Source: an optimization exercise on an open RTL-to-GDS flow (aim: small area, a short achievable clock period and few clock cycles per item). Production flows keep margins and buffers that such runs may drop. RTL that was checked went through simulation tests only; none was proved equivalent to the original. Some runs may be left out. An edit can pass the tests and still lose a function that they never use. No functional check of the RTL was part of runs 2 to 5.

File: config.mk
export PLATFORM = sky130hd
export DESIGN_NAME = matvec8_part3
export DESIGN_NICKNAME = matvec8_part3
export VERILOG_FILES = /design/flow/design.v
export SDC_FILE = /design/flow/constraint.sdc
export NUM_CORES = 4
export LEC_CHECK = 0
export CAP_MARGIN = 20
export CORE_MARGIN = 2
export CORE_UTILIZATION = 40
export SLEW_MARGIN = 20
File: constraint.sdc
create_clock -name core_clock -period 10.0 [get_ports {clk}]
set_input_delay 2.0000 -clock core_clock [delete_from_list [all_inputs] [get_ports {clk}]]
set_output_delay 2.0000 -clock core_clock [all_outputs]
set_load 0.01 [all_outputs]
File: design.v
module matvec8_part3(clk, reset, input_valid, input_ready, input_data, new_matrix, output_valid, output_ready, output_data);
parameter INPUT_LENGTH = 14;
parameter OUTPUT_LENGTH = 28;
parameter MATRIX_LENGTH = 8;
parameter VECTOR_SIZE = MATRIX_LENGTH;
parameter MATRIX_SIZE = MATRIX_LENGTH * MATRIX_LENGTH;
input clk, reset, input_valid, output_ready,new_matrix;
input signed [INPUT_LENGTH-1:0] input_data;
output signed [OUTPUT_LENGTH-1:0] output_data;
output output_valid, input_ready;
wire [$clog2(VECTOR_SIZE)-1:0]wire_addr_x;
wire wire_wr_en_x;
wire [$clog2(MATRIX_SIZE)-1:0]wire_addr_w;
wire wire_wr_en_w;
wire wire_clear_acc;
wire wire_en_acc;
control control_inst(.clk(clk), .reset(reset), .new_matrix(new_matrix), .input_valid(input_valid), .addr_x(wire_addr_x), .wr_en_x(wire_wr_en_x), .addr_w(wire_addr_w), .wr_en_w(wire_wr_en_w), .clear_acc(wire_clear_acc), .en_acc(wire_en_acc), .input_ready(input_ready), .output_valid(output_valid), .output_ready(output_ready));
datapath datapath_inst(.clk(clk), .input_data(input_data), .addr_x(wire_addr_x), .wr_en_x(wire_wr_en_x), .addr_w(wire_addr_w), .wr_en_w(wire_wr_en_w), .clear_acc(wire_clear_acc), .en_acc(wire_en_acc), .output_data(output_data));
endmodule
module datapath(clk, input_data, addr_x, wr_en_x, addr_w, wr_en_w, clear_acc, en_acc, output_data);
parameter INPUT_LENGTH = 14;
parameter OUTPUT_LENGTH = 28;
parameter MATRIX_LENGTH = 8;
parameter MATRIX_SIZE = MATRIX_LENGTH * MATRIX_LENGTH;
parameter VECTOR_SIZE = MATRIX_LENGTH;
input clk, wr_en_x, wr_en_w, clear_acc, en_acc;
input signed [INPUT_LENGTH-1:0] input_data;
input [$clog2(VECTOR_SIZE)-1:0] addr_x ;
input [$clog2(MATRIX_SIZE)-1:0] addr_w;
output logic signed [OUTPUT_LENGTH-1:0] output_data;
   logic [INPUT_LENGTH-1: 0]input_data_holder;                                       
wire [INPUT_LENGTH-1:0] wire_mem_x_data_out;
wire [INPUT_LENGTH-1:0] wire_mem_w_data_out;
wire [OUTPUT_LENGTH-1:0] wire_mult_to_add;
wire [OUTPUT_LENGTH-1:0] wire_add_to_reg28b;
always_ff @(posedge clk)begin
   input_data_holder <= input_data ;
end
memory #(INPUT_LENGTH,MATRIX_SIZE) memoryWInst(.clk(clk), .data_in(input_data_holder), .data_out(wire_mem_w_data_out), .addr(addr_w), .wr_en(wr_en_w));
memory #(INPUT_LENGTH,VECTOR_SIZE) memoryXInst(.clk(clk), .data_in(input_data_holder), .data_out(wire_mem_x_data_out), .addr(addr_x), .wr_en(wr_en_x));
multiplier multiplier_inst(.a_in(wire_mem_x_data_out), .b_in(wire_mem_w_data_out), .mult_out(wire_mult_to_add));
adder adder_inst(.productAB(wire_mult_to_add), .preSum(output_data), .out(wire_add_to_reg28b));
register28b reg28b_add_to_out_inst(.clk(clk), .reset(clear_acc), .en(en_acc), .data(wire_add_to_reg28b), .out(output_data));
endmodule
module control(clk, reset,new_matrix, input_valid, input_ready, output_valid, output_ready, addr_x, wr_en_x, addr_w, wr_en_w, clear_acc, en_acc);
parameter MATRIX_LENGTH = 8;
parameter MATRIX_SIZE = MATRIX_LENGTH * MATRIX_LENGTH;
parameter VECTOR_SIZE = MATRIX_LENGTH;
parameter DATA_SIZE = MATRIX_SIZE + VECTOR_SIZE;
input clk, reset, input_valid, output_ready,new_matrix;
output logic [$clog2(VECTOR_SIZE)-1:0] addr_x;
output logic [$clog2(MATRIX_SIZE)-1:0] addr_w;
output logic wr_en_x, wr_en_w, clear_acc, en_acc, input_ready, output_valid;
logic local_valid, temp_valid, temp_valid2, local_ready,local_wr_en_x, local_wr_en_w; 
logic start_computing,temp_en_acc,temp_clear_acc,continue_next,reset_x_addr,from_loading;          
logic temp_en_accp,temp_en_acc2,came3;
logic unsigned [$clog2(DATA_SIZE)-1:0]count_input_data;                                     
logic unsigned [$clog2(MATRIX_SIZE)-1:0]count_w_addr;
logic unsigned [$clog2(VECTOR_SIZE)-1:0]count_x_addr;
logic unsigned [$clog2(MATRIX_SIZE):0]count_compute;
always_ff @(posedge clk) begin 
    if(reset)begin                                                                          
        local_ready <= 1;                                                                   
        input_ready <= 1;
        local_valid <= 0;
        output_valid <= 0;
        count_input_data <= 0;
        count_w_addr <= 0;
        count_x_addr <= 0;
        count_compute <= 0;
        addr_x <=0;
        addr_w <=0 ;
        local_wr_en_w <= 0;
        local_wr_en_x <= 0;
        wr_en_w <= 0;
        wr_en_x <= 0;
        en_acc <= 0;
        clear_acc <= 1;
        start_computing <= 0;    
        temp_valid <= 0;
        temp_valid2 <= 0;
        temp_en_acc <= 0;
        temp_clear_acc <= 1;
        continue_next <= 0;
        reset_x_addr <= 0;
        from_loading <= 0;
        came3 <= 0;
        temp_en_accp <= 0;
   end 
    else begin
        if(count_input_data != DATA_SIZE &&(!input_valid && !start_computing))begin                 
            if(local_wr_en_w == 1)begin 
                local_wr_en_w <= 0;
                wr_en_w <= 0;
            end
            else if (local_wr_en_x == 1) begin
                local_wr_en_x <= 0;
                wr_en_x <= 0;
            end
        end
        else if((input_valid && local_ready)||count_input_data == DATA_SIZE) begin                  
            if(count_input_data < MATRIX_SIZE) begin                                          
                if(count_input_data == 0)begin
                    if(new_matrix == 1)begin
                        local_wr_en_w <= 1;
                        local_wr_en_x <= 0;
                        wr_en_w <= 1;                                                                 
                        wr_en_x <= 0;
                        count_input_data <= count_input_data +1;
                    end
                    else begin
                        count_input_data <= MATRIX_SIZE+1;
                        local_wr_en_w <= 0;
                        local_wr_en_x <= 1;
                        wr_en_w <= 0;
                        wr_en_x <= 1;
                    end
                end
                else begin
                    local_wr_en_w <= 1;
                    local_wr_en_x <= 0;
                    wr_en_w <= 1;                                                                 
                    wr_en_x <= 0;
                    count_input_data <= count_input_data +1;
                    if(count_input_data != 0 )begin
                        count_w_addr <= count_w_addr +1;
                        addr_w <= count_w_addr +1 ;
                    end
                end
            end
        else if(count_input_data >= MATRIX_SIZE && count_input_data < DATA_SIZE) begin             
            local_wr_en_w <= 0;
            local_wr_en_x <= 1;
            wr_en_w <= 0;
            wr_en_x <= 1;
            count_input_data <= count_input_data +1;                                                
            if(count_input_data != MATRIX_SIZE)begin                                                                  
                count_x_addr <= count_x_addr +1;
                addr_x <= count_x_addr +1 ;
                end
        end                                                                          
	    else if(count_input_data == DATA_SIZE) begin                                                        
            start_computing <= 1;                                                                    
            count_w_addr <= 0;                                                                       
            addr_w <=  0 ;                                                                           
            addr_x <= 0;
            count_x_addr <= 0;
            count_input_data <= 0;
            local_wr_en_x <= 0;
            wr_en_x <= 0;
            temp_en_acc <= 1;
            en_acc <= temp_en_acc ;
            temp_clear_acc <= 0;
            clear_acc <= temp_clear_acc ;
            temp_valid <= 0;
            temp_valid2 <= temp_valid;
            local_valid <= temp_valid2;
            output_valid <= temp_valid2;
            count_compute <= count_compute+1;
		    from_loading <=1;
        end   
	    if(count_input_data +1 == DATA_SIZE)begin                                                               
		    local_ready <= 0 ;                                                                           
            input_ready <= 0;
        end
        end
        else if(start_computing) begin                                                                   
            if( count_compute%MATRIX_LENGTH != 0 || continue_next)begin                                              
		        reset_x_addr <= 0;                                                                       
                continue_next <= 0;
                count_w_addr <= count_w_addr +1;
                addr_w <= count_w_addr +1 ;
                if(reset_x_addr != 1 || from_loading) begin                                              
                    count_x_addr <= count_x_addr +1;
                    addr_x <= count_x_addr +1 ;
		            from_loading <= 0;
                end
                count_compute <= count_compute +1;
                temp_en_acc <= 1;
                en_acc <= temp_en_acc ;
                temp_clear_acc <= 0;
                clear_acc <= temp_clear_acc ;
                if((count_compute +1)%MATRIX_LENGTH == 0)begin                                                           
                    temp_valid <= 1;                                                                         
                    temp_valid2 <= temp_valid;
                    local_valid <= temp_valid2;
                    output_valid <= temp_valid2;
		            temp_en_accp <= 0;
		            came3 <= 1;                                                                             
                end
                else begin                                                                                       
                    temp_valid <= 0;
                    temp_valid2 <= temp_valid;
                    local_valid <= temp_valid2;
                    output_valid <= temp_valid2;
                end
            end
            else if(count_compute%MATRIX_LENGTH == 0) begin                                                                      
                if(count_compute != MATRIX_SIZE) begin 
                    if(output_ready && local_valid)begin                                                               
                        clear_acc <= 1;                                                                                
                        output_valid <= 0;
                        local_valid <= 0;
		                temp_valid <= 0;
		                temp_valid2 <= 0;
		                temp_en_acc <= 0;
                        count_x_addr <= 0;
		                reset_x_addr <= 1;
                        addr_x <= 0 ;
                        continue_next <= 1;
		                en_acc <= 0;
                    end
                    else if(!output_ready && local_valid )begin                                                      
                        en_acc <= 0;
                    end 
                    else if(!local_valid)begin                                                                       
		                if(came3) begin                                                                              
		                    en_acc <= 1;
                            came3<= 0;
                        end
		                 else begin
		                    en_acc <= 0;
                        end
                        temp_valid2 <= temp_valid;                                                                       
                        local_valid <= temp_valid2;
                        output_valid <= temp_valid2;
                    end
                end
                else begin                                                                                               
                    if(output_ready && local_valid)begin                                                                 
                        start_computing <= 0;
                        en_acc <= 0;
                        clear_acc <= 1;
                        local_valid <= 0;
                        output_valid <= 0;
			            temp_valid <= 0;
                        temp_valid2 <= 0;
                        temp_en_acc <= 0;
                        count_compute <= 0;
                        count_w_addr <= 0;
                        count_x_addr <= 0;
                        addr_w <= 0;
                        addr_x <= 0;
                        local_ready <= 1;
                        input_ready<=1;   
                    end
                    else if(!output_ready && local_valid )begin                                                          
                        en_acc <= 0;
                    end 
                    else if(!local_valid)begin                                                                           
		                if(came3) begin
		                    en_acc <= 1;
                            came3<= 0;
                        end
		                else begin
		                    en_acc <= 0;
                        end	
                        temp_valid2 <= temp_valid;
                        local_valid <= temp_valid2;
                        output_valid <= temp_valid2;
                    end
                end
            end
        end
    end
end  
endmodule
module memory(clk, data_in, data_out, addr, wr_en);
parameter WIDTH = 16, SIZE = 64;
localparam LOGSIZE = $clog2(SIZE);
input [WIDTH-1:0] data_in;
output logic [WIDTH-1:0] data_out;
input [LOGSIZE-1:0] addr;
input clk, wr_en;
logic [SIZE-1:0][WIDTH-1:0] mem;
always_ff @(posedge clk) begin
    data_out <= mem[addr];
if (wr_en)
    mem[addr] <= data_in;
end
endmodule
module adder(preSum, productAB, out);
parameter WIDTH = 28;
input signed[WIDTH-1:0] preSum, productAB;
output logic signed[WIDTH-1:0] out;
always_comb begin
    out = productAB + preSum;
    if(preSum>0 && productAB >0 && out<0) begin
        out = signed'(28'b0111111111111111111111111111);
    end
    else if(preSum <0 && productAB <0 && out>0) begin
        out = signed'(28'b1000000000000000000000000000);
    end
end
endmodule
module multiplier(a_in, b_in, mult_out);
parameter WIDTH = 14;
parameter WIDTH2 = 28;
input signed [WIDTH-1:0] a_in, b_in;
output logic signed [WIDTH2-1:0] mult_out;
always_comb begin
    mult_out = a_in * b_in;
end   
endmodule
module register28b(data, en, clk, reset, out);
parameter WIDTH = 28;
input logic signed [WIDTH-1:0] data;
input en, reset, clk ;
output logic signed [WIDTH-1:0] out;
always_ff @(posedge clk) begin
    if (reset) begin
        out <= 0;
    end
    else if (en) begin
        out <= data;
    end
end
endmodule
File: run.sh
#!/bin/bash
# synth_recipe.tcl (not shown) runs the flow's synth.tcl, then flattens the netlist and writes it again
# the make line also repeats each setting of config.mk as NAME=value (left out here)
make -C /OpenROAD-flow-scripts/flow DESIGN_CONFIG=/design/flow/config.mk WORK_HOME=/design/flow/orfs CLKGATE_MAP_FILE= SYNTH_SCRIPT=/design/flow/synth_recipe.tcl finish
run_1/final_clocks.png
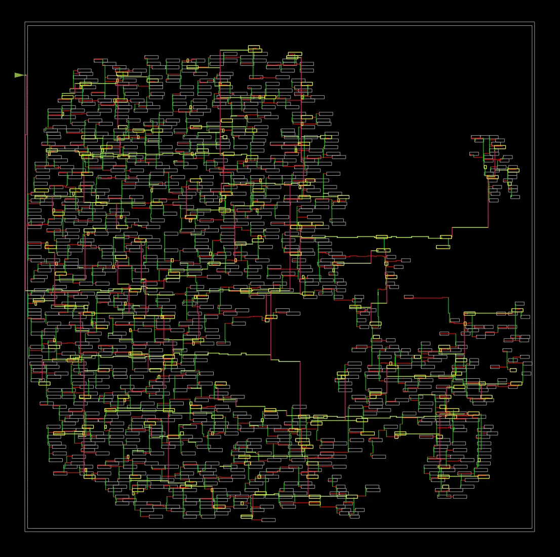
Clock Sinks: 1118

run_1/registers.png
Other sequential cells in the stronger grey, the rest of the logic in the fainter grey.
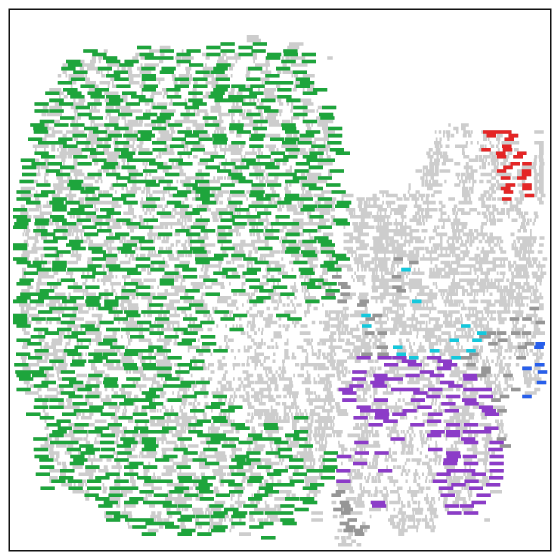
legend:
  datapath_inst.reg28b_add_to_out_inst.out:
    colour: red
    placed_flops: 28
  datapath_inst.memoryXInst.data_out:
    colour: cyan
    placed_flops: 14
    where: east
  datapath_inst.memoryWInst.mem:
    colour: green
    placed_flops: 896
  control_inst.count_compute:
    colour: blue
    placed_flops: 7
  datapath_inst.memoryXInst.mem:
    colour: purple
    placed_flops: 112
    where: south-east
Seq/total area: 42.7%
Reg area: 32500 um^2
Finished Core Util: 44.9%

==> results_dict.tcl, run 1 <==
set metrics [dict create \
    status "no timing/DRC/antenna violations" \
    largest_register "datapath_inst.memoryWInst.mem" \
    setup_viol 0 \
    fp-row-count 151 \
    grt_antenna_before_repair 15 \
    grt_usage_pct 30.5 \
    path_common_cell "fa_1" \
    cts_hold_buf 0 \
    ys.flop_type "edfxtp_1" \
    fin_nets 5998 \
    max_freq_ghz 0.109 \
    ys_seq_elements 1118 \
    final_common_cell "edfxtp_1" \
    drv_cap 0 \
    synth_fp_nets 6035 \
    setup_tns_ns 0 \
    drive_gt1_share_pct 14.6 \
    slew_viol_final 0 \
    finalCritPeriodShare_pct 91.8 \
    synth_fa_ha_area_share_pct 8.24 \
    synth_top_family_by_area "compound AO/OA/AOI/OAI gates" \
    critPathSlowestCell "fa_1" \
    wl_per_cell_um 33.8 \
    die_y_um 416 \
    worstMarginPinSlew_ns 1.31 \
    largest_register_ffs 896 \
    crit_start "datapath_inst.memoryWInst.data_out[2]$_DFF_P_" \
    cp-end-kind "register" \
    syn_inst 5691 \
    clockRootBuffer "clkbuf_16" \
    cp_top_family "adder cells" \
    hold_violations 0 \
    grt_pass1_vias 50711 \
    drt_iter0_drc 8873 \
    grt-ovfl-total 0 \
    crit_path_max_fanout 18 \
    min_path_type "reg -> reg" \
    synthToLayoutAreaGrowth_pct 11.8 \
    synth_edf_count 1008 \
    post_cts_buffers 0 \
    async_flop_share_pct 0 \
    die_x_um 416 \
    cts_inserted_buffers 131 \
    skew_ns 0.0588 \
    slew_headroom_pct 12.4 \
    cts-htree-levels 4 \
    cp.arrival_ns 9.85 \
    muxShareOfSynthArea_pct 11.8 \
    layout_common_cells "edfxtp_1 (1008), nand2_1 (864), a22o_1 (691), o21ai_0 (358), mux4_2 (338)" \
    antenna_left 0 \
    rsz0062_at_grt "false" \
    dr.pass1.iters 6 \
    crit_required_ns 10.67 \
    startpoint_type "register" \
    portBuffers 48 \
    synth_cell_types 96 \
    dp_hpwl_mm 180 \
    drc_errors 0 \
    min_from "control_inst.temp_clear_acc$_SDFFE_PP1P_" \
    grt_pass1_wl_mm 380 \
    critPathMaxStageDelay_ns 0.66 \
    min_period_ns 9.18 \
    clk_latency_ns 0.81 \
    yosysWarnings 7 \
    synth_xor_area_share_pct 1.12 \
    cts_tree "yes" \
    r2r-start "datapath_inst.memoryWInst.data_out[2]$_DFF_P_" \
    critPathBufInv 5 \
    postSynthAreaPerCell_um2 12.0 \
    path_clk_slew_ns 0.06 \
    start_util_pct 40.2 \
    grt_max_degree 181 \
    synth_compound_gate_area_share_pct 17.8 \
    yosys.area_share.simple_pct 9.69 \
    ios 49 \
    crit_type "reg -> reg" \
    gp_congestion 0.993 \
    die_area_um2 173000 \
    seq_area_frac_synth_pct 47.7 \
    core-area_um2 169000 \
    clk_path_buf_depth 3 \
    vias_per_cell 6.81 \
    reg_top3 "datapath_inst.memoryWInst.mem x896, datapath_inst.memoryXInst.mem x112, datapath_inst.reg28b_add_to_out_inst.out x28" \
    cts_repair_resize_count 0 \
    netlist_area_um2 68100 \
]
Testbench counts for the RTL of run 1, summed over its fixed seeds: cycles 34,816, vectors 320.
run_1/met2.png
Bar = 100 um. Cells faint in the background.
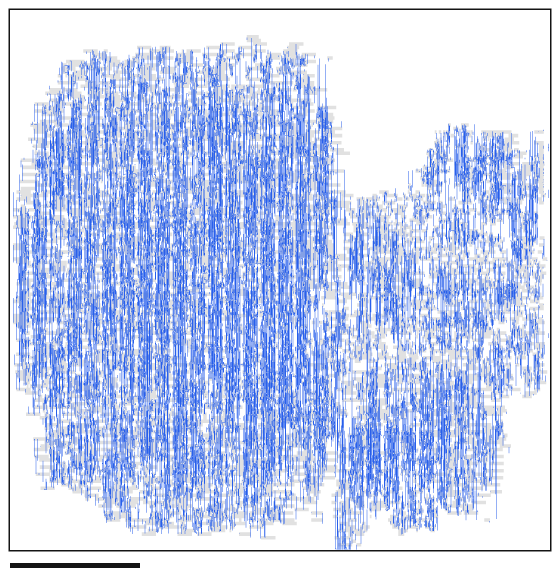
wire length on this layer: 116 mm
longest straight run: 152 um
Routed Wire Length: 270 mm
GR Util met2: 44.7%
DR vias: 54347

[run 1: layout make-up]
cell class | instances | area [um^2]
Multi-Input combinational cell | 3929 | 33600
Antenna cell | 9 | 22.5
Timing Repair Buffer | 234 | 1990
Fill cell | 15417 | 93200
Tap cell | 2218 | 2780
Clock inverter | 69 | 711
Sequential cell | 1118 | 32500
Inverter | 240 | 903
Clock buffer | 167 | 3580
[run 1: cells in the mapped netlist, types with 82 or more instances]
library cell | n | area share (%)
a21oi_1 | 130 | 0.96
a22o_1 | 691 | 8.9
and2_1 | 96 | 0.88
clkbuf_1 | 347 | 1.9
dfxtp_1 | 110 | 3.2
edfxtp_1 | 1008 | 44
fa_1 | 205 | 6.0
ha_1 | 120 | 2.2
inv_1 | 236 | 1.3
mux4_2 | 338 | 11
nand2_1 | 866 | 4.8
nor2_1 | 268 | 1.5
o21ai_0 | 360 | 2.6
o22ai_1 | 82 | 0.75
o2bb2ai_1 | 98 | 1.3
[run 1: path summary, 6_finish.rpt]
| path | end | cells past startpoint | slack (ns) |
|---|---|---|---|
| worst min register to register | control_inst.temp_clear_acc$_SDFFE_PP1P_ | 1 | 0.46 |
| worst max-delay path | datapath_inst.reg28b_add_to_out_inst.out[1]$_SDFFE_PP0P_ | 30 | 0.82 |
| worst min-delay path | control_inst.temp_clear_acc$_SDFFE_PP1P_ | 1 | 0.46 |
| worst max register to register | datapath_inst.reg28b_add_to_out_inst.out[1]$_SDFFE_PP0P_ | 30 | 0.82 |
[run 1: worst reg2reg max path: cells and delay by family, from the launching register on]
kind	cells	cell delay (ns)
XOR/XNOR	2	0.32
flip-flops	1	0.64
buffers and inverters	5	0.36
AO/OA/AOI/OAI	4	0.99
adder cells (fa/ha/maj)	8	3.86
AND/OR/NAND/NOR	11	2.93
[run 1: per-stage QoR]
step	hold slack [ns]	cell area (um^2)	setup WS [ns]	std cells
after global routing	0.479	76100	0.223	7975
after floorplan	0.427	68100	1.80	5691
after global placement	0.434	71600	0.951	7733
final	0.456	76100	0.822	7984
after detailed placement	0.445	71700	0.778	7736
after CTS	0.458	76000	0.688	7972
[run 1: layer usage]
layer / wire (um) / vias up / GRT usage (%)
met5: 129 / - / 0
met4: 18800 / 18 / 17.5
met3: 36500 / 788 / 8.97
met2: 116000 / 4039 / 44.7
met1: 99100 / 27543 / 40.3
li1: - / 21959 / -
==> run 2: a larger rewrite; changed files in full <==
==> design.v <==
module matvec8_part3(clk, reset, input_valid, input_ready, input_data, new_matrix, output_valid, output_ready, output_data);
input clk, reset, input_valid, output_ready, new_matrix;
input signed [13:0] input_data;
output signed [27:0] output_data;
output output_valid, input_ready;
reg [2:0] ph;
always @(posedge clk) ph <= reset ? 3'd0 : ph + 3'd1;
reg rdy;
assign input_ready = rdy;
wire xfer = input_valid & rdy;
reg [13:0] in_r;
always @(posedge clk) in_r <= input_data;
reg mid;             
reg isW;             
reg [2:0] row;       
reg [2:0] col;       
wire eW   = mid ? isW : new_matrix;         
wire [2:0] erow = mid ? row : 3'd0;
reg vld;             
reg ldd;             
reg p0d, p1d;        
reg spec;            
reg pvalid;          
reg hfull;           
reg hcap;            
reg hwr;             
reg x0d;             
reg [13:0] H;
reg run, psel, run_a, cmpv, accpend;
reg [2:0] cnt;       
reg ov;
reg [7:0] wW;        
reg wX;              
wire is_x   = xfer & ~eW;
wire x_last = is_x & (col == 3'd7);
wire x0_dir = is_x & (col == 3'd0) & (mid | ~vld);
wire x0_toH = is_x & ~mid & vld;
wire slot_ok = (cnt == 3'd0) & ~accpend;
wire x1_now  = is_x & (col == 3'd1);
wire go_spec = (ph == 3'd1) & slot_ok & (x0d | hwr) & x1_now;
wire go0     = (ph == 3'd1) & slot_ok & vld & ldd & ~p0d & ~spec;
wire go1     = (ph == 3'd1) & slot_ok & vld & ldd & p0d & ~p1d;
reg        mid_n, isW_n, vld_n, ldd_n, p0d_n, p1d_n, spec_n, pvalid_n, hfull_n;
reg [2:0]  row_n, col_n;
always @* begin
  mid_n = mid; isW_n = isW; row_n = row; col_n = col;
  vld_n = vld; ldd_n = ldd; p0d_n = p0d; p1d_n = p1d; spec_n = spec;
  pvalid_n = pvalid; hfull_n = hfull;
  if (xfer) begin
    col_n = col + 3'd1;
    if (!mid) begin
      mid_n = 1'b1;
      isW_n = new_matrix;
    end
    if (eW && col == 3'd7) begin
      row_n = erow + 3'd1;
      if (erow == 3'd7) isW_n = 1'b0;
    end
    if (x_last) mid_n = 1'b0;
  end
  if (x0_toH) hfull_n = 1'b1;
  if (x0_dir || hwr) begin
    vld_n = 1'b1; ldd_n = 1'b0; p0d_n = 1'b0; p1d_n = 1'b0;
  end
  if (hwr) hfull_n = 1'b0;
  if (x_last) ldd_n = 1'b1;
  if (go_spec) begin spec_n = 1'b1; pvalid_n = 1'b1; end
  if (go0) begin p0d_n = 1'b1; pvalid_n = 1'b1; end
  if (go1) begin p1d_n = 1'b1; vld_n = 1'b0; pvalid_n = 1'b1; end
  if (spec && ph != 3'd1) begin
    if (!xfer) pvalid_n = 1'b0;
    if (ph == 3'd7) begin
      spec_n = 1'b0;
      p0d_n = pvalid & xfer;
    end
  end
end
wire [2:0] ph_n = ph + 3'd1;
wire accept_ok =
    !mid_n ? ~(vld_n & ~p0d_n) :
    isW_n  ? (~row_n[2] | ~vld_n) :
    ((col_n == 3'd0) | hfull_n) ? ~vld_n : 1'b1;
always @(posedge clk) begin
  if (reset) begin
    rdy <= 1'b1; mid <= 1'b0; isW <= 1'b0; row <= 3'd0; col <= 3'd0;
    vld <= 1'b0; ldd <= 1'b0; p0d <= 1'b0; p1d <= 1'b0; spec <= 1'b0;
    pvalid <= 1'b0; hfull <= 1'b0; hcap <= 1'b0; hwr <= 1'b0; x0d <= 1'b0;
    wW <= 8'd0; wX <= 1'b0;
    run <= 1'b0; psel <= 1'b0; run_a <= 1'b0; cmpv <= 1'b0;
  end else begin
    mid <= mid_n; isW <= isW_n; row <= row_n; col <= col_n;
    vld <= vld_n; ldd <= ldd_n; p0d <= p0d_n; p1d <= p1d_n; spec <= spec_n;
    pvalid <= pvalid_n; hfull <= hfull_n;
    rdy <= accept_ok & (ph_n == col_n);
    hcap <= x0_toH;
    hwr  <= hfull_n & ~vld_n & (ph_n == 3'd1);
    x0d  <= x0_dir;
    wW   <= (xfer & eW) ? (8'd1 << erow) : 8'd0;
    wX   <= is_x & ~x0_toH;
    if (ph == 3'd1) begin
      run  <= go_spec | go0 | go1;
      psel <= go1;
      cmpv <= run & pvalid;
    end
    run_a <= run;
  end
end
always @(posedge clk) if (hcap) H <= in_r;
reg [7:0][7:0][13:0] R;     
reg [7:0][13:0] X;          
genvar r, j;
generate for (r = 0; r < 8; r = r + 1) begin : wring
  always @(posedge clk) R[r][0] <= wW[r] ? in_r : R[r][7];
  for (j = 1; j < 8; j = j + 1) begin : sh
    always @(posedge clk) R[r][j] <= R[r][j-1];
  end
end endgenerate
always @(posedge clk) X[0] <= hwr ? H : (wX ? in_r : X[7]);
generate for (j = 1; j < 8; j = j + 1) begin : xring
  always @(posedge clk) X[j] <= X[j-1];
end endgenerate
wire signed [13:0] x_op = run ? X[0] : 14'sd0;
wire first = run_a & (ph == 3'd3);
wire cmp   = cmpv & (ph == 3'd3);
reg [3:0][27:0] P;
reg [3:0][27:0] acc;
reg [3:0][27:0] res;
genvar k;
generate for (k = 0; k < 4; k = k + 1) begin : mac
  wire signed [13:0] w_op = psel ? R[k+4][0] : R[k][0];
  wire [27:0] base = first ? 28'd0 : acc[k];
  wire [28:0] s = {base[27], base} + {P[k][27], P[k]};
  wire [27:0] sat = (s[28] != s[27]) ? {s[28], {27{~s[28]}}} : s[27:0];
  always @(posedge clk) begin
    P[k]   <= $signed(w_op) * $signed(x_op);
    acc[k] <= sat;
  end
end endgenerate
wire avail = cmp | accpend;
wire ld    = avail & (cnt == 3'd0);
wire shift = ov & output_ready;
always @(posedge clk) begin
  if (reset) begin
    cnt <= 3'd0; ov <= 1'b0; accpend <= 1'b0;
  end else begin
    accpend <= avail & ~ld;
    if (ld) begin
      cnt <= 3'd4; ov <= 1'b1;
    end else if (shift) begin
      cnt <= cnt - 3'd1; ov <= (cnt != 3'd1);
    end
  end
end
always @(posedge clk) begin
  if (ld) res <= acc;
  else if (shift) res <= {28'd0, res[3:1]};
end
assign output_data  = res[0];
assign output_valid = ov;
endmodule
run_2/final_clocks.png
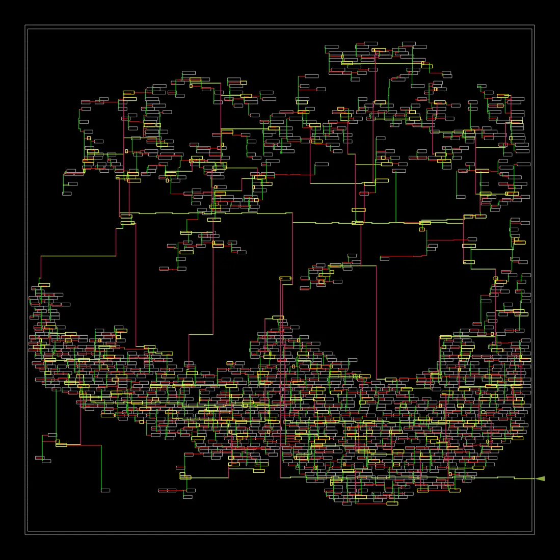
clk_skew: 0.0467 ns
Num CTS Buffers: 141
Clock Sinks: 1412
FFs & Latches: 1412
clk_buf instances: 192

run_2/final_congestion.png
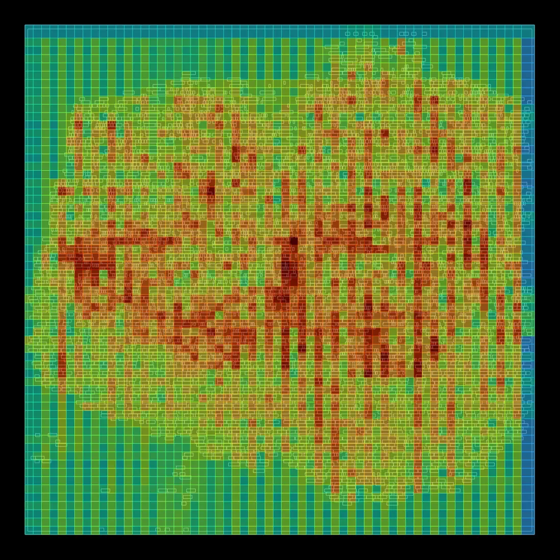
GRT Util Overall: 19.2%
met1 usage: 25.2%
grt met3 use: 3.04%
layer with the highest usage: met2
routed len/inst: 18.7 um

==> run 2 against run 1 <==
Still clean. Critical path depth is 5 lower. Clock skew decreased by 0.012 ns. Register-to-register slack better by 1.1 ns. Maximum frequency is 14% higher. Cell area rose by 3.9%. Wire length shrank 38%. Flip-flop and latch count up 294. Sequential share of layout area down 5.4 points. Via count decreased by 19%. Global-route usage down 11 points. Die area rose by 4.1%. Largest cell class unchanged. Highest routed layer is now met4.
==> results_dict.tcl, run 2 <==
set metrics [dict create \
    crit_path_max_fanout 60 \
    portBuffers 48 \
    min_path_cells 0 \
    grt_max_degree 86 \
    post_cts_buffers 0 \
    synth_fa_ha_area_share_pct 29.8 \
    grt_antenna_before_repair 8 \
    path_clk_slew_ns 0.06 \
    critPathMaxStageDelay_ns 0.91 \
    fin_util_pct 44.9 \
    syn_inst 6520 \
    r2r_cells 25 \
    cp-end-kind "register" \
    num_vias 43776 \
    ys.flop_type "dfxtp_1" \
    rsz0062_at_grt "false" \
    fp-row-count 154 \
    finalCritPeriodShare_pct 80.4 \
    fin_nets 7777 \
    grt_pass1_wl_mm 267 \
    crit_required_ns 10.69 \
    slew_viol_final 0 \
    synth_most_common_cell "dfxtp_1" \
    cp.depth 25 \
    min_path_type "reg -> reg" \
    whs_ns 0.302 \
    cts_tree "yes" \
    dp_cells 8774 \
    synth_fp_nets 7720 \
    drc_errors 0 \
    clk_latency_ns 0.79 \
    netlist_area_um2 70900 \
    worstMarginPinSlew_ns 1.15 \
    final_common_cell "dfxtp_1" \
    drive_gt1_share_pct 8.22 \
    min_period_ns 8.04 \
    yosys.area_share.simple_pct 10.1 \
    status "no timing/DRC/antenna violations" \
    r2r-start "psel$_SDFFE_PP0P_" \
    die_y_um 425 \
    synth_edf_count 126 \
    yosysWarnings 1 \
    hold_violations 0 \
    synth.top_cell.area_share_pct 36.3 \
    ys_seq_elements 1412 \
    grt_pass1_vias 46678 \
    synthTopCellsByCount "dfxtp_1 (1286), inv_1 (955), fa_1 (784)" \
    synth.largest_area_cell "dfxtp_1" \
    synth_area_leaders "dfxtp_1 (36%), fa_1 (22%), ha_1 (7.0%)" \
    core-area_um2 176000 \
    die_area_um2 181000 \
    post_layout_nonfiller_instances 9033 \
    grt-ovfl-total 0 \
    cts_hold_buf 0 \
    critPathSlowestCell "mux2i_1" \
    setup_viol 0 \
    layout_common_cells "dfxtp_1 (1282), inv_1 (955), fa_1 (784), nand2_1 (674), nor2_1 (598)" \
    die_x_um 425 \
    min_from "R[384]$_DFF_P_" \
    drt_iter0_drc 2630 \
    cts-htree-levels 4 \
    start_util_pct 40.2 \
    postSynthAreaPerCell_um2 10.9 \
    critPathBufInv 7 \
    drv_cap 0 \
    seq_area_frac_synth_pct 41.7 \
    synthToLayoutAreaGrowth_pct 11.6 \
    antenna_left 0 \
    max_freq_ghz 0.124 \
    crit_type "reg -> reg" \
    vias_per_cell 4.85 \
    finalWirelength_mm 169 \
    clk_path_buf_depth 3 \
    setup_tns_ns 0 \
    synth_xor_area_share_pct 2.70 \
    clockRootBuffer "clkbuf_16" \
]
[run 2: layout make-up]
class	count	area, um^2
Fill cell	16619	97100
Tap cell	2340	2930
Inverter	955	3580
Antenna cell	2	5.00
Clock buffer	192	4070
Multi-Input combinational cell	3954	36900
Sequential cell	1412	29500
Timing Repair Buffer	113	981
Clock inverter	65	1000
[run 2: kinds of logic after synthesis]
logic type,Yosys count
compound gates,604
xor+xnor,217
fa+ha+maj,1223
buf+inv,1154
flops,1412
mux,243
simple gates,1667
[run 2: worst paths after layout]
kind                                  endpoint  slack [ns]
worst max register to register   P[83]$_DFF_P_        1.96
worst min register to register  R[398]$_DFF_P_        0.30
worst min-delay path            R[398]$_DFF_P_        0.30
worst max-delay path             P[83]$_DFF_P_        1.96
[run 2: per-stage QoR]
stage / setup WS, ns / instance area, um^2
after floorplan: 2.64 / 70900
final: 1.96 / 79100
after detailed placement: 1.64 / 74000
after global routing: 1.50 / 79000
after global placement: 1.64 / 73900
after CTS: 1.58 / 79000
[run 2: layer usage]
layer | GRT usage [%] | vias to the layer above | wire length (um)
met5 | 0 | - | 0
met4 | 6.87 | 0 | 5950
met3 | 3.04 | 319 | 8200
met2 | 32.1 | 1030 | 79900
met1 | 25.2 | 21841 | 74400
li1 | - | 20586 | -
--- run 3 (changed files replaced; the others as in run 2) ---
==> design.v <==
module matvec8_part3(clk, reset, input_valid, input_ready, input_data, new_matrix, output_valid, output_ready, output_data);
input clk, reset, input_valid, output_ready, new_matrix;
input signed [13:0] input_data;
output signed [27:0] output_data;
output output_valid, input_ready;
reg [2:0] ph;
always @(posedge clk) ph <= reset ? 3'd0 : ph + 3'd1;
reg rdy;
assign input_ready = rdy;
wire xfer = input_valid & rdy;
reg [13:0] in_r;
always @(posedge clk) in_r <= input_data;
reg mid;             
reg isW;             
reg [2:0] row;       
reg [2:0] col;       
wire eW   = mid ? isW : new_matrix;         
wire [2:0] erow = mid ? row : 3'd0;
reg vld;             
reg ldd;             
reg p0d, p1d;        
reg spec;            
reg pvalid;          
reg hfull;           
reg hcap;            
reg hwr;             
reg x0d;             
reg [13:0] H;
reg run, psel, ran, cmpv, accpend;
reg [2:0] cnt;       
reg ov;
reg [7:0] wW;        
reg wX;              
wire is_x   = xfer & ~eW;
wire x_last = is_x & (col == 3'd7);
wire x0_dir = is_x & (col == 3'd0) & (mid | ~vld);
wire x0_toH = is_x & ~mid & vld;
wire slot_ok = (cnt == 3'd0) & ~accpend;
wire x1_now  = is_x & (col == 3'd1);
wire go_spec = (ph == 3'd1) & slot_ok & (x0d | hwr);
wire go0     = (ph == 3'd1) & slot_ok & vld & ldd & ~p0d & ~spec;
wire go1     = (ph == 3'd1) & slot_ok & vld & ldd & p0d & ~p1d;
reg        mid_n, isW_n, vld_n, ldd_n, p0d_n, p1d_n, spec_n, pvalid_n, hfull_n;
reg [2:0]  row_n, col_n;
always @* begin
  mid_n = mid; isW_n = isW; row_n = row; col_n = col;
  vld_n = vld; ldd_n = ldd; p0d_n = p0d; p1d_n = p1d; spec_n = spec;
  pvalid_n = pvalid; hfull_n = hfull;
  if (xfer) begin
    col_n = col + 3'd1;
    if (!mid) begin
      mid_n = 1'b1;
      isW_n = new_matrix;
    end
    if (eW && col == 3'd7) begin
      row_n = erow + 3'd1;
      if (erow == 3'd7) isW_n = 1'b0;
    end
    if (x_last) mid_n = 1'b0;
  end
  if (x0_toH) hfull_n = 1'b1;
  if (x0_dir || hwr) begin
    vld_n = 1'b1; ldd_n = 1'b0; p0d_n = 1'b0; p1d_n = 1'b0;
  end
  if (hwr) hfull_n = 1'b0;
  if (x_last) ldd_n = 1'b1;
  if (go_spec) begin spec_n = x1_now; pvalid_n = x1_now; end
  if (go0) begin p0d_n = 1'b1; pvalid_n = 1'b1; end
  if (go1) begin p1d_n = 1'b1; vld_n = 1'b0; pvalid_n = 1'b1; end
  if (spec && ph != 3'd1) begin
    if (!xfer) pvalid_n = 1'b0;
    if (ph == 3'd7) begin
      spec_n = 1'b0;
      p0d_n = pvalid & xfer;
    end
  end
end
wire [2:0] ph_n = ph + 3'd1;
wire accept_ok =
    !mid_n ? ~(vld_n & ~p0d_n) :
    isW_n  ? (~row_n[2] | ~vld_n) :
    ((col_n == 3'd0) | hfull_n) ? ~vld_n : 1'b1;
always @(posedge clk) begin
  if (reset) begin
    rdy <= 1'b1; mid <= 1'b0; isW <= 1'b0; row <= 3'd0; col <= 3'd0;
    vld <= 1'b0; ldd <= 1'b0; p0d <= 1'b0; p1d <= 1'b0; spec <= 1'b0;
    pvalid <= 1'b0; hfull <= 1'b0; hcap <= 1'b0; hwr <= 1'b0; x0d <= 1'b0;
    wW <= 8'd0; wX <= 1'b0;
    run <= 1'b0; psel <= 1'b0; ran <= 1'b0; cmpv <= 1'b0;
  end else begin
    mid <= mid_n; isW <= isW_n; row <= row_n; col <= col_n;
    vld <= vld_n; ldd <= ldd_n; p0d <= p0d_n; p1d <= p1d_n; spec <= spec_n;
    pvalid <= pvalid_n; hfull <= hfull_n;
    rdy <= accept_ok & (ph_n == col_n);
    hcap <= x0_toH;
    hwr  <= hfull_n & ~vld_n & (ph_n == 3'd1);
    x0d  <= x0_dir;
    wW   <= (xfer & eW) ? (8'd1 << erow) : 8'd0;
    wX   <= is_x & ~x0_toH;
    if (ph == 3'd1) begin
      run  <= go_spec | go0 | go1;
      psel <= go1;
      cmpv <= run & pvalid;
      ran  <= run;
    end
  end
end
always @(posedge clk) if (hcap) H <= in_r;
reg [7:0][7:0][13:0] R;     
reg [7:0][13:0] X;          
genvar r, j;
generate for (r = 0; r < 8; r = r + 1) begin : wring
  always @(posedge clk) R[r][0] <= wW[r] ? in_r : R[r][7];
  for (j = 1; j < 8; j = j + 1) begin : sh
    always @(posedge clk) R[r][j] <= R[r][j-1];
  end
end endgenerate
always @(posedge clk) X[0] <= hwr ? H : (wX ? in_r : X[7]);
generate for (j = 1; j < 8; j = j + 1) begin : xring
  always @(posedge clk) X[j] <= X[j-1];
end endgenerate
wire run_n = ~reset & ((ph == 3'd1) ? (go_spec | go0 | go1) : run);
wire [13:0] x0_n = hwr ? H : (wX ? in_r : X[7]);
wire [13:0] xg_n = run_n ? x0_n : 14'd0;
wire [14:0] xe_n = {xg_n, 1'b0};
reg [6:0] b_one, b_two, b_neg;
integer d;
always @(posedge clk) begin
  for (d = 0; d < 7; d = d + 1) begin
    b_one[d] <= xe_n[2*d+1] ^ xe_n[2*d];
    b_two[d] <= (xe_n[2*d+2] & ~xe_n[2*d+1] & ~xe_n[2*d]) | (~xe_n[2*d+2] & xe_n[2*d+1] & xe_n[2*d]);
    b_neg[d] <= xe_n[2*d+2] & ~(xe_n[2*d+1] & xe_n[2*d]);
  end
end
wire cmp  = cmpv & (ph == 3'd2);
wire drop = ran & ~cmpv & (ph == 3'd2);    
reg [3:0][28:0] PS, PC;      
reg [3:0][27:0] acc;
reg [3:0][27:0] res;
genvar k;
generate for (k = 0; k < 4; k = k + 1) begin : mac
  wire [13:0] w_op = psel ? R[k+4][0] : R[k][0];
  wire [28:0] ps, pc;
  booth_cs mul(.w(w_op), .one(b_one), .two(b_two), .neg(b_neg), .s(ps), .c(pc));
  wire [28:0] b29 = {acc[k][27], acc[k]};
  wire [28:0] u = b29 ^ PS[k] ^ PC[k];
  wire [28:0] v = {(b29[27:0] & PS[k][27:0]) | (b29[27:0] & PC[k][27:0]) | (PS[k][27:0] & PC[k][27:0]), 1'b0};
  wire [28:0] s = u + v;
  wire [27:0] sat = (s[28] != s[27]) ? {s[28], {27{~s[28]}}} : s[27:0];
  always @(posedge clk) begin
    PS[k]  <= ps;
    PC[k]  <= pc;
    acc[k] <= clr ? 28'd0 : sat;
  end
end endgenerate
wire empty  = (cnt == 3'd0);
wire ld_now  = cmp & empty;
wire ldp     = accpend & empty;
reg rst_d;
always @(posedge clk) rst_d <= reset;
wire clr     = ld_now | ldp | drop | reset | rst_d;
wire shift   = ov & output_ready;
always @(posedge clk) begin
  if (reset) begin
    cnt <= 3'd0; ov <= 1'b0; accpend <= 1'b0;
  end else begin
    accpend <= (cmp | accpend) & ~empty;
    if (ld_now | ldp) begin
      cnt <= 3'd4; ov <= 1'b1;
    end else if (shift) begin
      cnt <= cnt - 3'd1; ov <= (cnt != 3'd1);
    end
  end
end
always @(posedge clk) begin
  if (ld_now) res <= {mac[3].sat, mac[2].sat, mac[1].sat, mac[0].sat};
  else if (ldp) res <= acc;
  else if (shift) res <= {28'd0, res[3:1]};
end
assign output_data  = res[0];
assign output_valid = ov;
endmodule
module booth_cs(input [13:0] w, input [6:0] one, input [6:0] two, input [6:0] neg, output [28:0] s, output [28:0] c);
  wire pp0_0;
  wire pp0_1;
  wire pp0_2;
  wire pp0_3;
  wire pp0_4;
  wire pp0_5;
  wire pp0_6;
  wire pp0_7;
  wire pp0_8;
  wire pp0_9;
  wire pp0_10;
  wire pp0_11;
  wire pp0_12;
  wire pp0_13;
  wire pp0_14;
  wire pp0_15;
  wire pp1_0;
  wire pp1_1;
  wire pp1_2;
  wire pp1_3;
  wire pp1_4;
  wire pp1_5;
  wire pp1_6;
  wire pp1_7;
  wire pp1_8;
  wire pp1_9;
  wire pp1_10;
  wire pp1_11;
  wire pp1_12;
  wire pp1_13;
  wire pp1_14;
  wire pp1_15;
  wire pp2_0;
  wire pp2_1;
  wire pp2_2;
  wire pp2_3;
  wire pp2_4;
  wire pp2_5;
  wire pp2_6;
  wire pp2_7;
  wire pp2_8;
  wire pp2_9;
  wire pp2_10;
  wire pp2_11;
  wire pp2_12;
  wire pp2_13;
  wire pp2_14;
  wire pp2_15;
  wire pp3_0;
  wire pp3_1;
  wire pp3_2;
  wire pp3_3;
  wire pp3_4;
  wire pp3_5;
  wire pp3_6;
  wire pp3_7;
  wire pp3_8;
  wire pp3_9;
  wire pp3_10;
  wire pp3_11;
  wire pp3_12;
  wire pp3_13;
  wire pp3_14;
  wire pp3_15;
  wire pp4_0;
  wire pp4_1;
  wire pp4_2;
  wire pp4_3;
  wire pp4_4;
  wire pp4_5;
  wire pp4_6;
  wire pp4_7;
  wire pp4_8;
  wire pp4_9;
  wire pp4_10;
  wire pp4_11;
  wire pp4_12;
  wire pp4_13;
  wire pp4_14;
  wire pp4_15;
  wire pp5_0;
  wire pp5_1;
  wire pp5_2;
  wire pp5_3;
  wire pp5_4;
  wire pp5_5;
  wire pp5_6;
  wire pp5_7;
  wire pp5_8;
  wire pp5_9;
  wire pp5_10;
  wire pp5_11;
  wire pp5_12;
  wire pp5_13;
  wire pp5_14;
  wire pp5_15;
  wire pp6_0;
  wire pp6_1;
  wire pp6_2;
  wire pp6_3;
  wire pp6_4;
  wire pp6_5;
  wire pp6_6;
  wire pp6_7;
  wire pp6_8;
  wire pp6_9;
  wire pp6_10;
  wire pp6_11;
  wire pp6_12;
  wire pp6_13;
  wire pp6_14;
  wire pp6_15;
  wire hs1;
  wire hc2;
  wire hs3;
  wire hc4;
  wire fs5;
  wire fc6;
  wire hs7;
  wire hc8;
  wire fs9;
  wire fc10;
  wire hs11;
  wire hc12;
  wire fs13;
  wire fc14;
  wire hs15;
  wire hc16;
  wire fs17;
  wire fc18;
  wire fs19;
  wire fc20;
  wire fs21;
  wire fc22;
  wire hs23;
  wire hc24;
  wire fs25;
  wire fc26;
  wire hs27;
  wire hc28;
  wire hs29;
  wire hc30;
  wire hs31;
  wire hc32;
  wire fs33;
  wire fc34;
  wire hs35;
  wire hc36;
  wire fs37;
  wire fc38;
  wire hs39;
  wire hc40;
  wire fs41;
  wire fc42;
  wire fs43;
  wire fc44;
  wire fs45;
  wire fc46;
  wire fs47;
  wire fc48;
  wire fs49;
  wire fc50;
  wire fs51;
  wire fc52;
  wire fs53;
  wire fc54;
  wire fs55;
  wire fc56;
  wire fs57;
  wire fc58;
  wire fs59;
  wire fc60;
  wire fs61;
  wire fc62;
  wire fs63;
  wire fc64;
  wire fs65;
  wire fc66;
  wire fs67;
  wire fc68;
  wire fs69;
  wire fc70;
  wire fs71;
  wire fc72;
  wire fs73;
  wire fc74;
  wire fs75;
  wire fc76;
  wire fs77;
  wire fc78;
  wire fs79;
  wire fc80;
  wire fs81;
  wire fc82;
  wire hs83;
  wire hc84;
  wire fs85;
  wire fc86;
  wire hs87;
  wire hc88;
  wire hs89;
  wire hc90;
  wire hs91;
  wire hc92;
  wire fs93;
  wire fc94;
  wire fs95;
  wire fc96;
  wire fs97;
  wire fc98;
  wire fs99;
  wire fc100;
  wire fs101;
  wire fc102;
  wire fs103;
  wire fc104;
  wire fs105;
  wire fc106;
  wire fs107;
  wire fc108;
  wire fs109;
  wire fc110;
  wire fs111;
  wire fc112;
  wire fs113;
  wire fc114;
  wire fs115;
  wire fc116;
  wire fs117;
  wire fc118;
  wire fs119;
  wire fc120;
  wire fs121;
  wire fc122;
  wire fs123;
  wire fc124;
  wire fs125;
  wire fc126;
  wire fs127;
  wire fc128;
  wire hs129;
  wire hc130;
  wire hs131;
  wire hc132;
  wire hs133;
  wire hc134;
  wire fs135;
  wire fc136;
  wire fs137;
  wire fc138;
  wire fs139;
  wire fc140;
  wire fs141;
  wire fc142;
  wire fs143;
  wire fc144;
  wire fs145;
  wire fc146;
  wire fs147;
  wire fc148;
  wire fs149;
  wire fc150;
  wire fs151;
  wire fc152;
  wire fs153;
  wire fc154;
  wire fs155;
  wire fc156;
  wire fs157;
  wire fc158;
  wire fs159;
  wire fc160;
  wire fs161;
  wire fc162;
  wire fs163;
  wire fc164;
  wire fs165;
  wire fc166;
  wire fs167;
  wire fc168;
  wire fs169;
  wire fc170;
  wire fs171;
  wire fc172;
  wire fs173;
  wire fc174;
  wire fs175;
  wire fc176;
  wire fs177;
  wire fc178;
  wire hs179;
  wire hc180;
  assign pp0_0 = ((one[0] & w[0])) ^ neg[0];
  assign pp0_1 = ((one[0] & w[1]) | (two[0] & w[0])) ^ neg[0];
  assign pp0_2 = ((one[0] & w[2]) | (two[0] & w[1])) ^ neg[0];
  assign pp0_3 = ((one[0] & w[3]) | (two[0] & w[2])) ^ neg[0];
  assign pp0_4 = ((one[0] & w[4]) | (two[0] & w[3])) ^ neg[0];
  assign pp0_5 = ((one[0] & w[5]) | (two[0] & w[4])) ^ neg[0];
  assign pp0_6 = ((one[0] & w[6]) | (two[0] & w[5])) ^ neg[0];
  assign pp0_7 = ((one[0] & w[7]) | (two[0] & w[6])) ^ neg[0];
  assign pp0_8 = ((one[0] & w[8]) | (two[0] & w[7])) ^ neg[0];
  assign pp0_9 = ((one[0] & w[9]) | (two[0] & w[8])) ^ neg[0];
  assign pp0_10 = ((one[0] & w[10]) | (two[0] & w[9])) ^ neg[0];
  assign pp0_11 = ((one[0] & w[11]) | (two[0] & w[10])) ^ neg[0];
  assign pp0_12 = ((one[0] & w[12]) | (two[0] & w[11])) ^ neg[0];
  assign pp0_13 = ((one[0] & w[13]) | (two[0] & w[12])) ^ neg[0];
  assign pp0_14 = ((one[0] & w[13]) | (two[0] & w[13])) ^ neg[0];
  assign pp0_15 = ~(((one[0] & w[13]) | (two[0] & w[13])) ^ neg[0]);
  assign pp1_0 = ((one[1] & w[0])) ^ neg[1];
  assign pp1_1 = ((one[1] & w[1]) | (two[1] & w[0])) ^ neg[1];
  assign pp1_2 = ((one[1] & w[2]) | (two[1] & w[1])) ^ neg[1];
  assign pp1_3 = ((one[1] & w[3]) | (two[1] & w[2])) ^ neg[1];
  assign pp1_4 = ((one[1] & w[4]) | (two[1] & w[3])) ^ neg[1];
  assign pp1_5 = ((one[1] & w[5]) | (two[1] & w[4])) ^ neg[1];
  assign pp1_6 = ((one[1] & w[6]) | (two[1] & w[5])) ^ neg[1];
  assign pp1_7 = ((one[1] & w[7]) | (two[1] & w[6])) ^ neg[1];
  assign pp1_8 = ((one[1] & w[8]) | (two[1] & w[7])) ^ neg[1];
  assign pp1_9 = ((one[1] & w[9]) | (two[1] & w[8])) ^ neg[1];
  assign pp1_10 = ((one[1] & w[10]) | (two[1] & w[9])) ^ neg[1];
  assign pp1_11 = ((one[1] & w[11]) | (two[1] & w[10])) ^ neg[1];
  assign pp1_12 = ((one[1] & w[12]) | (two[1] & w[11])) ^ neg[1];
  assign pp1_13 = ((one[1] & w[13]) | (two[1] & w[12])) ^ neg[1];
  assign pp1_14 = ((one[1] & w[13]) | (two[1] & w[13])) ^ neg[1];
  assign pp1_15 = ~(((one[1] & w[13]) | (two[1] & w[13])) ^ neg[1]);
  assign pp2_0 = ((one[2] & w[0])) ^ neg[2];
  assign pp2_1 = ((one[2] & w[1]) | (two[2] & w[0])) ^ neg[2];
  assign pp2_2 = ((one[2] & w[2]) | (two[2] & w[1])) ^ neg[2];
  assign pp2_3 = ((one[2] & w[3]) | (two[2] & w[2])) ^ neg[2];
  assign pp2_4 = ((one[2] & w[4]) | (two[2] & w[3])) ^ neg[2];
  assign pp2_5 = ((one[2] & w[5]) | (two[2] & w[4])) ^ neg[2];
  assign pp2_6 = ((one[2] & w[6]) | (two[2] & w[5])) ^ neg[2];
  assign pp2_7 = ((one[2] & w[7]) | (two[2] & w[6])) ^ neg[2];
  assign pp2_8 = ((one[2] & w[8]) | (two[2] & w[7])) ^ neg[2];
  assign pp2_9 = ((one[2] & w[9]) | (two[2] & w[8])) ^ neg[2];
  assign pp2_10 = ((one[2] & w[10]) | (two[2] & w[9])) ^ neg[2];
  assign pp2_11 = ((one[2] & w[11]) | (two[2] & w[10])) ^ neg[2];
  assign pp2_12 = ((one[2] & w[12]) | (two[2] & w[11])) ^ neg[2];
  assign pp2_13 = ((one[2] & w[13]) | (two[2] & w[12])) ^ neg[2];
  assign pp2_14 = ((one[2] & w[13]) | (two[2] & w[13])) ^ neg[2];
  assign pp2_15 = ~(((one[2] & w[13]) | (two[2] & w[13])) ^ neg[2]);
  assign pp3_0 = ((one[3] & w[0])) ^ neg[3];
  assign pp3_1 = ((one[3] & w[1]) | (two[3] & w[0])) ^ neg[3];
  assign pp3_2 = ((one[3] & w[2]) | (two[3] & w[1])) ^ neg[3];
  assign pp3_3 = ((one[3] & w[3]) | (two[3] & w[2])) ^ neg[3];
  assign pp3_4 = ((one[3] & w[4]) | (two[3] & w[3])) ^ neg[3];
  assign pp3_5 = ((one[3] & w[5]) | (two[3] & w[4])) ^ neg[3];
  assign pp3_6 = ((one[3] & w[6]) | (two[3] & w[5])) ^ neg[3];
  assign pp3_7 = ((one[3] & w[7]) | (two[3] & w[6])) ^ neg[3];
  assign pp3_8 = ((one[3] & w[8]) | (two[3] & w[7])) ^ neg[3];
  assign pp3_9 = ((one[3] & w[9]) | (two[3] & w[8])) ^ neg[3];
  assign pp3_10 = ((one[3] & w[10]) | (two[3] & w[9])) ^ neg[3];
  assign pp3_11 = ((one[3] & w[11]) | (two[3] & w[10])) ^ neg[3];
  assign pp3_12 = ((one[3] & w[12]) | (two[3] & w[11])) ^ neg[3];
  assign pp3_13 = ((one[3] & w[13]) | (two[3] & w[12])) ^ neg[3];
  assign pp3_14 = ((one[3] & w[13]) | (two[3] & w[13])) ^ neg[3];
  assign pp3_15 = ~(((one[3] & w[13]) | (two[3] & w[13])) ^ neg[3]);
  assign pp4_0 = ((one[4] & w[0])) ^ neg[4];
  assign pp4_1 = ((one[4] & w[1]) | (two[4] & w[0])) ^ neg[4];
  assign pp4_2 = ((one[4] & w[2]) | (two[4] & w[1])) ^ neg[4];
  assign pp4_3 = ((one[4] & w[3]) | (two[4] & w[2])) ^ neg[4];
  assign pp4_4 = ((one[4] & w[4]) | (two[4] & w[3])) ^ neg[4];
  assign pp4_5 = ((one[4] & w[5]) | (two[4] & w[4])) ^ neg[4];
  assign pp4_6 = ((one[4] & w[6]) | (two[4] & w[5])) ^ neg[4];
  assign pp4_7 = ((one[4] & w[7]) | (two[4] & w[6])) ^ neg[4];
  assign pp4_8 = ((one[4] & w[8]) | (two[4] & w[7])) ^ neg[4];
  assign pp4_9 = ((one[4] & w[9]) | (two[4] & w[8])) ^ neg[4];
  assign pp4_10 = ((one[4] & w[10]) | (two[4] & w[9])) ^ neg[4];
  assign pp4_11 = ((one[4] & w[11]) | (two[4] & w[10])) ^ neg[4];
  assign pp4_12 = ((one[4] & w[12]) | (two[4] & w[11])) ^ neg[4];
  assign pp4_13 = ((one[4] & w[13]) | (two[4] & w[12])) ^ neg[4];
  assign pp4_14 = ((one[4] & w[13]) | (two[4] & w[13])) ^ neg[4];
  assign pp4_15 = ~(((one[4] & w[13]) | (two[4] & w[13])) ^ neg[4]);
  assign pp5_0 = ((one[5] & w[0])) ^ neg[5];
  assign pp5_1 = ((one[5] & w[1]) | (two[5] & w[0])) ^ neg[5];
  assign pp5_2 = ((one[5] & w[2]) | (two[5] & w[1])) ^ neg[5];
  assign pp5_3 = ((one[5] & w[3]) | (two[5] & w[2])) ^ neg[5];
  assign pp5_4 = ((one[5] & w[4]) | (two[5] & w[3])) ^ neg[5];
  assign pp5_5 = ((one[5] & w[5]) | (two[5] & w[4])) ^ neg[5];
  assign pp5_6 = ((one[5] & w[6]) | (two[5] & w[5])) ^ neg[5];
  assign pp5_7 = ((one[5] & w[7]) | (two[5] & w[6])) ^ neg[5];
  assign pp5_8 = ((one[5] & w[8]) | (two[5] & w[7])) ^ neg[5];
  assign pp5_9 = ((one[5] & w[9]) | (two[5] & w[8])) ^ neg[5];
  assign pp5_10 = ((one[5] & w[10]) | (two[5] & w[9])) ^ neg[5];
  assign pp5_11 = ((one[5] & w[11]) | (two[5] & w[10])) ^ neg[5];
  assign pp5_12 = ((one[5] & w[12]) | (two[5] & w[11])) ^ neg[5];
  assign pp5_13 = ((one[5] & w[13]) | (two[5] & w[12])) ^ neg[5];
  assign pp5_14 = ((one[5] & w[13]) | (two[5] & w[13])) ^ neg[5];
  assign pp5_15 = ~(((one[5] & w[13]) | (two[5] & w[13])) ^ neg[5]);
  assign pp6_0 = ((one[6] & w[0])) ^ neg[6];
  assign pp6_1 = ((one[6] & w[1]) | (two[6] & w[0])) ^ neg[6];
  assign pp6_2 = ((one[6] & w[2]) | (two[6] & w[1])) ^ neg[6];
  assign pp6_3 = ((one[6] & w[3]) | (two[6] & w[2])) ^ neg[6];
  assign pp6_4 = ((one[6] & w[4]) | (two[6] & w[3])) ^ neg[6];
  assign pp6_5 = ((one[6] & w[5]) | (two[6] & w[4])) ^ neg[6];
  assign pp6_6 = ((one[6] & w[6]) | (two[6] & w[5])) ^ neg[6];
  assign pp6_7 = ((one[6] & w[7]) | (two[6] & w[6])) ^ neg[6];
  assign pp6_8 = ((one[6] & w[8]) | (two[6] & w[7])) ^ neg[6];
  assign pp6_9 = ((one[6] & w[9]) | (two[6] & w[8])) ^ neg[6];
  assign pp6_10 = ((one[6] & w[10]) | (two[6] & w[9])) ^ neg[6];
  assign pp6_11 = ((one[6] & w[11]) | (two[6] & w[10])) ^ neg[6];
  assign pp6_12 = ((one[6] & w[12]) | (two[6] & w[11])) ^ neg[6];
  assign pp6_13 = ((one[6] & w[13]) | (two[6] & w[12])) ^ neg[6];
  assign pp6_14 = ((one[6] & w[13]) | (two[6] & w[13])) ^ neg[6];
  assign pp6_15 = ~(((one[6] & w[13]) | (two[6] & w[13])) ^ neg[6]);
  assign hs1 = pp0_10 ^ pp1_8;
  assign hc2 = pp0_10 & pp1_8;
  assign hs3 = pp0_11 ^ pp1_9;
  assign hc4 = pp0_11 & pp1_9;
  assign fs5 = pp0_12 ^ pp1_10 ^ pp2_8;
  assign fc6 = (pp0_12 & pp1_10) | (pp0_12 & pp2_8) | (pp1_10 & pp2_8);
  assign hs7 = pp3_6 ^ pp4_4;
  assign hc8 = pp3_6 & pp4_4;
  assign fs9 = pp0_13 ^ pp1_11 ^ pp2_9;
  assign fc10 = (pp0_13 & pp1_11) | (pp0_13 & pp2_9) | (pp1_11 & pp2_9);
  assign hs11 = pp3_7 ^ pp4_5;
  assign hc12 = pp3_7 & pp4_5;
  assign fs13 = pp0_14 ^ pp1_12 ^ pp2_10;
  assign fc14 = (pp0_14 & pp1_12) | (pp0_14 & pp2_10) | (pp1_12 & pp2_10);
  assign hs15 = pp3_8 ^ pp4_6;
  assign hc16 = pp3_8 & pp4_6;
  assign fs17 = pp0_15 ^ pp1_13 ^ pp2_11;
  assign fc18 = (pp0_15 & pp1_13) | (pp0_15 & pp2_11) | (pp1_13 & pp2_11);
  assign fs19 = pp3_9 ^ pp4_7 ^ pp5_5;
  assign fc20 = (pp3_9 & pp4_7) | (pp3_9 & pp5_5) | (pp4_7 & pp5_5);
  assign fs21 = pp1_14 ^ pp2_12 ^ pp3_10;
  assign fc22 = (pp1_14 & pp2_12) | (pp1_14 & pp3_10) | (pp2_12 & pp3_10);
  assign hs23 = pp4_8 ^ pp5_6;
  assign hc24 = pp4_8 & pp5_6;
  assign fs25 = pp1_15 ^ pp2_13 ^ pp3_11;
  assign fc26 = (pp1_15 & pp2_13) | (pp1_15 & pp3_11) | (pp2_13 & pp3_11);
  assign hs27 = pp2_14 ^ pp3_12;
  assign hc28 = pp2_14 & pp3_12;
  assign hs29 = pp0_6 ^ pp1_4;
  assign hc30 = pp0_6 & pp1_4;
  assign hs31 = pp0_7 ^ pp1_5;
  assign hc32 = pp0_7 & pp1_5;
  assign fs33 = pp0_8 ^ pp1_6 ^ pp2_4;
  assign fc34 = (pp0_8 & pp1_6) | (pp0_8 & pp2_4) | (pp1_6 & pp2_4);
  assign hs35 = pp3_2 ^ pp4_0;
  assign hc36 = pp3_2 & pp4_0;
  assign fs37 = pp0_9 ^ pp1_7 ^ pp2_5;
  assign fc38 = (pp0_9 & pp1_7) | (pp0_9 & pp2_5) | (pp1_7 & pp2_5);
  assign hs39 = pp3_3 ^ pp4_1;
  assign hc40 = pp3_3 & pp4_1;
  assign fs41 = pp2_6 ^ pp3_4 ^ pp4_2;
  assign fc42 = (pp2_6 & pp3_4) | (pp2_6 & pp4_2) | (pp3_4 & pp4_2);
  assign fs43 = pp5_0 ^ neg[5] ^ hs1;
  assign fc44 = (pp5_0 & neg[5]) | (pp5_0 & hs1) | (neg[5] & hs1);
  assign fs45 = pp2_7 ^ pp3_5 ^ pp4_3;
  assign fc46 = (pp2_7 & pp3_5) | (pp2_7 & pp4_3) | (pp3_5 & pp4_3);
  assign fs47 = pp5_1 ^ hc2 ^ hs3;
  assign fc48 = (pp5_1 & hc2) | (pp5_1 & hs3) | (hc2 & hs3);
  assign fs49 = pp5_2 ^ pp6_0 ^ neg[6];
  assign fc50 = (pp5_2 & pp6_0) | (pp5_2 & neg[6]) | (pp6_0 & neg[6]);
  assign fs51 = hc4 ^ fs5 ^ hs7;
  assign fc52 = (hc4 & fs5) | (hc4 & hs7) | (fs5 & hs7);
  assign fs53 = pp5_3 ^ pp6_1 ^ fc6;
  assign fc54 = (pp5_3 & pp6_1) | (pp5_3 & fc6) | (pp6_1 & fc6);
  assign fs55 = hc8 ^ fs9 ^ hs11;
  assign fc56 = (hc8 & fs9) | (hc8 & hs11) | (fs9 & hs11);
  assign fs57 = pp5_4 ^ pp6_2 ^ fc10;
  assign fc58 = (pp5_4 & pp6_2) | (pp5_4 & fc10) | (pp6_2 & fc10);
  assign fs59 = hc12 ^ fs13 ^ hs15;
  assign fc60 = (hc12 & fs13) | (hc12 & hs15) | (fs13 & hs15);
  assign fs61 = pp6_3 ^ 1'b1 ^ fc14;
  assign fc62 = (pp6_3 & 1'b1) | (pp6_3 & fc14) | (1'b1 & fc14);
  assign fs63 = hc16 ^ fs17 ^ fs19;
  assign fc64 = (hc16 & fs17) | (hc16 & fs19) | (fs17 & fs19);
  assign fs65 = pp6_4 ^ 1'b1 ^ fc18;
  assign fc66 = (pp6_4 & 1'b1) | (pp6_4 & fc18) | (1'b1 & fc18);
  assign fs67 = fc20 ^ fs21 ^ hs23;
  assign fc68 = (fc20 & fs21) | (fc20 & hs23) | (fs21 & hs23);
  assign fs69 = pp4_9 ^ pp5_7 ^ pp6_5;
  assign fc70 = (pp4_9 & pp5_7) | (pp4_9 & pp6_5) | (pp5_7 & pp6_5);
  assign fs71 = fc22 ^ hc24 ^ fs25;
  assign fc72 = (fc22 & hc24) | (fc22 & fs25) | (hc24 & fs25);
  assign fs73 = pp4_10 ^ pp5_8 ^ pp6_6;
  assign fc74 = (pp4_10 & pp5_8) | (pp4_10 & pp6_6) | (pp5_8 & pp6_6);
  assign fs75 = 1'b1 ^ fc26 ^ hs27;
  assign fc76 = (1'b1 & fc26) | (1'b1 & hs27) | (fc26 & hs27);
  assign fs77 = pp2_15 ^ pp3_13 ^ pp4_11;
  assign fc78 = (pp2_15 & pp3_13) | (pp2_15 & pp4_11) | (pp3_13 & pp4_11);
  assign fs79 = pp5_9 ^ pp6_7 ^ hc28;
  assign fc80 = (pp5_9 & pp6_7) | (pp5_9 & hc28) | (pp6_7 & hc28);
  assign fs81 = pp3_14 ^ pp4_12 ^ pp5_10;
  assign fc82 = (pp3_14 & pp4_12) | (pp3_14 & pp5_10) | (pp4_12 & pp5_10);
  assign hs83 = pp6_8 ^ 1'b1;
  assign hc84 = pp6_8 & 1'b1;
  assign fs85 = pp3_15 ^ pp4_13 ^ pp5_11;
  assign fc86 = (pp3_15 & pp4_13) | (pp3_15 & pp5_11) | (pp4_13 & pp5_11);
  assign hs87 = pp4_14 ^ pp5_12;
  assign hc88 = pp4_14 & pp5_12;
  assign hs89 = pp0_4 ^ pp1_2;
  assign hc90 = pp0_4 & pp1_2;
  assign hs91 = pp0_5 ^ pp1_3;
  assign hc92 = pp0_5 & pp1_3;
  assign fs93 = pp2_2 ^ pp3_0 ^ neg[3];
  assign fc94 = (pp2_2 & pp3_0) | (pp2_2 & neg[3]) | (pp3_0 & neg[3]);
  assign fs95 = pp2_3 ^ pp3_1 ^ hc30;
  assign fc96 = (pp2_3 & pp3_1) | (pp2_3 & hc30) | (pp3_1 & hc30);
  assign fs97 = neg[4] ^ hc32 ^ fs33;
  assign fc98 = (neg[4] & hc32) | (neg[4] & fs33) | (hc32 & fs33);
  assign fs99 = fc34 ^ hc36 ^ fs37;
  assign fc100 = (fc34 & hc36) | (fc34 & fs37) | (hc36 & fs37);
  assign fs101 = fc38 ^ hc40 ^ fs41;
  assign fc102 = (fc38 & hc40) | (fc38 & fs41) | (hc40 & fs41);
  assign fs103 = fc42 ^ fc44 ^ fs45;
  assign fc104 = (fc42 & fc44) | (fc42 & fs45) | (fc44 & fs45);
  assign fs105 = fc46 ^ fc48 ^ fs49;
  assign fc106 = (fc46 & fc48) | (fc46 & fs49) | (fc48 & fs49);
  assign fs107 = fc50 ^ fc52 ^ fs53;
  assign fc108 = (fc50 & fc52) | (fc50 & fs53) | (fc52 & fs53);
  assign fs109 = fc54 ^ fc56 ^ fs57;
  assign fc110 = (fc54 & fc56) | (fc54 & fs57) | (fc56 & fs57);
  assign fs111 = fc58 ^ fc60 ^ fs61;
  assign fc112 = (fc58 & fc60) | (fc58 & fs61) | (fc60 & fs61);
  assign fs113 = fc62 ^ fc64 ^ fs65;
  assign fc114 = (fc62 & fc64) | (fc62 & fs65) | (fc64 & fs65);
  assign fs115 = fc66 ^ fc68 ^ fs69;
  assign fc116 = (fc66 & fc68) | (fc66 & fs69) | (fc68 & fs69);
  assign fs117 = fc70 ^ fc72 ^ fs73;
  assign fc118 = (fc70 & fc72) | (fc70 & fs73) | (fc72 & fs73);
  assign fs119 = fc74 ^ fc76 ^ fs77;
  assign fc120 = (fc74 & fc76) | (fc74 & fs77) | (fc76 & fs77);
  assign fs121 = fc78 ^ fc80 ^ fs81;
  assign fc122 = (fc78 & fc80) | (fc78 & fs81) | (fc80 & fs81);
  assign fs123 = pp6_9 ^ fc82 ^ hc84;
  assign fc124 = (pp6_9 & fc82) | (pp6_9 & hc84) | (fc82 & hc84);
  assign fs125 = pp6_10 ^ 1'b1 ^ fc86;
  assign fc126 = (pp6_10 & 1'b1) | (pp6_10 & fc86) | (1'b1 & fc86);
  assign fs127 = pp4_15 ^ pp5_13 ^ pp6_11;
  assign fc128 = (pp4_15 & pp5_13) | (pp4_15 & pp6_11) | (pp5_13 & pp6_11);
  assign hs129 = pp5_14 ^ pp6_12;
  assign hc130 = pp5_14 & pp6_12;
  assign hs131 = pp0_2 ^ pp1_0;
  assign hc132 = pp0_2 & pp1_0;
  assign hs133 = pp0_3 ^ pp1_1;
  assign hc134 = pp0_3 & pp1_1;
  assign fs135 = pp2_0 ^ neg[2] ^ hs89;
  assign fc136 = (pp2_0 & neg[2]) | (pp2_0 & hs89) | (neg[2] & hs89);
  assign fs137 = pp2_1 ^ hc90 ^ hs91;
  assign fc138 = (pp2_1 & hc90) | (pp2_1 & hs91) | (hc90 & hs91);
  assign fs139 = hs29 ^ hc92 ^ fs93;
  assign fc140 = (hs29 & hc92) | (hs29 & fs93) | (hc92 & fs93);
  assign fs141 = hs31 ^ fc94 ^ fs95;
  assign fc142 = (hs31 & fc94) | (hs31 & fs95) | (fc94 & fs95);
  assign fs143 = hs35 ^ fc96 ^ fs97;
  assign fc144 = (hs35 & fc96) | (hs35 & fs97) | (fc96 & fs97);
  assign fs145 = hs39 ^ fc98 ^ fs99;
  assign fc146 = (hs39 & fc98) | (hs39 & fs99) | (fc98 & fs99);
  assign fs147 = fs43 ^ fc100 ^ fs101;
  assign fc148 = (fs43 & fc100) | (fs43 & fs101) | (fc100 & fs101);
  assign fs149 = fs47 ^ fc102 ^ fs103;
  assign fc150 = (fs47 & fc102) | (fs47 & fs103) | (fc102 & fs103);
  assign fs151 = fs51 ^ fc104 ^ fs105;
  assign fc152 = (fs51 & fc104) | (fs51 & fs105) | (fc104 & fs105);
  assign fs153 = fs55 ^ fc106 ^ fs107;
  assign fc154 = (fs55 & fc106) | (fs55 & fs107) | (fc106 & fs107);
  assign fs155 = fs59 ^ fc108 ^ fs109;
  assign fc156 = (fs59 & fc108) | (fs59 & fs109) | (fc108 & fs109);
  assign fs157 = fs63 ^ fc110 ^ fs111;
  assign fc158 = (fs63 & fc110) | (fs63 & fs111) | (fc110 & fs111);
  assign fs159 = fs67 ^ fc112 ^ fs113;
  assign fc160 = (fs67 & fc112) | (fs67 & fs113) | (fc112 & fs113);
  assign fs161 = fs71 ^ fc114 ^ fs115;
  assign fc162 = (fs71 & fc114) | (fs71 & fs115) | (fc114 & fs115);
  assign fs163 = fs75 ^ fc116 ^ fs117;
  assign fc164 = (fs75 & fc116) | (fs75 & fs117) | (fc116 & fs117);
  assign fs165 = fs79 ^ fc118 ^ fs119;
  assign fc166 = (fs79 & fc118) | (fs79 & fs119) | (fc118 & fs119);
  assign fs167 = hs83 ^ fc120 ^ fs121;
  assign fc168 = (hs83 & fc120) | (hs83 & fs121) | (fc120 & fs121);
  assign fs169 = fs85 ^ fc122 ^ fs123;
  assign fc170 = (fs85 & fc122) | (fs85 & fs123) | (fc122 & fs123);
  assign fs171 = hs87 ^ fc124 ^ fs125;
  assign fc172 = (hs87 & fc124) | (hs87 & fs125) | (fc124 & fs125);
  assign fs173 = hc88 ^ fc126 ^ fs127;
  assign fc174 = (hc88 & fc126) | (hc88 & fs127) | (fc126 & fs127);
  assign fs175 = 1'b1 ^ fc128 ^ hs129;
  assign fc176 = (1'b1 & fc128) | (1'b1 & hs129) | (fc128 & hs129);
  assign fs177 = pp5_15 ^ pp6_13 ^ hc130;
  assign fc178 = (pp5_15 & pp6_13) | (pp5_15 & hc130) | (pp6_13 & hc130);
  assign hs179 = pp6_14 ^ 1'b1;
  assign hc180 = pp6_14 & 1'b1;
  assign s = {1'b1, pp6_15, fc178, fc176, fc174, fc172, fc170, fc168, fc166, fc164, fc162, fc160, fc158, fc156, fc154, fc152, fc150, fc148, fc146, fc144, fc142, fc140, fc138, fc136, hc134, hc132, neg[1], pp0_1, pp0_0};
  assign c = {1'b0, hc180, hs179, fs177, fs175, fs173, fs171, fs169, fs167, fs165, fs163, fs161, fs159, fs157, fs155, fs153, fs151, fs149, fs147, fs145, fs143, fs141, fs139, fs137, fs135, hs133, hs131, 1'b0, neg[0]};
endmodule
==> config.mk <==
export PLATFORM = sky130hd
export DESIGN_NAME = matvec8_part3
export DESIGN_NICKNAME = matvec8_part3
export VERILOG_FILES = /design/flow/design.v
export SDC_FILE = /design/flow/constraint.sdc
export NUM_CORES = 4
export LEC_CHECK = 0
export CAP_MARGIN = 20
export CORE_MARGIN = 2
export CORE_UTILIZATION = 60
export SETUP_SLACK_MARGIN = 5
export SLEW_MARGIN = 20
run_3/pins.png
Pins as bars across the die edge, other pins in grey.
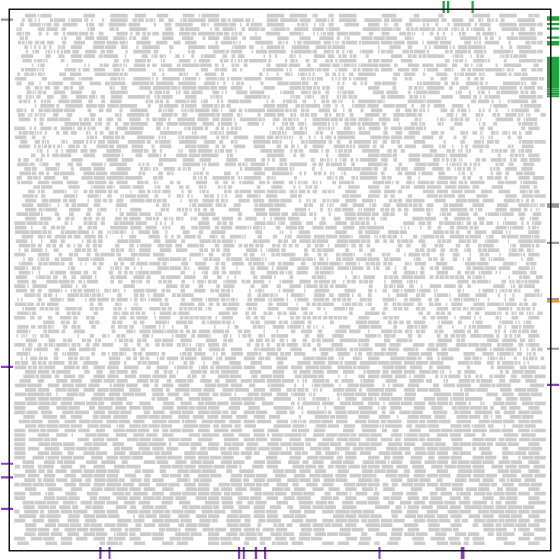
legend:
  input_data:
    colour: purple
    pins: 14
    direction: input
    edge: 9 south, 4 west, 1 east
  output_data:
    colour: green
    pins: 28
    direction: output
    edge: 25 east, 3 north
  input_valid:
    colour: orange
    pins: 1
    direction: input
    edge: east
all pins by edge: 32 east, 9 south, 5 west, 3 north
Die Span X: 326 um
Buffers on Ports: 48
Die H: 326 um

run_3/final_clocks.png
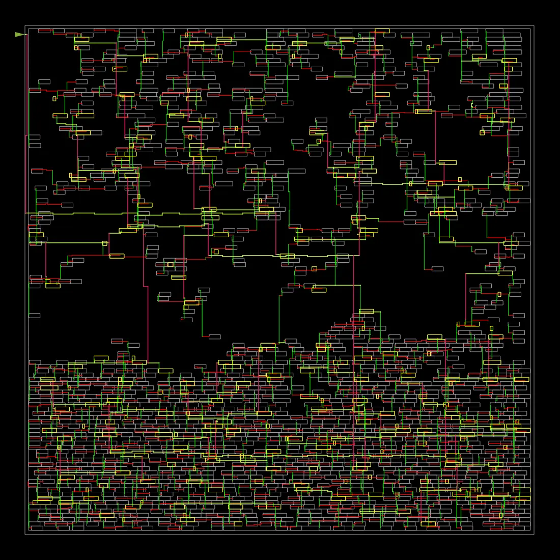
worst skew pair latency: 0.76 ns
Clock Sinks: 1532
FFs & Latches: 1532
Num CTS Buffers: 150

==> run 3 against run 2 <==
Maximum frequency increased by 66%. Cell count decreased by 26%. Register-to-register slack improved by 3.2 ns. Still clean. Highest routed layer unchanged. Critical path depth decreased by 2.
==> results_dict.tcl, run 3 <==
set metrics [dict create \
    status "no timing/DRC/antenna violations" \
    drive_gt1_share_pct 11.7 \
    rrSetupSlack_ns 5.14 \
    dr.pass1.iters 6 \
    clockRootBuffer "clkbuf_16" \
    grt_antenna_before_repair 3 \
    yosysWarnings 1 \
    max_freq_ghz 0.206 \
    cts_tree "yes" \
    grt_pass1_wl_mm 243 \
    busiest_layer "met2" \
    synth_edf_count 126 \
    ys.flop_type "dfxtp_1" \
    ios 49 \
    fin_nets 5793 \
    final_common_cell "dfxtp_1" \
    slew_viol_final 0 \
    startpoint_type "register" \
    synth_fp_nets 5847 \
    cts-htree-levels 4 \
    synth_most_common_cell "dfxtp_1" \
    clk_path_buf_depth 3 \
    multi_input_area_um2 27800 \
    grt-ovfl-total 0 \
    finalCritPeriodShare_pct 48.6 \
    setup_tns_ns 0 \
    synth.top_cell.area_share_pct 45.3 \
    synthTopCellsByCount "dfxtp_1 (1406), a22oi_1 (370), fa_1 (352), inv_1 (352), xnor2_1 (315)" \
    cts_hold_buf 0 \
    die_area_um2 106000 \
    cp-end-kind "register" \
    crit_start "PC[0]$_DFF_P_" \
    syn_inst 5243 \
    setup_ws_ns 5.14 \
    use_met3_pct 4.80 \
    largest_register_ffs 896 \
    rsz0062_at_grt "false" \
    dp_slack_ns 3.41 \
    core-area_um2 103000 \
    synth_area_leaders "dfxtp_1 (45%), fa_1 (11%), edfxtp_1 (6.1%)" \
    seq_area_frac_synth_pct 51.4 \
    crit_type "reg -> reg" \
    worstMarginPinSlew_ns 1.10 \
    ys_seq_elements 1532 \
    dp_hpwl_mm 105 \
    wl_per_cell_um 23.7 \
    r2r-start "PC[0]$_DFF_P_" \
    setup_viol 0 \
    drc_errors 0 \
    layout_common_cells "dfxtp_1 (1381), a22oi_1 (370), fa_1 (351), inv_1 (348), xnor2_1 (315)" \
    finalWirelength_mm 158 \
    crit_chain "inv_4 -> fa_1 -> inv_2 -> ha_4 -> inv_1 -> fa_2 -> nand2b_4 -> a21oi_4 -> o41ai_4 -> nor2b_4 -> o21a_1 -> o21ai_2 -> a21oi_1 -> o21bai_1 -> xor2_1 -> ha_4 -> clkinvlp_4 -> nor3_1 -> nand2_1 -> o221ai_4 -> or3_4 -> a21o_1 -> a21o_1" \
    grt_pass1_vias 39621 \
    drt_iter0_drc 2967 \
    fp-row-count 118 \
    antenna_left 0 \
    vias_per_cell 5.76 \
    min_path_type "reg -> reg" \
    wl_met2_mm 74.7 \
    r2r-end "res[38]$_DFFE_PP_" \
    grt_max_degree 77 \
    crit_path_max_fanout 6 \
    slew_headroom_pct 27.0 \
    top_layer "met4" \
    path_clk_slew_ns 0.06 \
    largest_register "R" \
    cts_repair_resize_count 26 \
    num_vias 38584 \
    hold_violations 0 \
    skew_ns 0.0359 \
    critPathSlowestCell "or3_4" \
    critPathMaxStageDelay_ns 0.50 \
    fillers 7862 \
    netlist_area_um2 62100 \
    cp.arrival_ns 5.36 \
    drv_cap 0 \
    crit_required_ns 10.51 \
    gp_congestion 0.923 \
    async_flop_share_pct 0 \
    grt_usage_pct 30.1 \
    min_period_ns 4.86 \
    post_cts_buffers 13 \
    start_util_pct 60.3 \
    wl_met1_mm 68.5 \
    met2_usage_pct 49.2 \
    crit_path_end "res[38]$_DFFE_PP_" \
    seqCellArea_um2 32000 \
    r2r_cells 23 \
    synthToLayoutAreaGrowth_pct 11.3 \
    wl_met3_mm 9.40 \
    postSynthAreaPerCell_um2 11.8 \
    synth_cell_types 81 \
    grt_util_met1_pct 40.6 \
    synth.largest_area_cell "dfxtp_1" \
]
-- run 3: cell families (layout without fill, tap and decap cells) --
family,count (synthesis),after routing,synth area share (%)
compound gates,997,997,11.1
xor+xnor,534,534,7.53
fa+ha+maj,610,610,16.4
buf+inv,697,764,4.43
flops,1532,1532,51.4
mux,231,231,4.09
other cells,0,2,0
simple gates,642,646,5.00
-- run 3: metrics by stage --
step / util, % / instances / hold slack, ns / cell area [um^2]
global route: 67.1 / 6694 / 0.311 / 69100
global placement: 61.5 / 6386 / 0.310 / 63400
CTS: 66.8 / 6680 / 0.301 / 68800
detailed placement: 61.5 / 6386 / 0.312 / 63400
floorplan: - / 5243 / 0.310 / 62100
finish: 67.1 / 6696 / 0.306 / 69100
-- run 3: worst min-delay path by stage --
stage | from | to | slack [ns] | cells after the start
6_report | R[73]$_DFF_P_ | R[87]$_DFF_P_ | 0.31 | 0
5_1_grt | R[73]$_DFF_P_ | R[87]$_DFF_P_ | 0.31 | 0
4_1_cts | R[73]$_DFF_P_ | R[87]$_DFF_P_ | 0.30 | 0
3_5_place_dp | R[134]$_DFF_P_ | R[148]$_DFF_P_ | 0.31 | 0
3_3_place_gp | R[183]$_DFF_P_ | R[197]$_DFF_P_ | 0.31 | 0
2_1_floorplan | R[86]$_DFF_P_ | R[100]$_DFF_P_ | 0.31 | 0
-- run 3: cell type report --
| class | instances | area share [%] |
|---|---|---|
| diodes | 2 | 0.00724 |
| clock buffers | 207 | 6.17 |
| clock inverters | 70 | 1.28 |
| inverters | 354 | 1.96 |
| multi-input cells | 3018 | 40.1 |
| flip-flops and latches | 1532 | 46.3 |
| well taps | 1380 | 2.50 |
| repair buffers | 132 | 1.66 |
| repair inverters | 1 | 0.00724 |
-- run 3: critical path: cells and delay by family (launching register included) --
kind,cells,cell delay (ns)
DFF,1,0.33
and+or+nand+nor,5,1.00
buffers and inverters,4,0.30
AOI/OAI and AO/OA,9,1.49
xor gates and xnor gates,1,0.28
adders and majority gates,4,1.20
==> run 3 -> run 4 <==
--- a/config.mk
+++ b/config.mk
@@ -7,5 +7,6 @@
 export LEC_CHECK = 0
+export ABC_CLOCK_PERIOD_IN_PS = 4000
 export CAP_MARGIN = 20
 export CORE_MARGIN = 2
-export CORE_UTILIZATION = 60
+export CORE_UTILIZATION = 40
 export SETUP_SLACK_MARGIN = 5
run_4/registers.png
Other sequential cells in the stronger grey, the rest of the logic in the fainter grey.
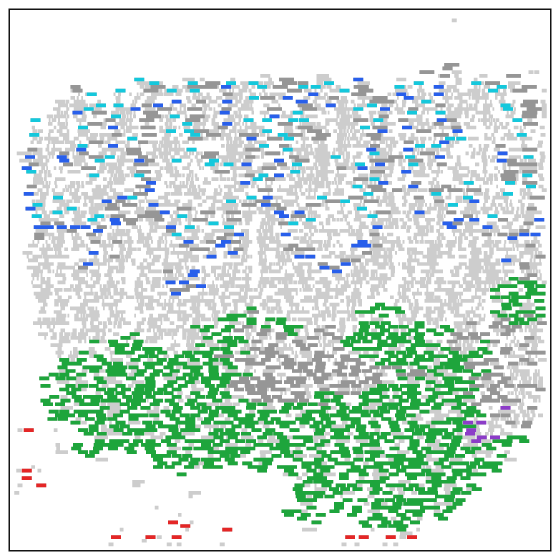
legend:
  PS:
    colour: blue
    placed_flops: 105
  wW:
    colour: purple
    placed_flops: 8
    where: south-east
  in_r:
    colour: red
    placed_flops: 14
  acc:
    colour: cyan
    placed_flops: 112
    where: a band across the top
  R:
    colour: green
    placed_flops: 896
not coloured: 397
Finished Core Util: 45.6%
Seq/total area: 45.5%
Reg area: 32000 um^2

run_4/pins.png
Pins as bars across the die edge, other pins in grey.
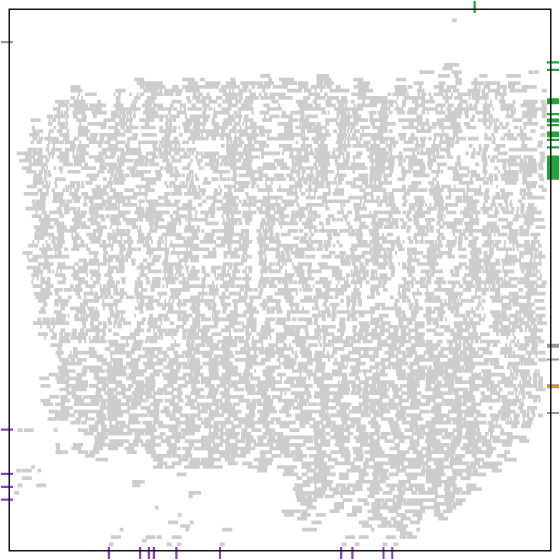
legend:
  output_data:
    colour: green
    pins: 28
    direction: output
    edge: 27 east, 1 north
  input_valid:
    colour: orange
    pins: 1
    direction: input
    edge: east
  input_data:
    colour: purple
    pins: 14
    direction: input
    edge: 10 south, 4 west
Die H: 398 um
Die Span X: 398 um

==> run 4 against run 3 <==
Largest cell class unchanged. Clock-buffer cell count increased by 17. Critical path type unchanged. Still clean. Critical endpoint unchanged. Synthesized area unchanged.
==> results_dict.tcl, run 4 <==
set metrics [dict create \
    setup_ws_ns 4.99 \
    cp-end-kind "register" \
    r2r-start "PC[0]$_DFF_P_" \
    syn_inst 5243 \
    synth.top_cell.area_share_pct 45.3 \
    min_path_type "reg -> reg" \
    grt_pass1_wl_mm 248 \
    max_freq_ghz 0.200 \
    antenna_left 0 \
    layout_common_cells "dfxtp_1 (1381), a22oi_1 (370), fa_1 (349), inv_1 (348), xnor2_1 (314)" \
    setup_tns_ns 0 \
    critPathSlowestCell "or3_4" \
    seq_area_frac_synth_pct 51.4 \
    crit_start "PC[0]$_DFF_P_" \
    worstMarginPinSlew_ns 1.15 \
    min_from "X[11]$_DFF_P_" \
    start_util_pct 40.3 \
    min_period_ns 5.01 \
    ios 49 \
    synth_cell_types 81 \
    status "no timing/DRC/antenna violations" \
    drc_errors 0 \
    fp-row-count 144 \
    ys.flop_type "dfxtp_1" \
    drv_cap 0 \
    drt_iter0_drc 3168 \
    crit_type "reg -> reg" \
    dp_slack_ns 3.51 \
    clk_latency_ns 0.81 \
    wl_met3_mm 10.2 \
    yosysWarnings 1 \
    core-area_um2 154000 \
    grt_pass1_vias 40194 \
    busiest_layer "met2" \
    cp.arrival_ns 5.58 \
    gp_congestion 0.901 \
    top_layer "met5" \
    largest_register_ffs 896 \
    use_met3_pct 3.38 \
    cts.sinks 1532 \
    slew_viol_final 0 \
    crit_path_max_fanout 6 \
    skew_ns 0.0678 \
    final_common_cell "dfxtp_1" \
    ys_seq_elements 1532 \
    grt_util_met1_pct 28.7 \
    grt_antenna_before_repair 7 \
    grt-ovfl-total 0 \
    cts_inserted_buffers 151 \
    synth_fp_nets 5847 \
    synth_edf_count 126 \
    netlist_area_um2 62100 \
    crit_chain "clkinvlp_4 -> buf_4 -> fa_2 -> inv_2 -> ha_4 -> inv_1 -> fa_2 -> nand2b_4 -> a21oi_4 -> o41ai_4 -> nor2b_4 -> o21a_2 -> o21ai_2 -> a21oi_1 -> o21bai_1 -> xor2_1 -> ha_4 -> clkinvlp_4 -> nor3_1 -> nand2_1 -> o221ai_4 -> or3_4 -> a21o_1 -> a21o_1" \
    die_area_um2 158000 \
    synth.largest_area_cell "dfxtp_1" \
    setup_viol 0 \
    clk_path_buf_depth 3 \
    wl_met2_mm 73.9 \
    finalCritPeriodShare_pct 50.1 \
    postSynthAreaPerCell_um2 11.8 \
    path_clk_slew_ns 0.06 \
    synth_most_common_cell "dfxtp_1" \
    grt_max_degree 80 \
    num_vias 38863 \
    finalWirelength_mm 163 \
    fin_nets 5817 \
    critPathMaxStageDelay_ns 0.50 \
    synth_area_leaders "dfxtp_1 (45%), fa_1 (11%), edfxtp_1 (6.1%)" \
    dp_hpwl_mm 108 \
    vias_per_cell 5.26 \
    met2_usage_pct 32.5 \
    crit_required_ns 10.56 \
    synthTopCellsByCount "dfxtp_1 (1406), a22oi_1 (370), fa_1 (352), inv_1 (352), xnor2_1 (315)" \
    wl_met1_mm 74.3 \
    startpoint_type "register" \
    final_cell_area_um2 70300 \
    rsz0062_at_grt "true" \
    dr.pass1.iters 6 \
    fillers 14022 \
    wl_per_cell_um 22.1 \
    portBuffers 48 \
    cp_top_family "compound AO/OA/AOI/OAI gates" \
    hold_violations 0 \
    clockRootBuffer "clkbuf_16" \
    whs_ns 0.301 \
    cts-htree-levels 4 \
    grt_usage_pct 20.6 \
    placed_cell_area_um2 64300 \
    largest_register "R" \
    drive_gt1_share_pct 12.5 \
    cts_tree "yes" \
    critPathBufInv 5 \
    async_flop_share_pct 0 \
    synthToLayoutAreaGrowth_pct 13.2 \
    slew_headroom_pct 23.5 \
]
[run 4: cell counts after synthesis]
Identical to the previous run, type by type.
[run 4: cells by family after synthesis]
| group | share of synthesized area [%] |
|---|---|
| buffers and inverters | 4.43 |
| adder cells (fa/ha/maj) | 16.4 |
| multiplexers | 4.09 |
| flip-flops | 51.4 |
| XOR/XNOR | 7.53 |
| AND/OR/NAND/NOR | 5.00 |
| AO/OA/AOI/OAI | 11.1 |
[run 4: metrics by stage]
step	cells
detailed placement	7055
floorplan	5243
finish	7383
CTS	7356
global route	7381
global placement	7055
[run 4: timing repair]
action | 4_1_cts | 5_1_grt
setup buffers | 21 | 20
gates cloned | 3 | 5
pin swaps | 12 | 27
setup endpoints to repair | 160 | 149
resized for setup | 40 | 68
hold buffers | 0 | 0
[run 4: worst register-to-register path: stages, from the launching register on]
cell        delay [ns]
dfxtp_2           0.34
clkinvlp_4        0.14
buf_4             0.17
fa_2              0.33
inv_2             0.08
ha_4              0.13
inv_1             0.05
fa_2              0.34
nand2b_4          0.17
a21oi_4           0.20
o41ai_4           0.10
nor2b_4           0.15
o21a_2            0.24
o21ai_2           0.17
a21oi_1           0.10
o21bai_1          0.22
xor2_1            0.25
ha_4              0.27
clkinvlp_4        0.11
nor3_1            0.07
nand2_1           0.13
o221ai_4          0.14
or3_4             0.50
a21o_1            0.21
a21o_1            0.18
[run 4: final timing paths]
check / to / cells past startpoint / slack, ns
setup / recovery: res[38]$_DFFE_PP_ / 24 / 4.99
hold / removal: X[25]$_DFF_P_ / 0 / 0.30
setup reg to reg: res[38]$_DFFE_PP_ / 24 / 4.99
hold reg to reg: X[25]$_DFF_P_ / 0 / 0.30
[run 4: cell type report]
cell class / count / area (um^2) / share of cell area (%)
Tap cell: 2044 / 2560 / 3.64
Sequential cell: 1532 / 32000 / 45.5
Multi-Input combinational cell: 3017 / 27900 / 39.7
Timing Repair inverter: 3 / 25.0 / 0.0356
Clock inverter: 53 / 788 / 1.12
Clock buffer: 224 / 4350 / 6.18
Antenna cell: 2 / 5.00 / 0.00712
Timing Repair Buffer: 154 / 1300 / 1.86
Inverter: 354 / 1360 / 1.94
==> run 4 -> run 5 <==
--- a/design.v
+++ b/design.v
@@ -16,4 +16,2 @@
 reg [2:0] col;       
-wire eW   = mid ? isW : new_matrix;         
-wire [2:0] erow = mid ? row : 3'd0;
 reg vld;             
@@ -28,3 +26,3 @@
 reg [13:0] H;
-reg run, psel, ran, cmpv, accpend;
+reg run, psel, run_a, cmpv, accpend;
 reg [2:0] cnt;       
@@ -33,8 +31,3 @@
 reg wX;              
-wire is_x   = xfer & ~eW;
-wire x_last = is_x & (col == 3'd7);
-wire x0_dir = is_x & (col == 3'd0) & (mid | ~vld);
-wire x0_toH = is_x & ~mid & vld;
 wire slot_ok = (cnt == 3'd0) & ~accpend;
-wire x1_now  = is_x & (col == 3'd1);
 wire go_spec = (ph == 3'd1) & slot_ok & (x0d | hwr);
@@ -42,42 +35,19 @@
 wire go1     = (ph == 3'd1) & slot_ok & vld & ldd & p0d & ~p1d;
-reg        mid_n, isW_n, vld_n, ldd_n, p0d_n, p1d_n, spec_n, pvalid_n, hfull_n;
-reg [2:0]  row_n, col_n;
-always @* begin
-  mid_n = mid; isW_n = isW; row_n = row; col_n = col;
-  vld_n = vld; ldd_n = ldd; p0d_n = p0d; p1d_n = p1d; spec_n = spec;
-  pvalid_n = pvalid; hfull_n = hfull;
-  if (xfer) begin
-    col_n = col + 3'd1;
-    if (!mid) begin
-      mid_n = 1'b1;
-      isW_n = new_matrix;
-    end
-    if (eW && col == 3'd7) begin
-      row_n = erow + 3'd1;
-      if (erow == 3'd7) isW_n = 1'b0;
-    end
-    if (x_last) mid_n = 1'b0;
-  end
-  if (x0_toH) hfull_n = 1'b1;
-  if (x0_dir || hwr) begin
-    vld_n = 1'b1; ldd_n = 1'b0; p0d_n = 1'b0; p1d_n = 1'b0;
-  end
-  if (hwr) hfull_n = 1'b0;
-  if (x_last) ldd_n = 1'b1;
-  if (go_spec) begin spec_n = x1_now; pvalid_n = x1_now; end
-  if (go0) begin p0d_n = 1'b1; pvalid_n = 1'b1; end
-  if (go1) begin p1d_n = 1'b1; vld_n = 1'b0; pvalid_n = 1'b1; end
-  if (spec && ph != 3'd1) begin
-    if (!xfer) pvalid_n = 1'b0;
-    if (ph == 3'd7) begin
-      spec_n = 1'b0;
-      p0d_n = pvalid & xfer;
-    end
-  end
-end
-wire [2:0] ph_n = ph + 3'd1;
-wire accept_ok =
-    !mid_n ? ~(vld_n & ~p0d_n) :
-    isW_n  ? (~row_n[2] | ~vld_n) :
-    ((col_n == 3'd0) | hfull_n) ? ~vld_n : 1'b1;
+localparam NXW = 35;
+wire [NXW-1:0] nx0, nx1v, nx1w;
+ctl_nx cn0 (.ph(ph), .mid(mid), .isW(isW), .row(row), .col(col), .vld(vld), .ldd(ldd), .p0d(p0d), .p1d(p1d),
+            .spec(spec), .pvalid(pvalid), .hfull(hfull), .x0d(x0d), .hwr(hwr), .go_spec(go_spec), .go0(go0), .go1(go1),
+            .xf(1'b0), .nm(1'b0), .nx(nx0));
+ctl_nx cn1v(.ph(ph), .mid(mid), .isW(isW), .row(row), .col(col), .vld(vld), .ldd(ldd), .p0d(p0d), .p1d(p1d),
+            .spec(spec), .pvalid(pvalid), .hfull(hfull), .x0d(x0d), .hwr(hwr), .go_spec(go_spec), .go0(go0), .go1(go1),
+            .xf(1'b1), .nm(1'b0), .nx(nx1v));
+ctl_nx cn1w(.ph(ph), .mid(mid), .isW(isW), .row(row), .col(col), .vld(vld), .ldd(ldd), .p0d(p0d), .p1d(p1d),
+            .spec(spec), .pvalid(pvalid), .hfull(hfull), .x0d(x0d), .hwr(hwr), .go_spec(go_spec), .go0(go0), .go1(go1),
+            .xf(1'b1), .nm(1'b1), .nx(nx1w));
+wire [NXW-1:0] nx = ~xfer ? nx0 : (new_matrix ? nx1w : nx1v);
+wire        mid_n, isW_n, vld_n, ldd_n, p0d_n, p1d_n, spec_n, pvalid_n, hfull_n, rdy_n, hcap_n, hwr_n, x0d_n, wX_n;
+wire [2:0]  row_n, col_n;
+wire [7:0]  wW_n;
+assign {mid_n, isW_n, row_n, col_n, vld_n, ldd_n, p0d_n, p1d_n, spec_n, pvalid_n, hfull_n,
+        rdy_n, hcap_n, hwr_n, x0d_n, wW_n, wX_n} = nx;
 always @(posedge clk) begin
@@ -88,3 +58,3 @@
     wW <= 8'd0; wX <= 1'b0;
-    run <= 1'b0; psel <= 1'b0; ran <= 1'b0; cmpv <= 1'b0;
+    run <= 1'b0; psel <= 1'b0; run_a <= 1'b0; cmpv <= 1'b0;
   end else begin
@@ -93,8 +63,3 @@
     pvalid <= pvalid_n; hfull <= hfull_n;
-    rdy <= accept_ok & (ph_n == col_n);
-    hcap <= x0_toH;
-    hwr  <= hfull_n & ~vld_n & (ph_n == 3'd1);
-    x0d  <= x0_dir;
-    wW   <= (xfer & eW) ? (8'd1 << erow) : 8'd0;
-    wX   <= is_x & ~x0_toH;
+    rdy <= rdy_n; hcap <= hcap_n; hwr <= hwr_n; x0d <= x0d_n; wW <= wW_n; wX <= wX_n;
     if (ph == 3'd1) begin
@@ -103,4 +68,4 @@
       cmpv <= run & pvalid;
-      ran  <= run;
     end
+    run_a <= run;
   end
@@ -134,4 +99,4 @@
 end
-wire cmp  = cmpv & (ph == 3'd2);
-wire drop = ran & ~cmpv & (ph == 3'd2);    
+wire first = run_a & (ph == 3'd3);
+wire cmp   = cmpv & (ph == 3'd3);
 reg [3:0][28:0] PS, PC;      
@@ -144,3 +109,4 @@
   booth_cs mul(.w(w_op), .one(b_one), .two(b_two), .neg(b_neg), .s(ps), .c(pc));
-  wire [28:0] b29 = {acc[k][27], acc[k]};
+  wire [27:0] base = first ? 28'd0 : acc[k];
+  wire [28:0] b29 = {base[27], base};
   wire [28:0] u = b29 ^ PS[k] ^ PC[k];
@@ -152,12 +118,8 @@
     PC[k]  <= pc;
-    acc[k] <= clr ? 28'd0 : sat;
+    acc[k] <= sat;
   end
 end endgenerate
-wire empty  = (cnt == 3'd0);
-wire ld_now  = cmp & empty;
-wire ldp     = accpend & empty;
-reg rst_d;
-always @(posedge clk) rst_d <= reset;
-wire clr     = ld_now | ldp | drop | reset | rst_d;
-wire shift   = ov & output_ready;
+wire avail = cmp | accpend;
+wire ld    = avail & (cnt == 3'd0);
+wire shift = ov & output_ready;
 always @(posedge clk) begin
@@ -166,4 +128,4 @@
   end else begin
-    accpend <= (cmp | accpend) & ~empty;
-    if (ld_now | ldp) begin
+    accpend <= avail & ~ld;
+    if (ld) begin
       cnt <= 3'd4; ov <= 1'b1;
@@ -175,4 +137,3 @@
 always @(posedge clk) begin
-  if (ld_now) res <= {mac[3].sat, mac[2].sat, mac[1].sat, mac[0].sat};
-  else if (ldp) res <= acc;
+  if (ld) res <= acc;
   else if (shift) res <= {28'd0, res[3:1]};
@@ -182,2 +143,60 @@
 endmodule
+module ctl_nx(input [2:0] ph, input mid, input isW, input [2:0] row, input [2:0] col,
+              input vld, input ldd, input p0d, input p1d, input spec, input pvalid, input hfull,
+              input x0d, input hwr, input go_spec, input go0, input go1,
+              input xf, input nm, output [34:0] nx);
+wire eW   = mid ? isW : nm;             
+wire [2:0] erow = mid ? row : 3'd0;
+wire is_x   = xf & ~eW;
+wire x_last = is_x & (col == 3'd7);
+wire x0_dir = is_x & (col == 3'd0) & (mid | ~vld);
+wire x0_toH = is_x & ~mid & vld;
+wire x1_now = is_x & (col == 3'd1);
+reg        mid_n, isW_n, vld_n, ldd_n, p0d_n, p1d_n, spec_n, pvalid_n, hfull_n;
+reg [2:0]  row_n, col_n;
+always @* begin
+  mid_n = mid; isW_n = isW; row_n = row; col_n = col;
+  vld_n = vld; ldd_n = ldd; p0d_n = p0d; p1d_n = p1d; spec_n = spec;
+  pvalid_n = pvalid; hfull_n = hfull;
+  if (xf) begin
+    col_n = col + 3'd1;
+    if (!mid) begin
+      mid_n = 1'b1;
+      isW_n = nm;
+    end
+    if (eW && col == 3'd7) begin
+      row_n = erow + 3'd1;
+      if (erow == 3'd7) isW_n = 1'b0;
+    end
+    if (x_last) mid_n = 1'b0;
+  end
+  if (x0_toH) hfull_n = 1'b1;
+  if (x0_dir || hwr) begin
+    vld_n = 1'b1; ldd_n = 1'b0; p0d_n = 1'b0; p1d_n = 1'b0;
+  end
+  if (hwr) hfull_n = 1'b0;
+  if (x_last) ldd_n = 1'b1;
+  if (go_spec) begin spec_n = x1_now; pvalid_n = x1_now; end
+  if (go0) begin p0d_n = 1'b1; pvalid_n = 1'b1; end
+  if (go1) begin p1d_n = 1'b1; vld_n = 1'b0; pvalid_n = 1'b1; end
+  if (spec && ph != 3'd1) begin
+    if (!xf) pvalid_n = 1'b0;
+    if (ph == 3'd7) begin
+      spec_n = 1'b0;
+      p0d_n = pvalid & xf;
+    end
+  end
+end
+wire [2:0] ph_n = ph + 3'd1;
+wire accept_ok =
+    !mid_n ? ~(vld_n & ~p0d_n) :
+    isW_n  ? (~row_n[2] | ~vld_n) :
+    ((col_n == 3'd0) | hfull_n) ? ~vld_n : 1'b1;
+wire rdy_n  = accept_ok & (ph_n == col_n);
+wire hwr_n  = hfull_n & ~vld_n & (ph_n == 3'd1);
+wire [7:0] wW_n = (xf & eW) ? (8'd1 << erow) : 8'd0;
+wire wX_n   = is_x & ~x0_toH;
+assign nx = {mid_n, isW_n, row_n, col_n, vld_n, ldd_n, p0d_n, p1d_n, spec_n, pvalid_n, hfull_n,
+             rdy_n, x0_toH, hwr_n, x0_dir, wW_n, wX_n};
+endmodule
 module booth_cs(input [13:0] w, input [6:0] one, input [6:0] two, input [6:0] neg, output [28:0] s, output [28:0] c);
--- a/config.mk
+++ b/config.mk
@@ -7,3 +7,3 @@
 export LEC_CHECK = 0
-export ABC_CLOCK_PERIOD_IN_PS = 4000
+export ABC_CLOCK_PERIOD_IN_PS = 3000
 export CAP_MARGIN = 20
run_5/met2.png
Bar = 100 um. Cells faint in the background.
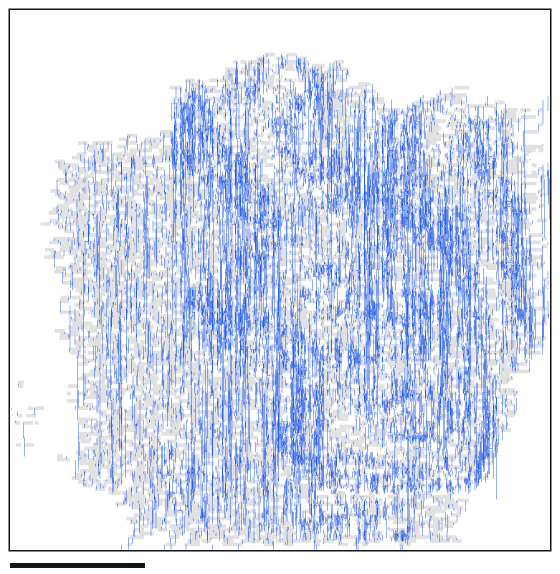
nets with wire on the layer: 4996
share of all routed wire: 44%
longest straight run: 109 um
main direction: vertical
GR Util met2: 29.9%
DR vias: 38177
Routed Wire Length: 152 mm

run_5/clock_map.png
Bar = 100 um.
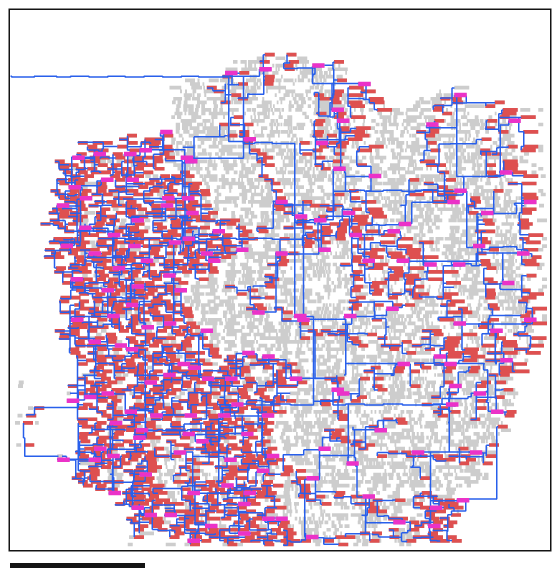
legend:
  flip-flops:
    colour: red
    count: 1531
  cells driving clock nets:
    colour: magenta
    count: 154
  clock wires:
    colour: blue
    length: 17100 um
routed clock nets: 155
flops lie: spread over the die
clk_skew: 0.0354 ns
worst skew pair latency: 0.79 ns

==> run 5 against run 4 <==
Die area increased by 0.35%. Wire length is 6.9% lower. Register-to-register slack better by 0.20 ns. Synthesized cell count rose by 5.7%. Flip-flop and latch count is 1 lower. Synthesized area up 0.35%. Sequential share of layout area about the same. Non-clock buffer count fell by 49. Worst setup slack improved by 0.20 ns. Critical path depth down 15. Largest cell class unchanged. Highest routed layer unchanged.
==> results_dict.tcl, run 5 <==
set metrics [dict create \
    synth_area_leaders "dfxtp_1 (45%), fa_1 (12%), edfxtp_1 (6.1%)" \
    synth_fp_nets 6148 \
    crit_required_ns 10.64 \
    fin_util_pct 45.5 \
    largest_register "R" \
    ys.flop_type "dfxtp_1" \
    hold_violations 0 \
    setup_viol 0 \
    fin_nets 6110 \
    wl_per_cell_um 19.8 \
    synth_cell_types 74 \
    netlist_area_um2 62300 \
    cts_hold_buf 0 \
    ios 49 \
    crit_type "reg -> reg" \
    min_path_type "reg -> reg" \
    cp-end-kind "register" \
    cp.arrival_ns 5.46 \
    status "no timing/DRC/antenna violations" \
    cts.sinks 1531 \
    synthToLayoutAreaGrowth_pct 12.8 \
    worstMarginPinSlew_ns 1.11 \
    seq_area_frac_synth_pct 51.2 \
    whs_ns 0.311 \
    slew_viol_final 0 \
    rsz0062_at_grt "false" \
    grt_usage_pct 19.3 \
    synth_edf_count 126 \
    final_common_cell "dfxtp_1" \
    grt_antenna_before_repair 1 \
    synthTopCellsByCount "dfxtp_1 (1405), inv_1 (764), nand2_1 (478)" \
    max_freq_ghz 0.208 \
    cts_tree "yes" \
    crit_path_max_fanout 41 \
    dp_cells 7379 \
    drc_errors 0 \
    startpoint_type "register" \
    die_area_um2 159000 \
    min_period_ns 4.81 \
    setup_tns_ns 0 \
    portBuffers 48 \
    core-area_um2 154000 \
    fp-row-count 144 \
    synth.largest_area_cell "dfxtp_1" \
    dp_hpwl_mm 104 \
    largest_register_ffs 896 \
    fillers 14088 \
    grt_max_degree 69 \
    start_util_pct 40.4 \
    async_flop_share_pct 0 \
    cts-htree-levels 4 \
    clk_path_buf_depth 3 \
    die_x_um 399 \
    yosysWarnings 2 \
    die_y_um 399 \
    syn_inst 5544 \
    grt-ovfl-total 0 \
    finalCritPeriodShare_pct 48.1 \
    drv_cap 0 \
    multi_input_area_um2 26600 \
    postSynthAreaPerCell_um2 11.2 \
    synth.top_cell.area_share_pct 45.1 \
    clockRootBuffer "clkbuf_16" \
    gp_congestion 0.885 \
    post_layout_nonfiller_instances 7675 \
    seqCellArea_um2 32000 \
    synth_most_common_cell "dfxtp_1" \
    ys_seq_elements 1531 \
    antenna_left 0 \
    drt_iter0_drc 2916 \
    vias_per_cell 4.97 \
    drive_gt1_share_pct 10.6 \
    layout_common_cells "dfxtp_1 (1378), inv_1 (764), nand2_1 (473), a22oi_1 (367), fa_1 (359)" \
    grt_pass1_wl_mm 235 \
    dr.pass1.iters 6 \
    path_clk_slew_ns 0.06 \
    slew_headroom_pct 25.7 \
    cts_inserted_buffers 154 \
    grt_pass1_vias 39020 \
]
-- run 5: stage by stage --
step           setup slack [ns]  cell area (um^2)
3_3_place_gp               3.68             64500
4_1_cts                    5.00             70200
3_5_place_dp               3.51             64500
6_report                   5.19             70300
5_1_grt                    5.01             70300
2_1_floorplan              5.39             62300
-- run 5: final timing paths --
kind              cells past startpoint  slack [ns]        endpoint              start
setup / recovery                      9        5.19  PC[73]$_DFF_P_  psel$_SDFFE_PP0P_
hold / removal                        0        0.31   X[82]$_DFF_P_      X[68]$_DFF_P_
setup reg to reg                      9        5.19  PC[73]$_DFF_P_  psel$_SDFFE_PP0P_
hold reg to reg                       0        0.31   X[82]$_DFF_P_      X[68]$_DFF_P_
-- run 5: area by class of cell --
cell class / count / area share (%)
Inverter: 765 / 4.08
Sequential cell: 1531 / 45.5
Clock buffer: 216 / 6.43
Multi-Input combinational cell: 2949 / 37.8
Tap cell: 2044 / 3.64
Timing Repair Buffer: 105 / 1.36
Clock inverter: 64 / 1.22
Antenna cell: 1 / 0.00356
-- run 5: layer usage --
layer / global-route usage (%) / vias to the layer above / wire length [um]
li1: - / 17737 / -
met5: 0 / - / 7
met1: 26.6 / 18864 / 70300
met3: 3.98 / 293 / 9660
met2: 29.9 / 1281 / 66500
met4: 7.28 / 2 / 5270
-- run 5: repair_timing --
item	in CTS	in global routing
endpoints found under the setup margin	111	105
setup buffers	4	5
gates cloned	5	1
pin swaps	5	10
resized for setup	31	18
-- run 5: cell families after synthesis --
family	after synthesis	synth area share, %
flops	1531	51.2
fa+ha+maj	632	16.9
xor+xnor	528	7.44
mux	209	3.73
compound gates	790	8.69
simple gates	785	5.40
buf+inv	1069	6.65
-- run 5: critical path, stage by stage, from the launching register on --
cell     delay [ns]
dfxtp_4        0.61
buf_4          0.68
mux2i_1        0.85
nor2_1         0.18
xnor2_1        0.36
fa_1           0.51
fa_1           0.45
fa_1           0.52
inv_1          0.05
fa_1           0.45

==> what the ideal ports hide <==
In the flow no input, the clock included, has a driving cell. The finished layouts below were timed again as built, in two steps. Step 1: set_driving_cell puts a clkbuf_16 on clk and a buf_2 on each other input, an assumption about the parent block. Step 2, shift: input delay + t, output delay - t, t = (earliest + latest rising clock arrival at the registers) / 2. This alone moves slack from input paths to output paths. a / b / c = ideal ports / drivers / drivers and shift; a / b = the first two.
run | shift t [ns] | setup WS [ns] | pins driven straight from the clock port
run 1 | 0.856 | 0.822 / 0.822 / 0.822 | 1
run 2 | 0.850 | 1.956 / 1.956 / 1.956 | 1
run 3 | 0.811 | 5.143 / 5.143 / 5.143 | 1
run 4 | 0.852 | 4.988 / 4.988 / 4.988 | 1
run 5 | 0.852 | 5.187 / 5.187 / 5.187 | 1
After both steps setup and hold are still met in every run listed.
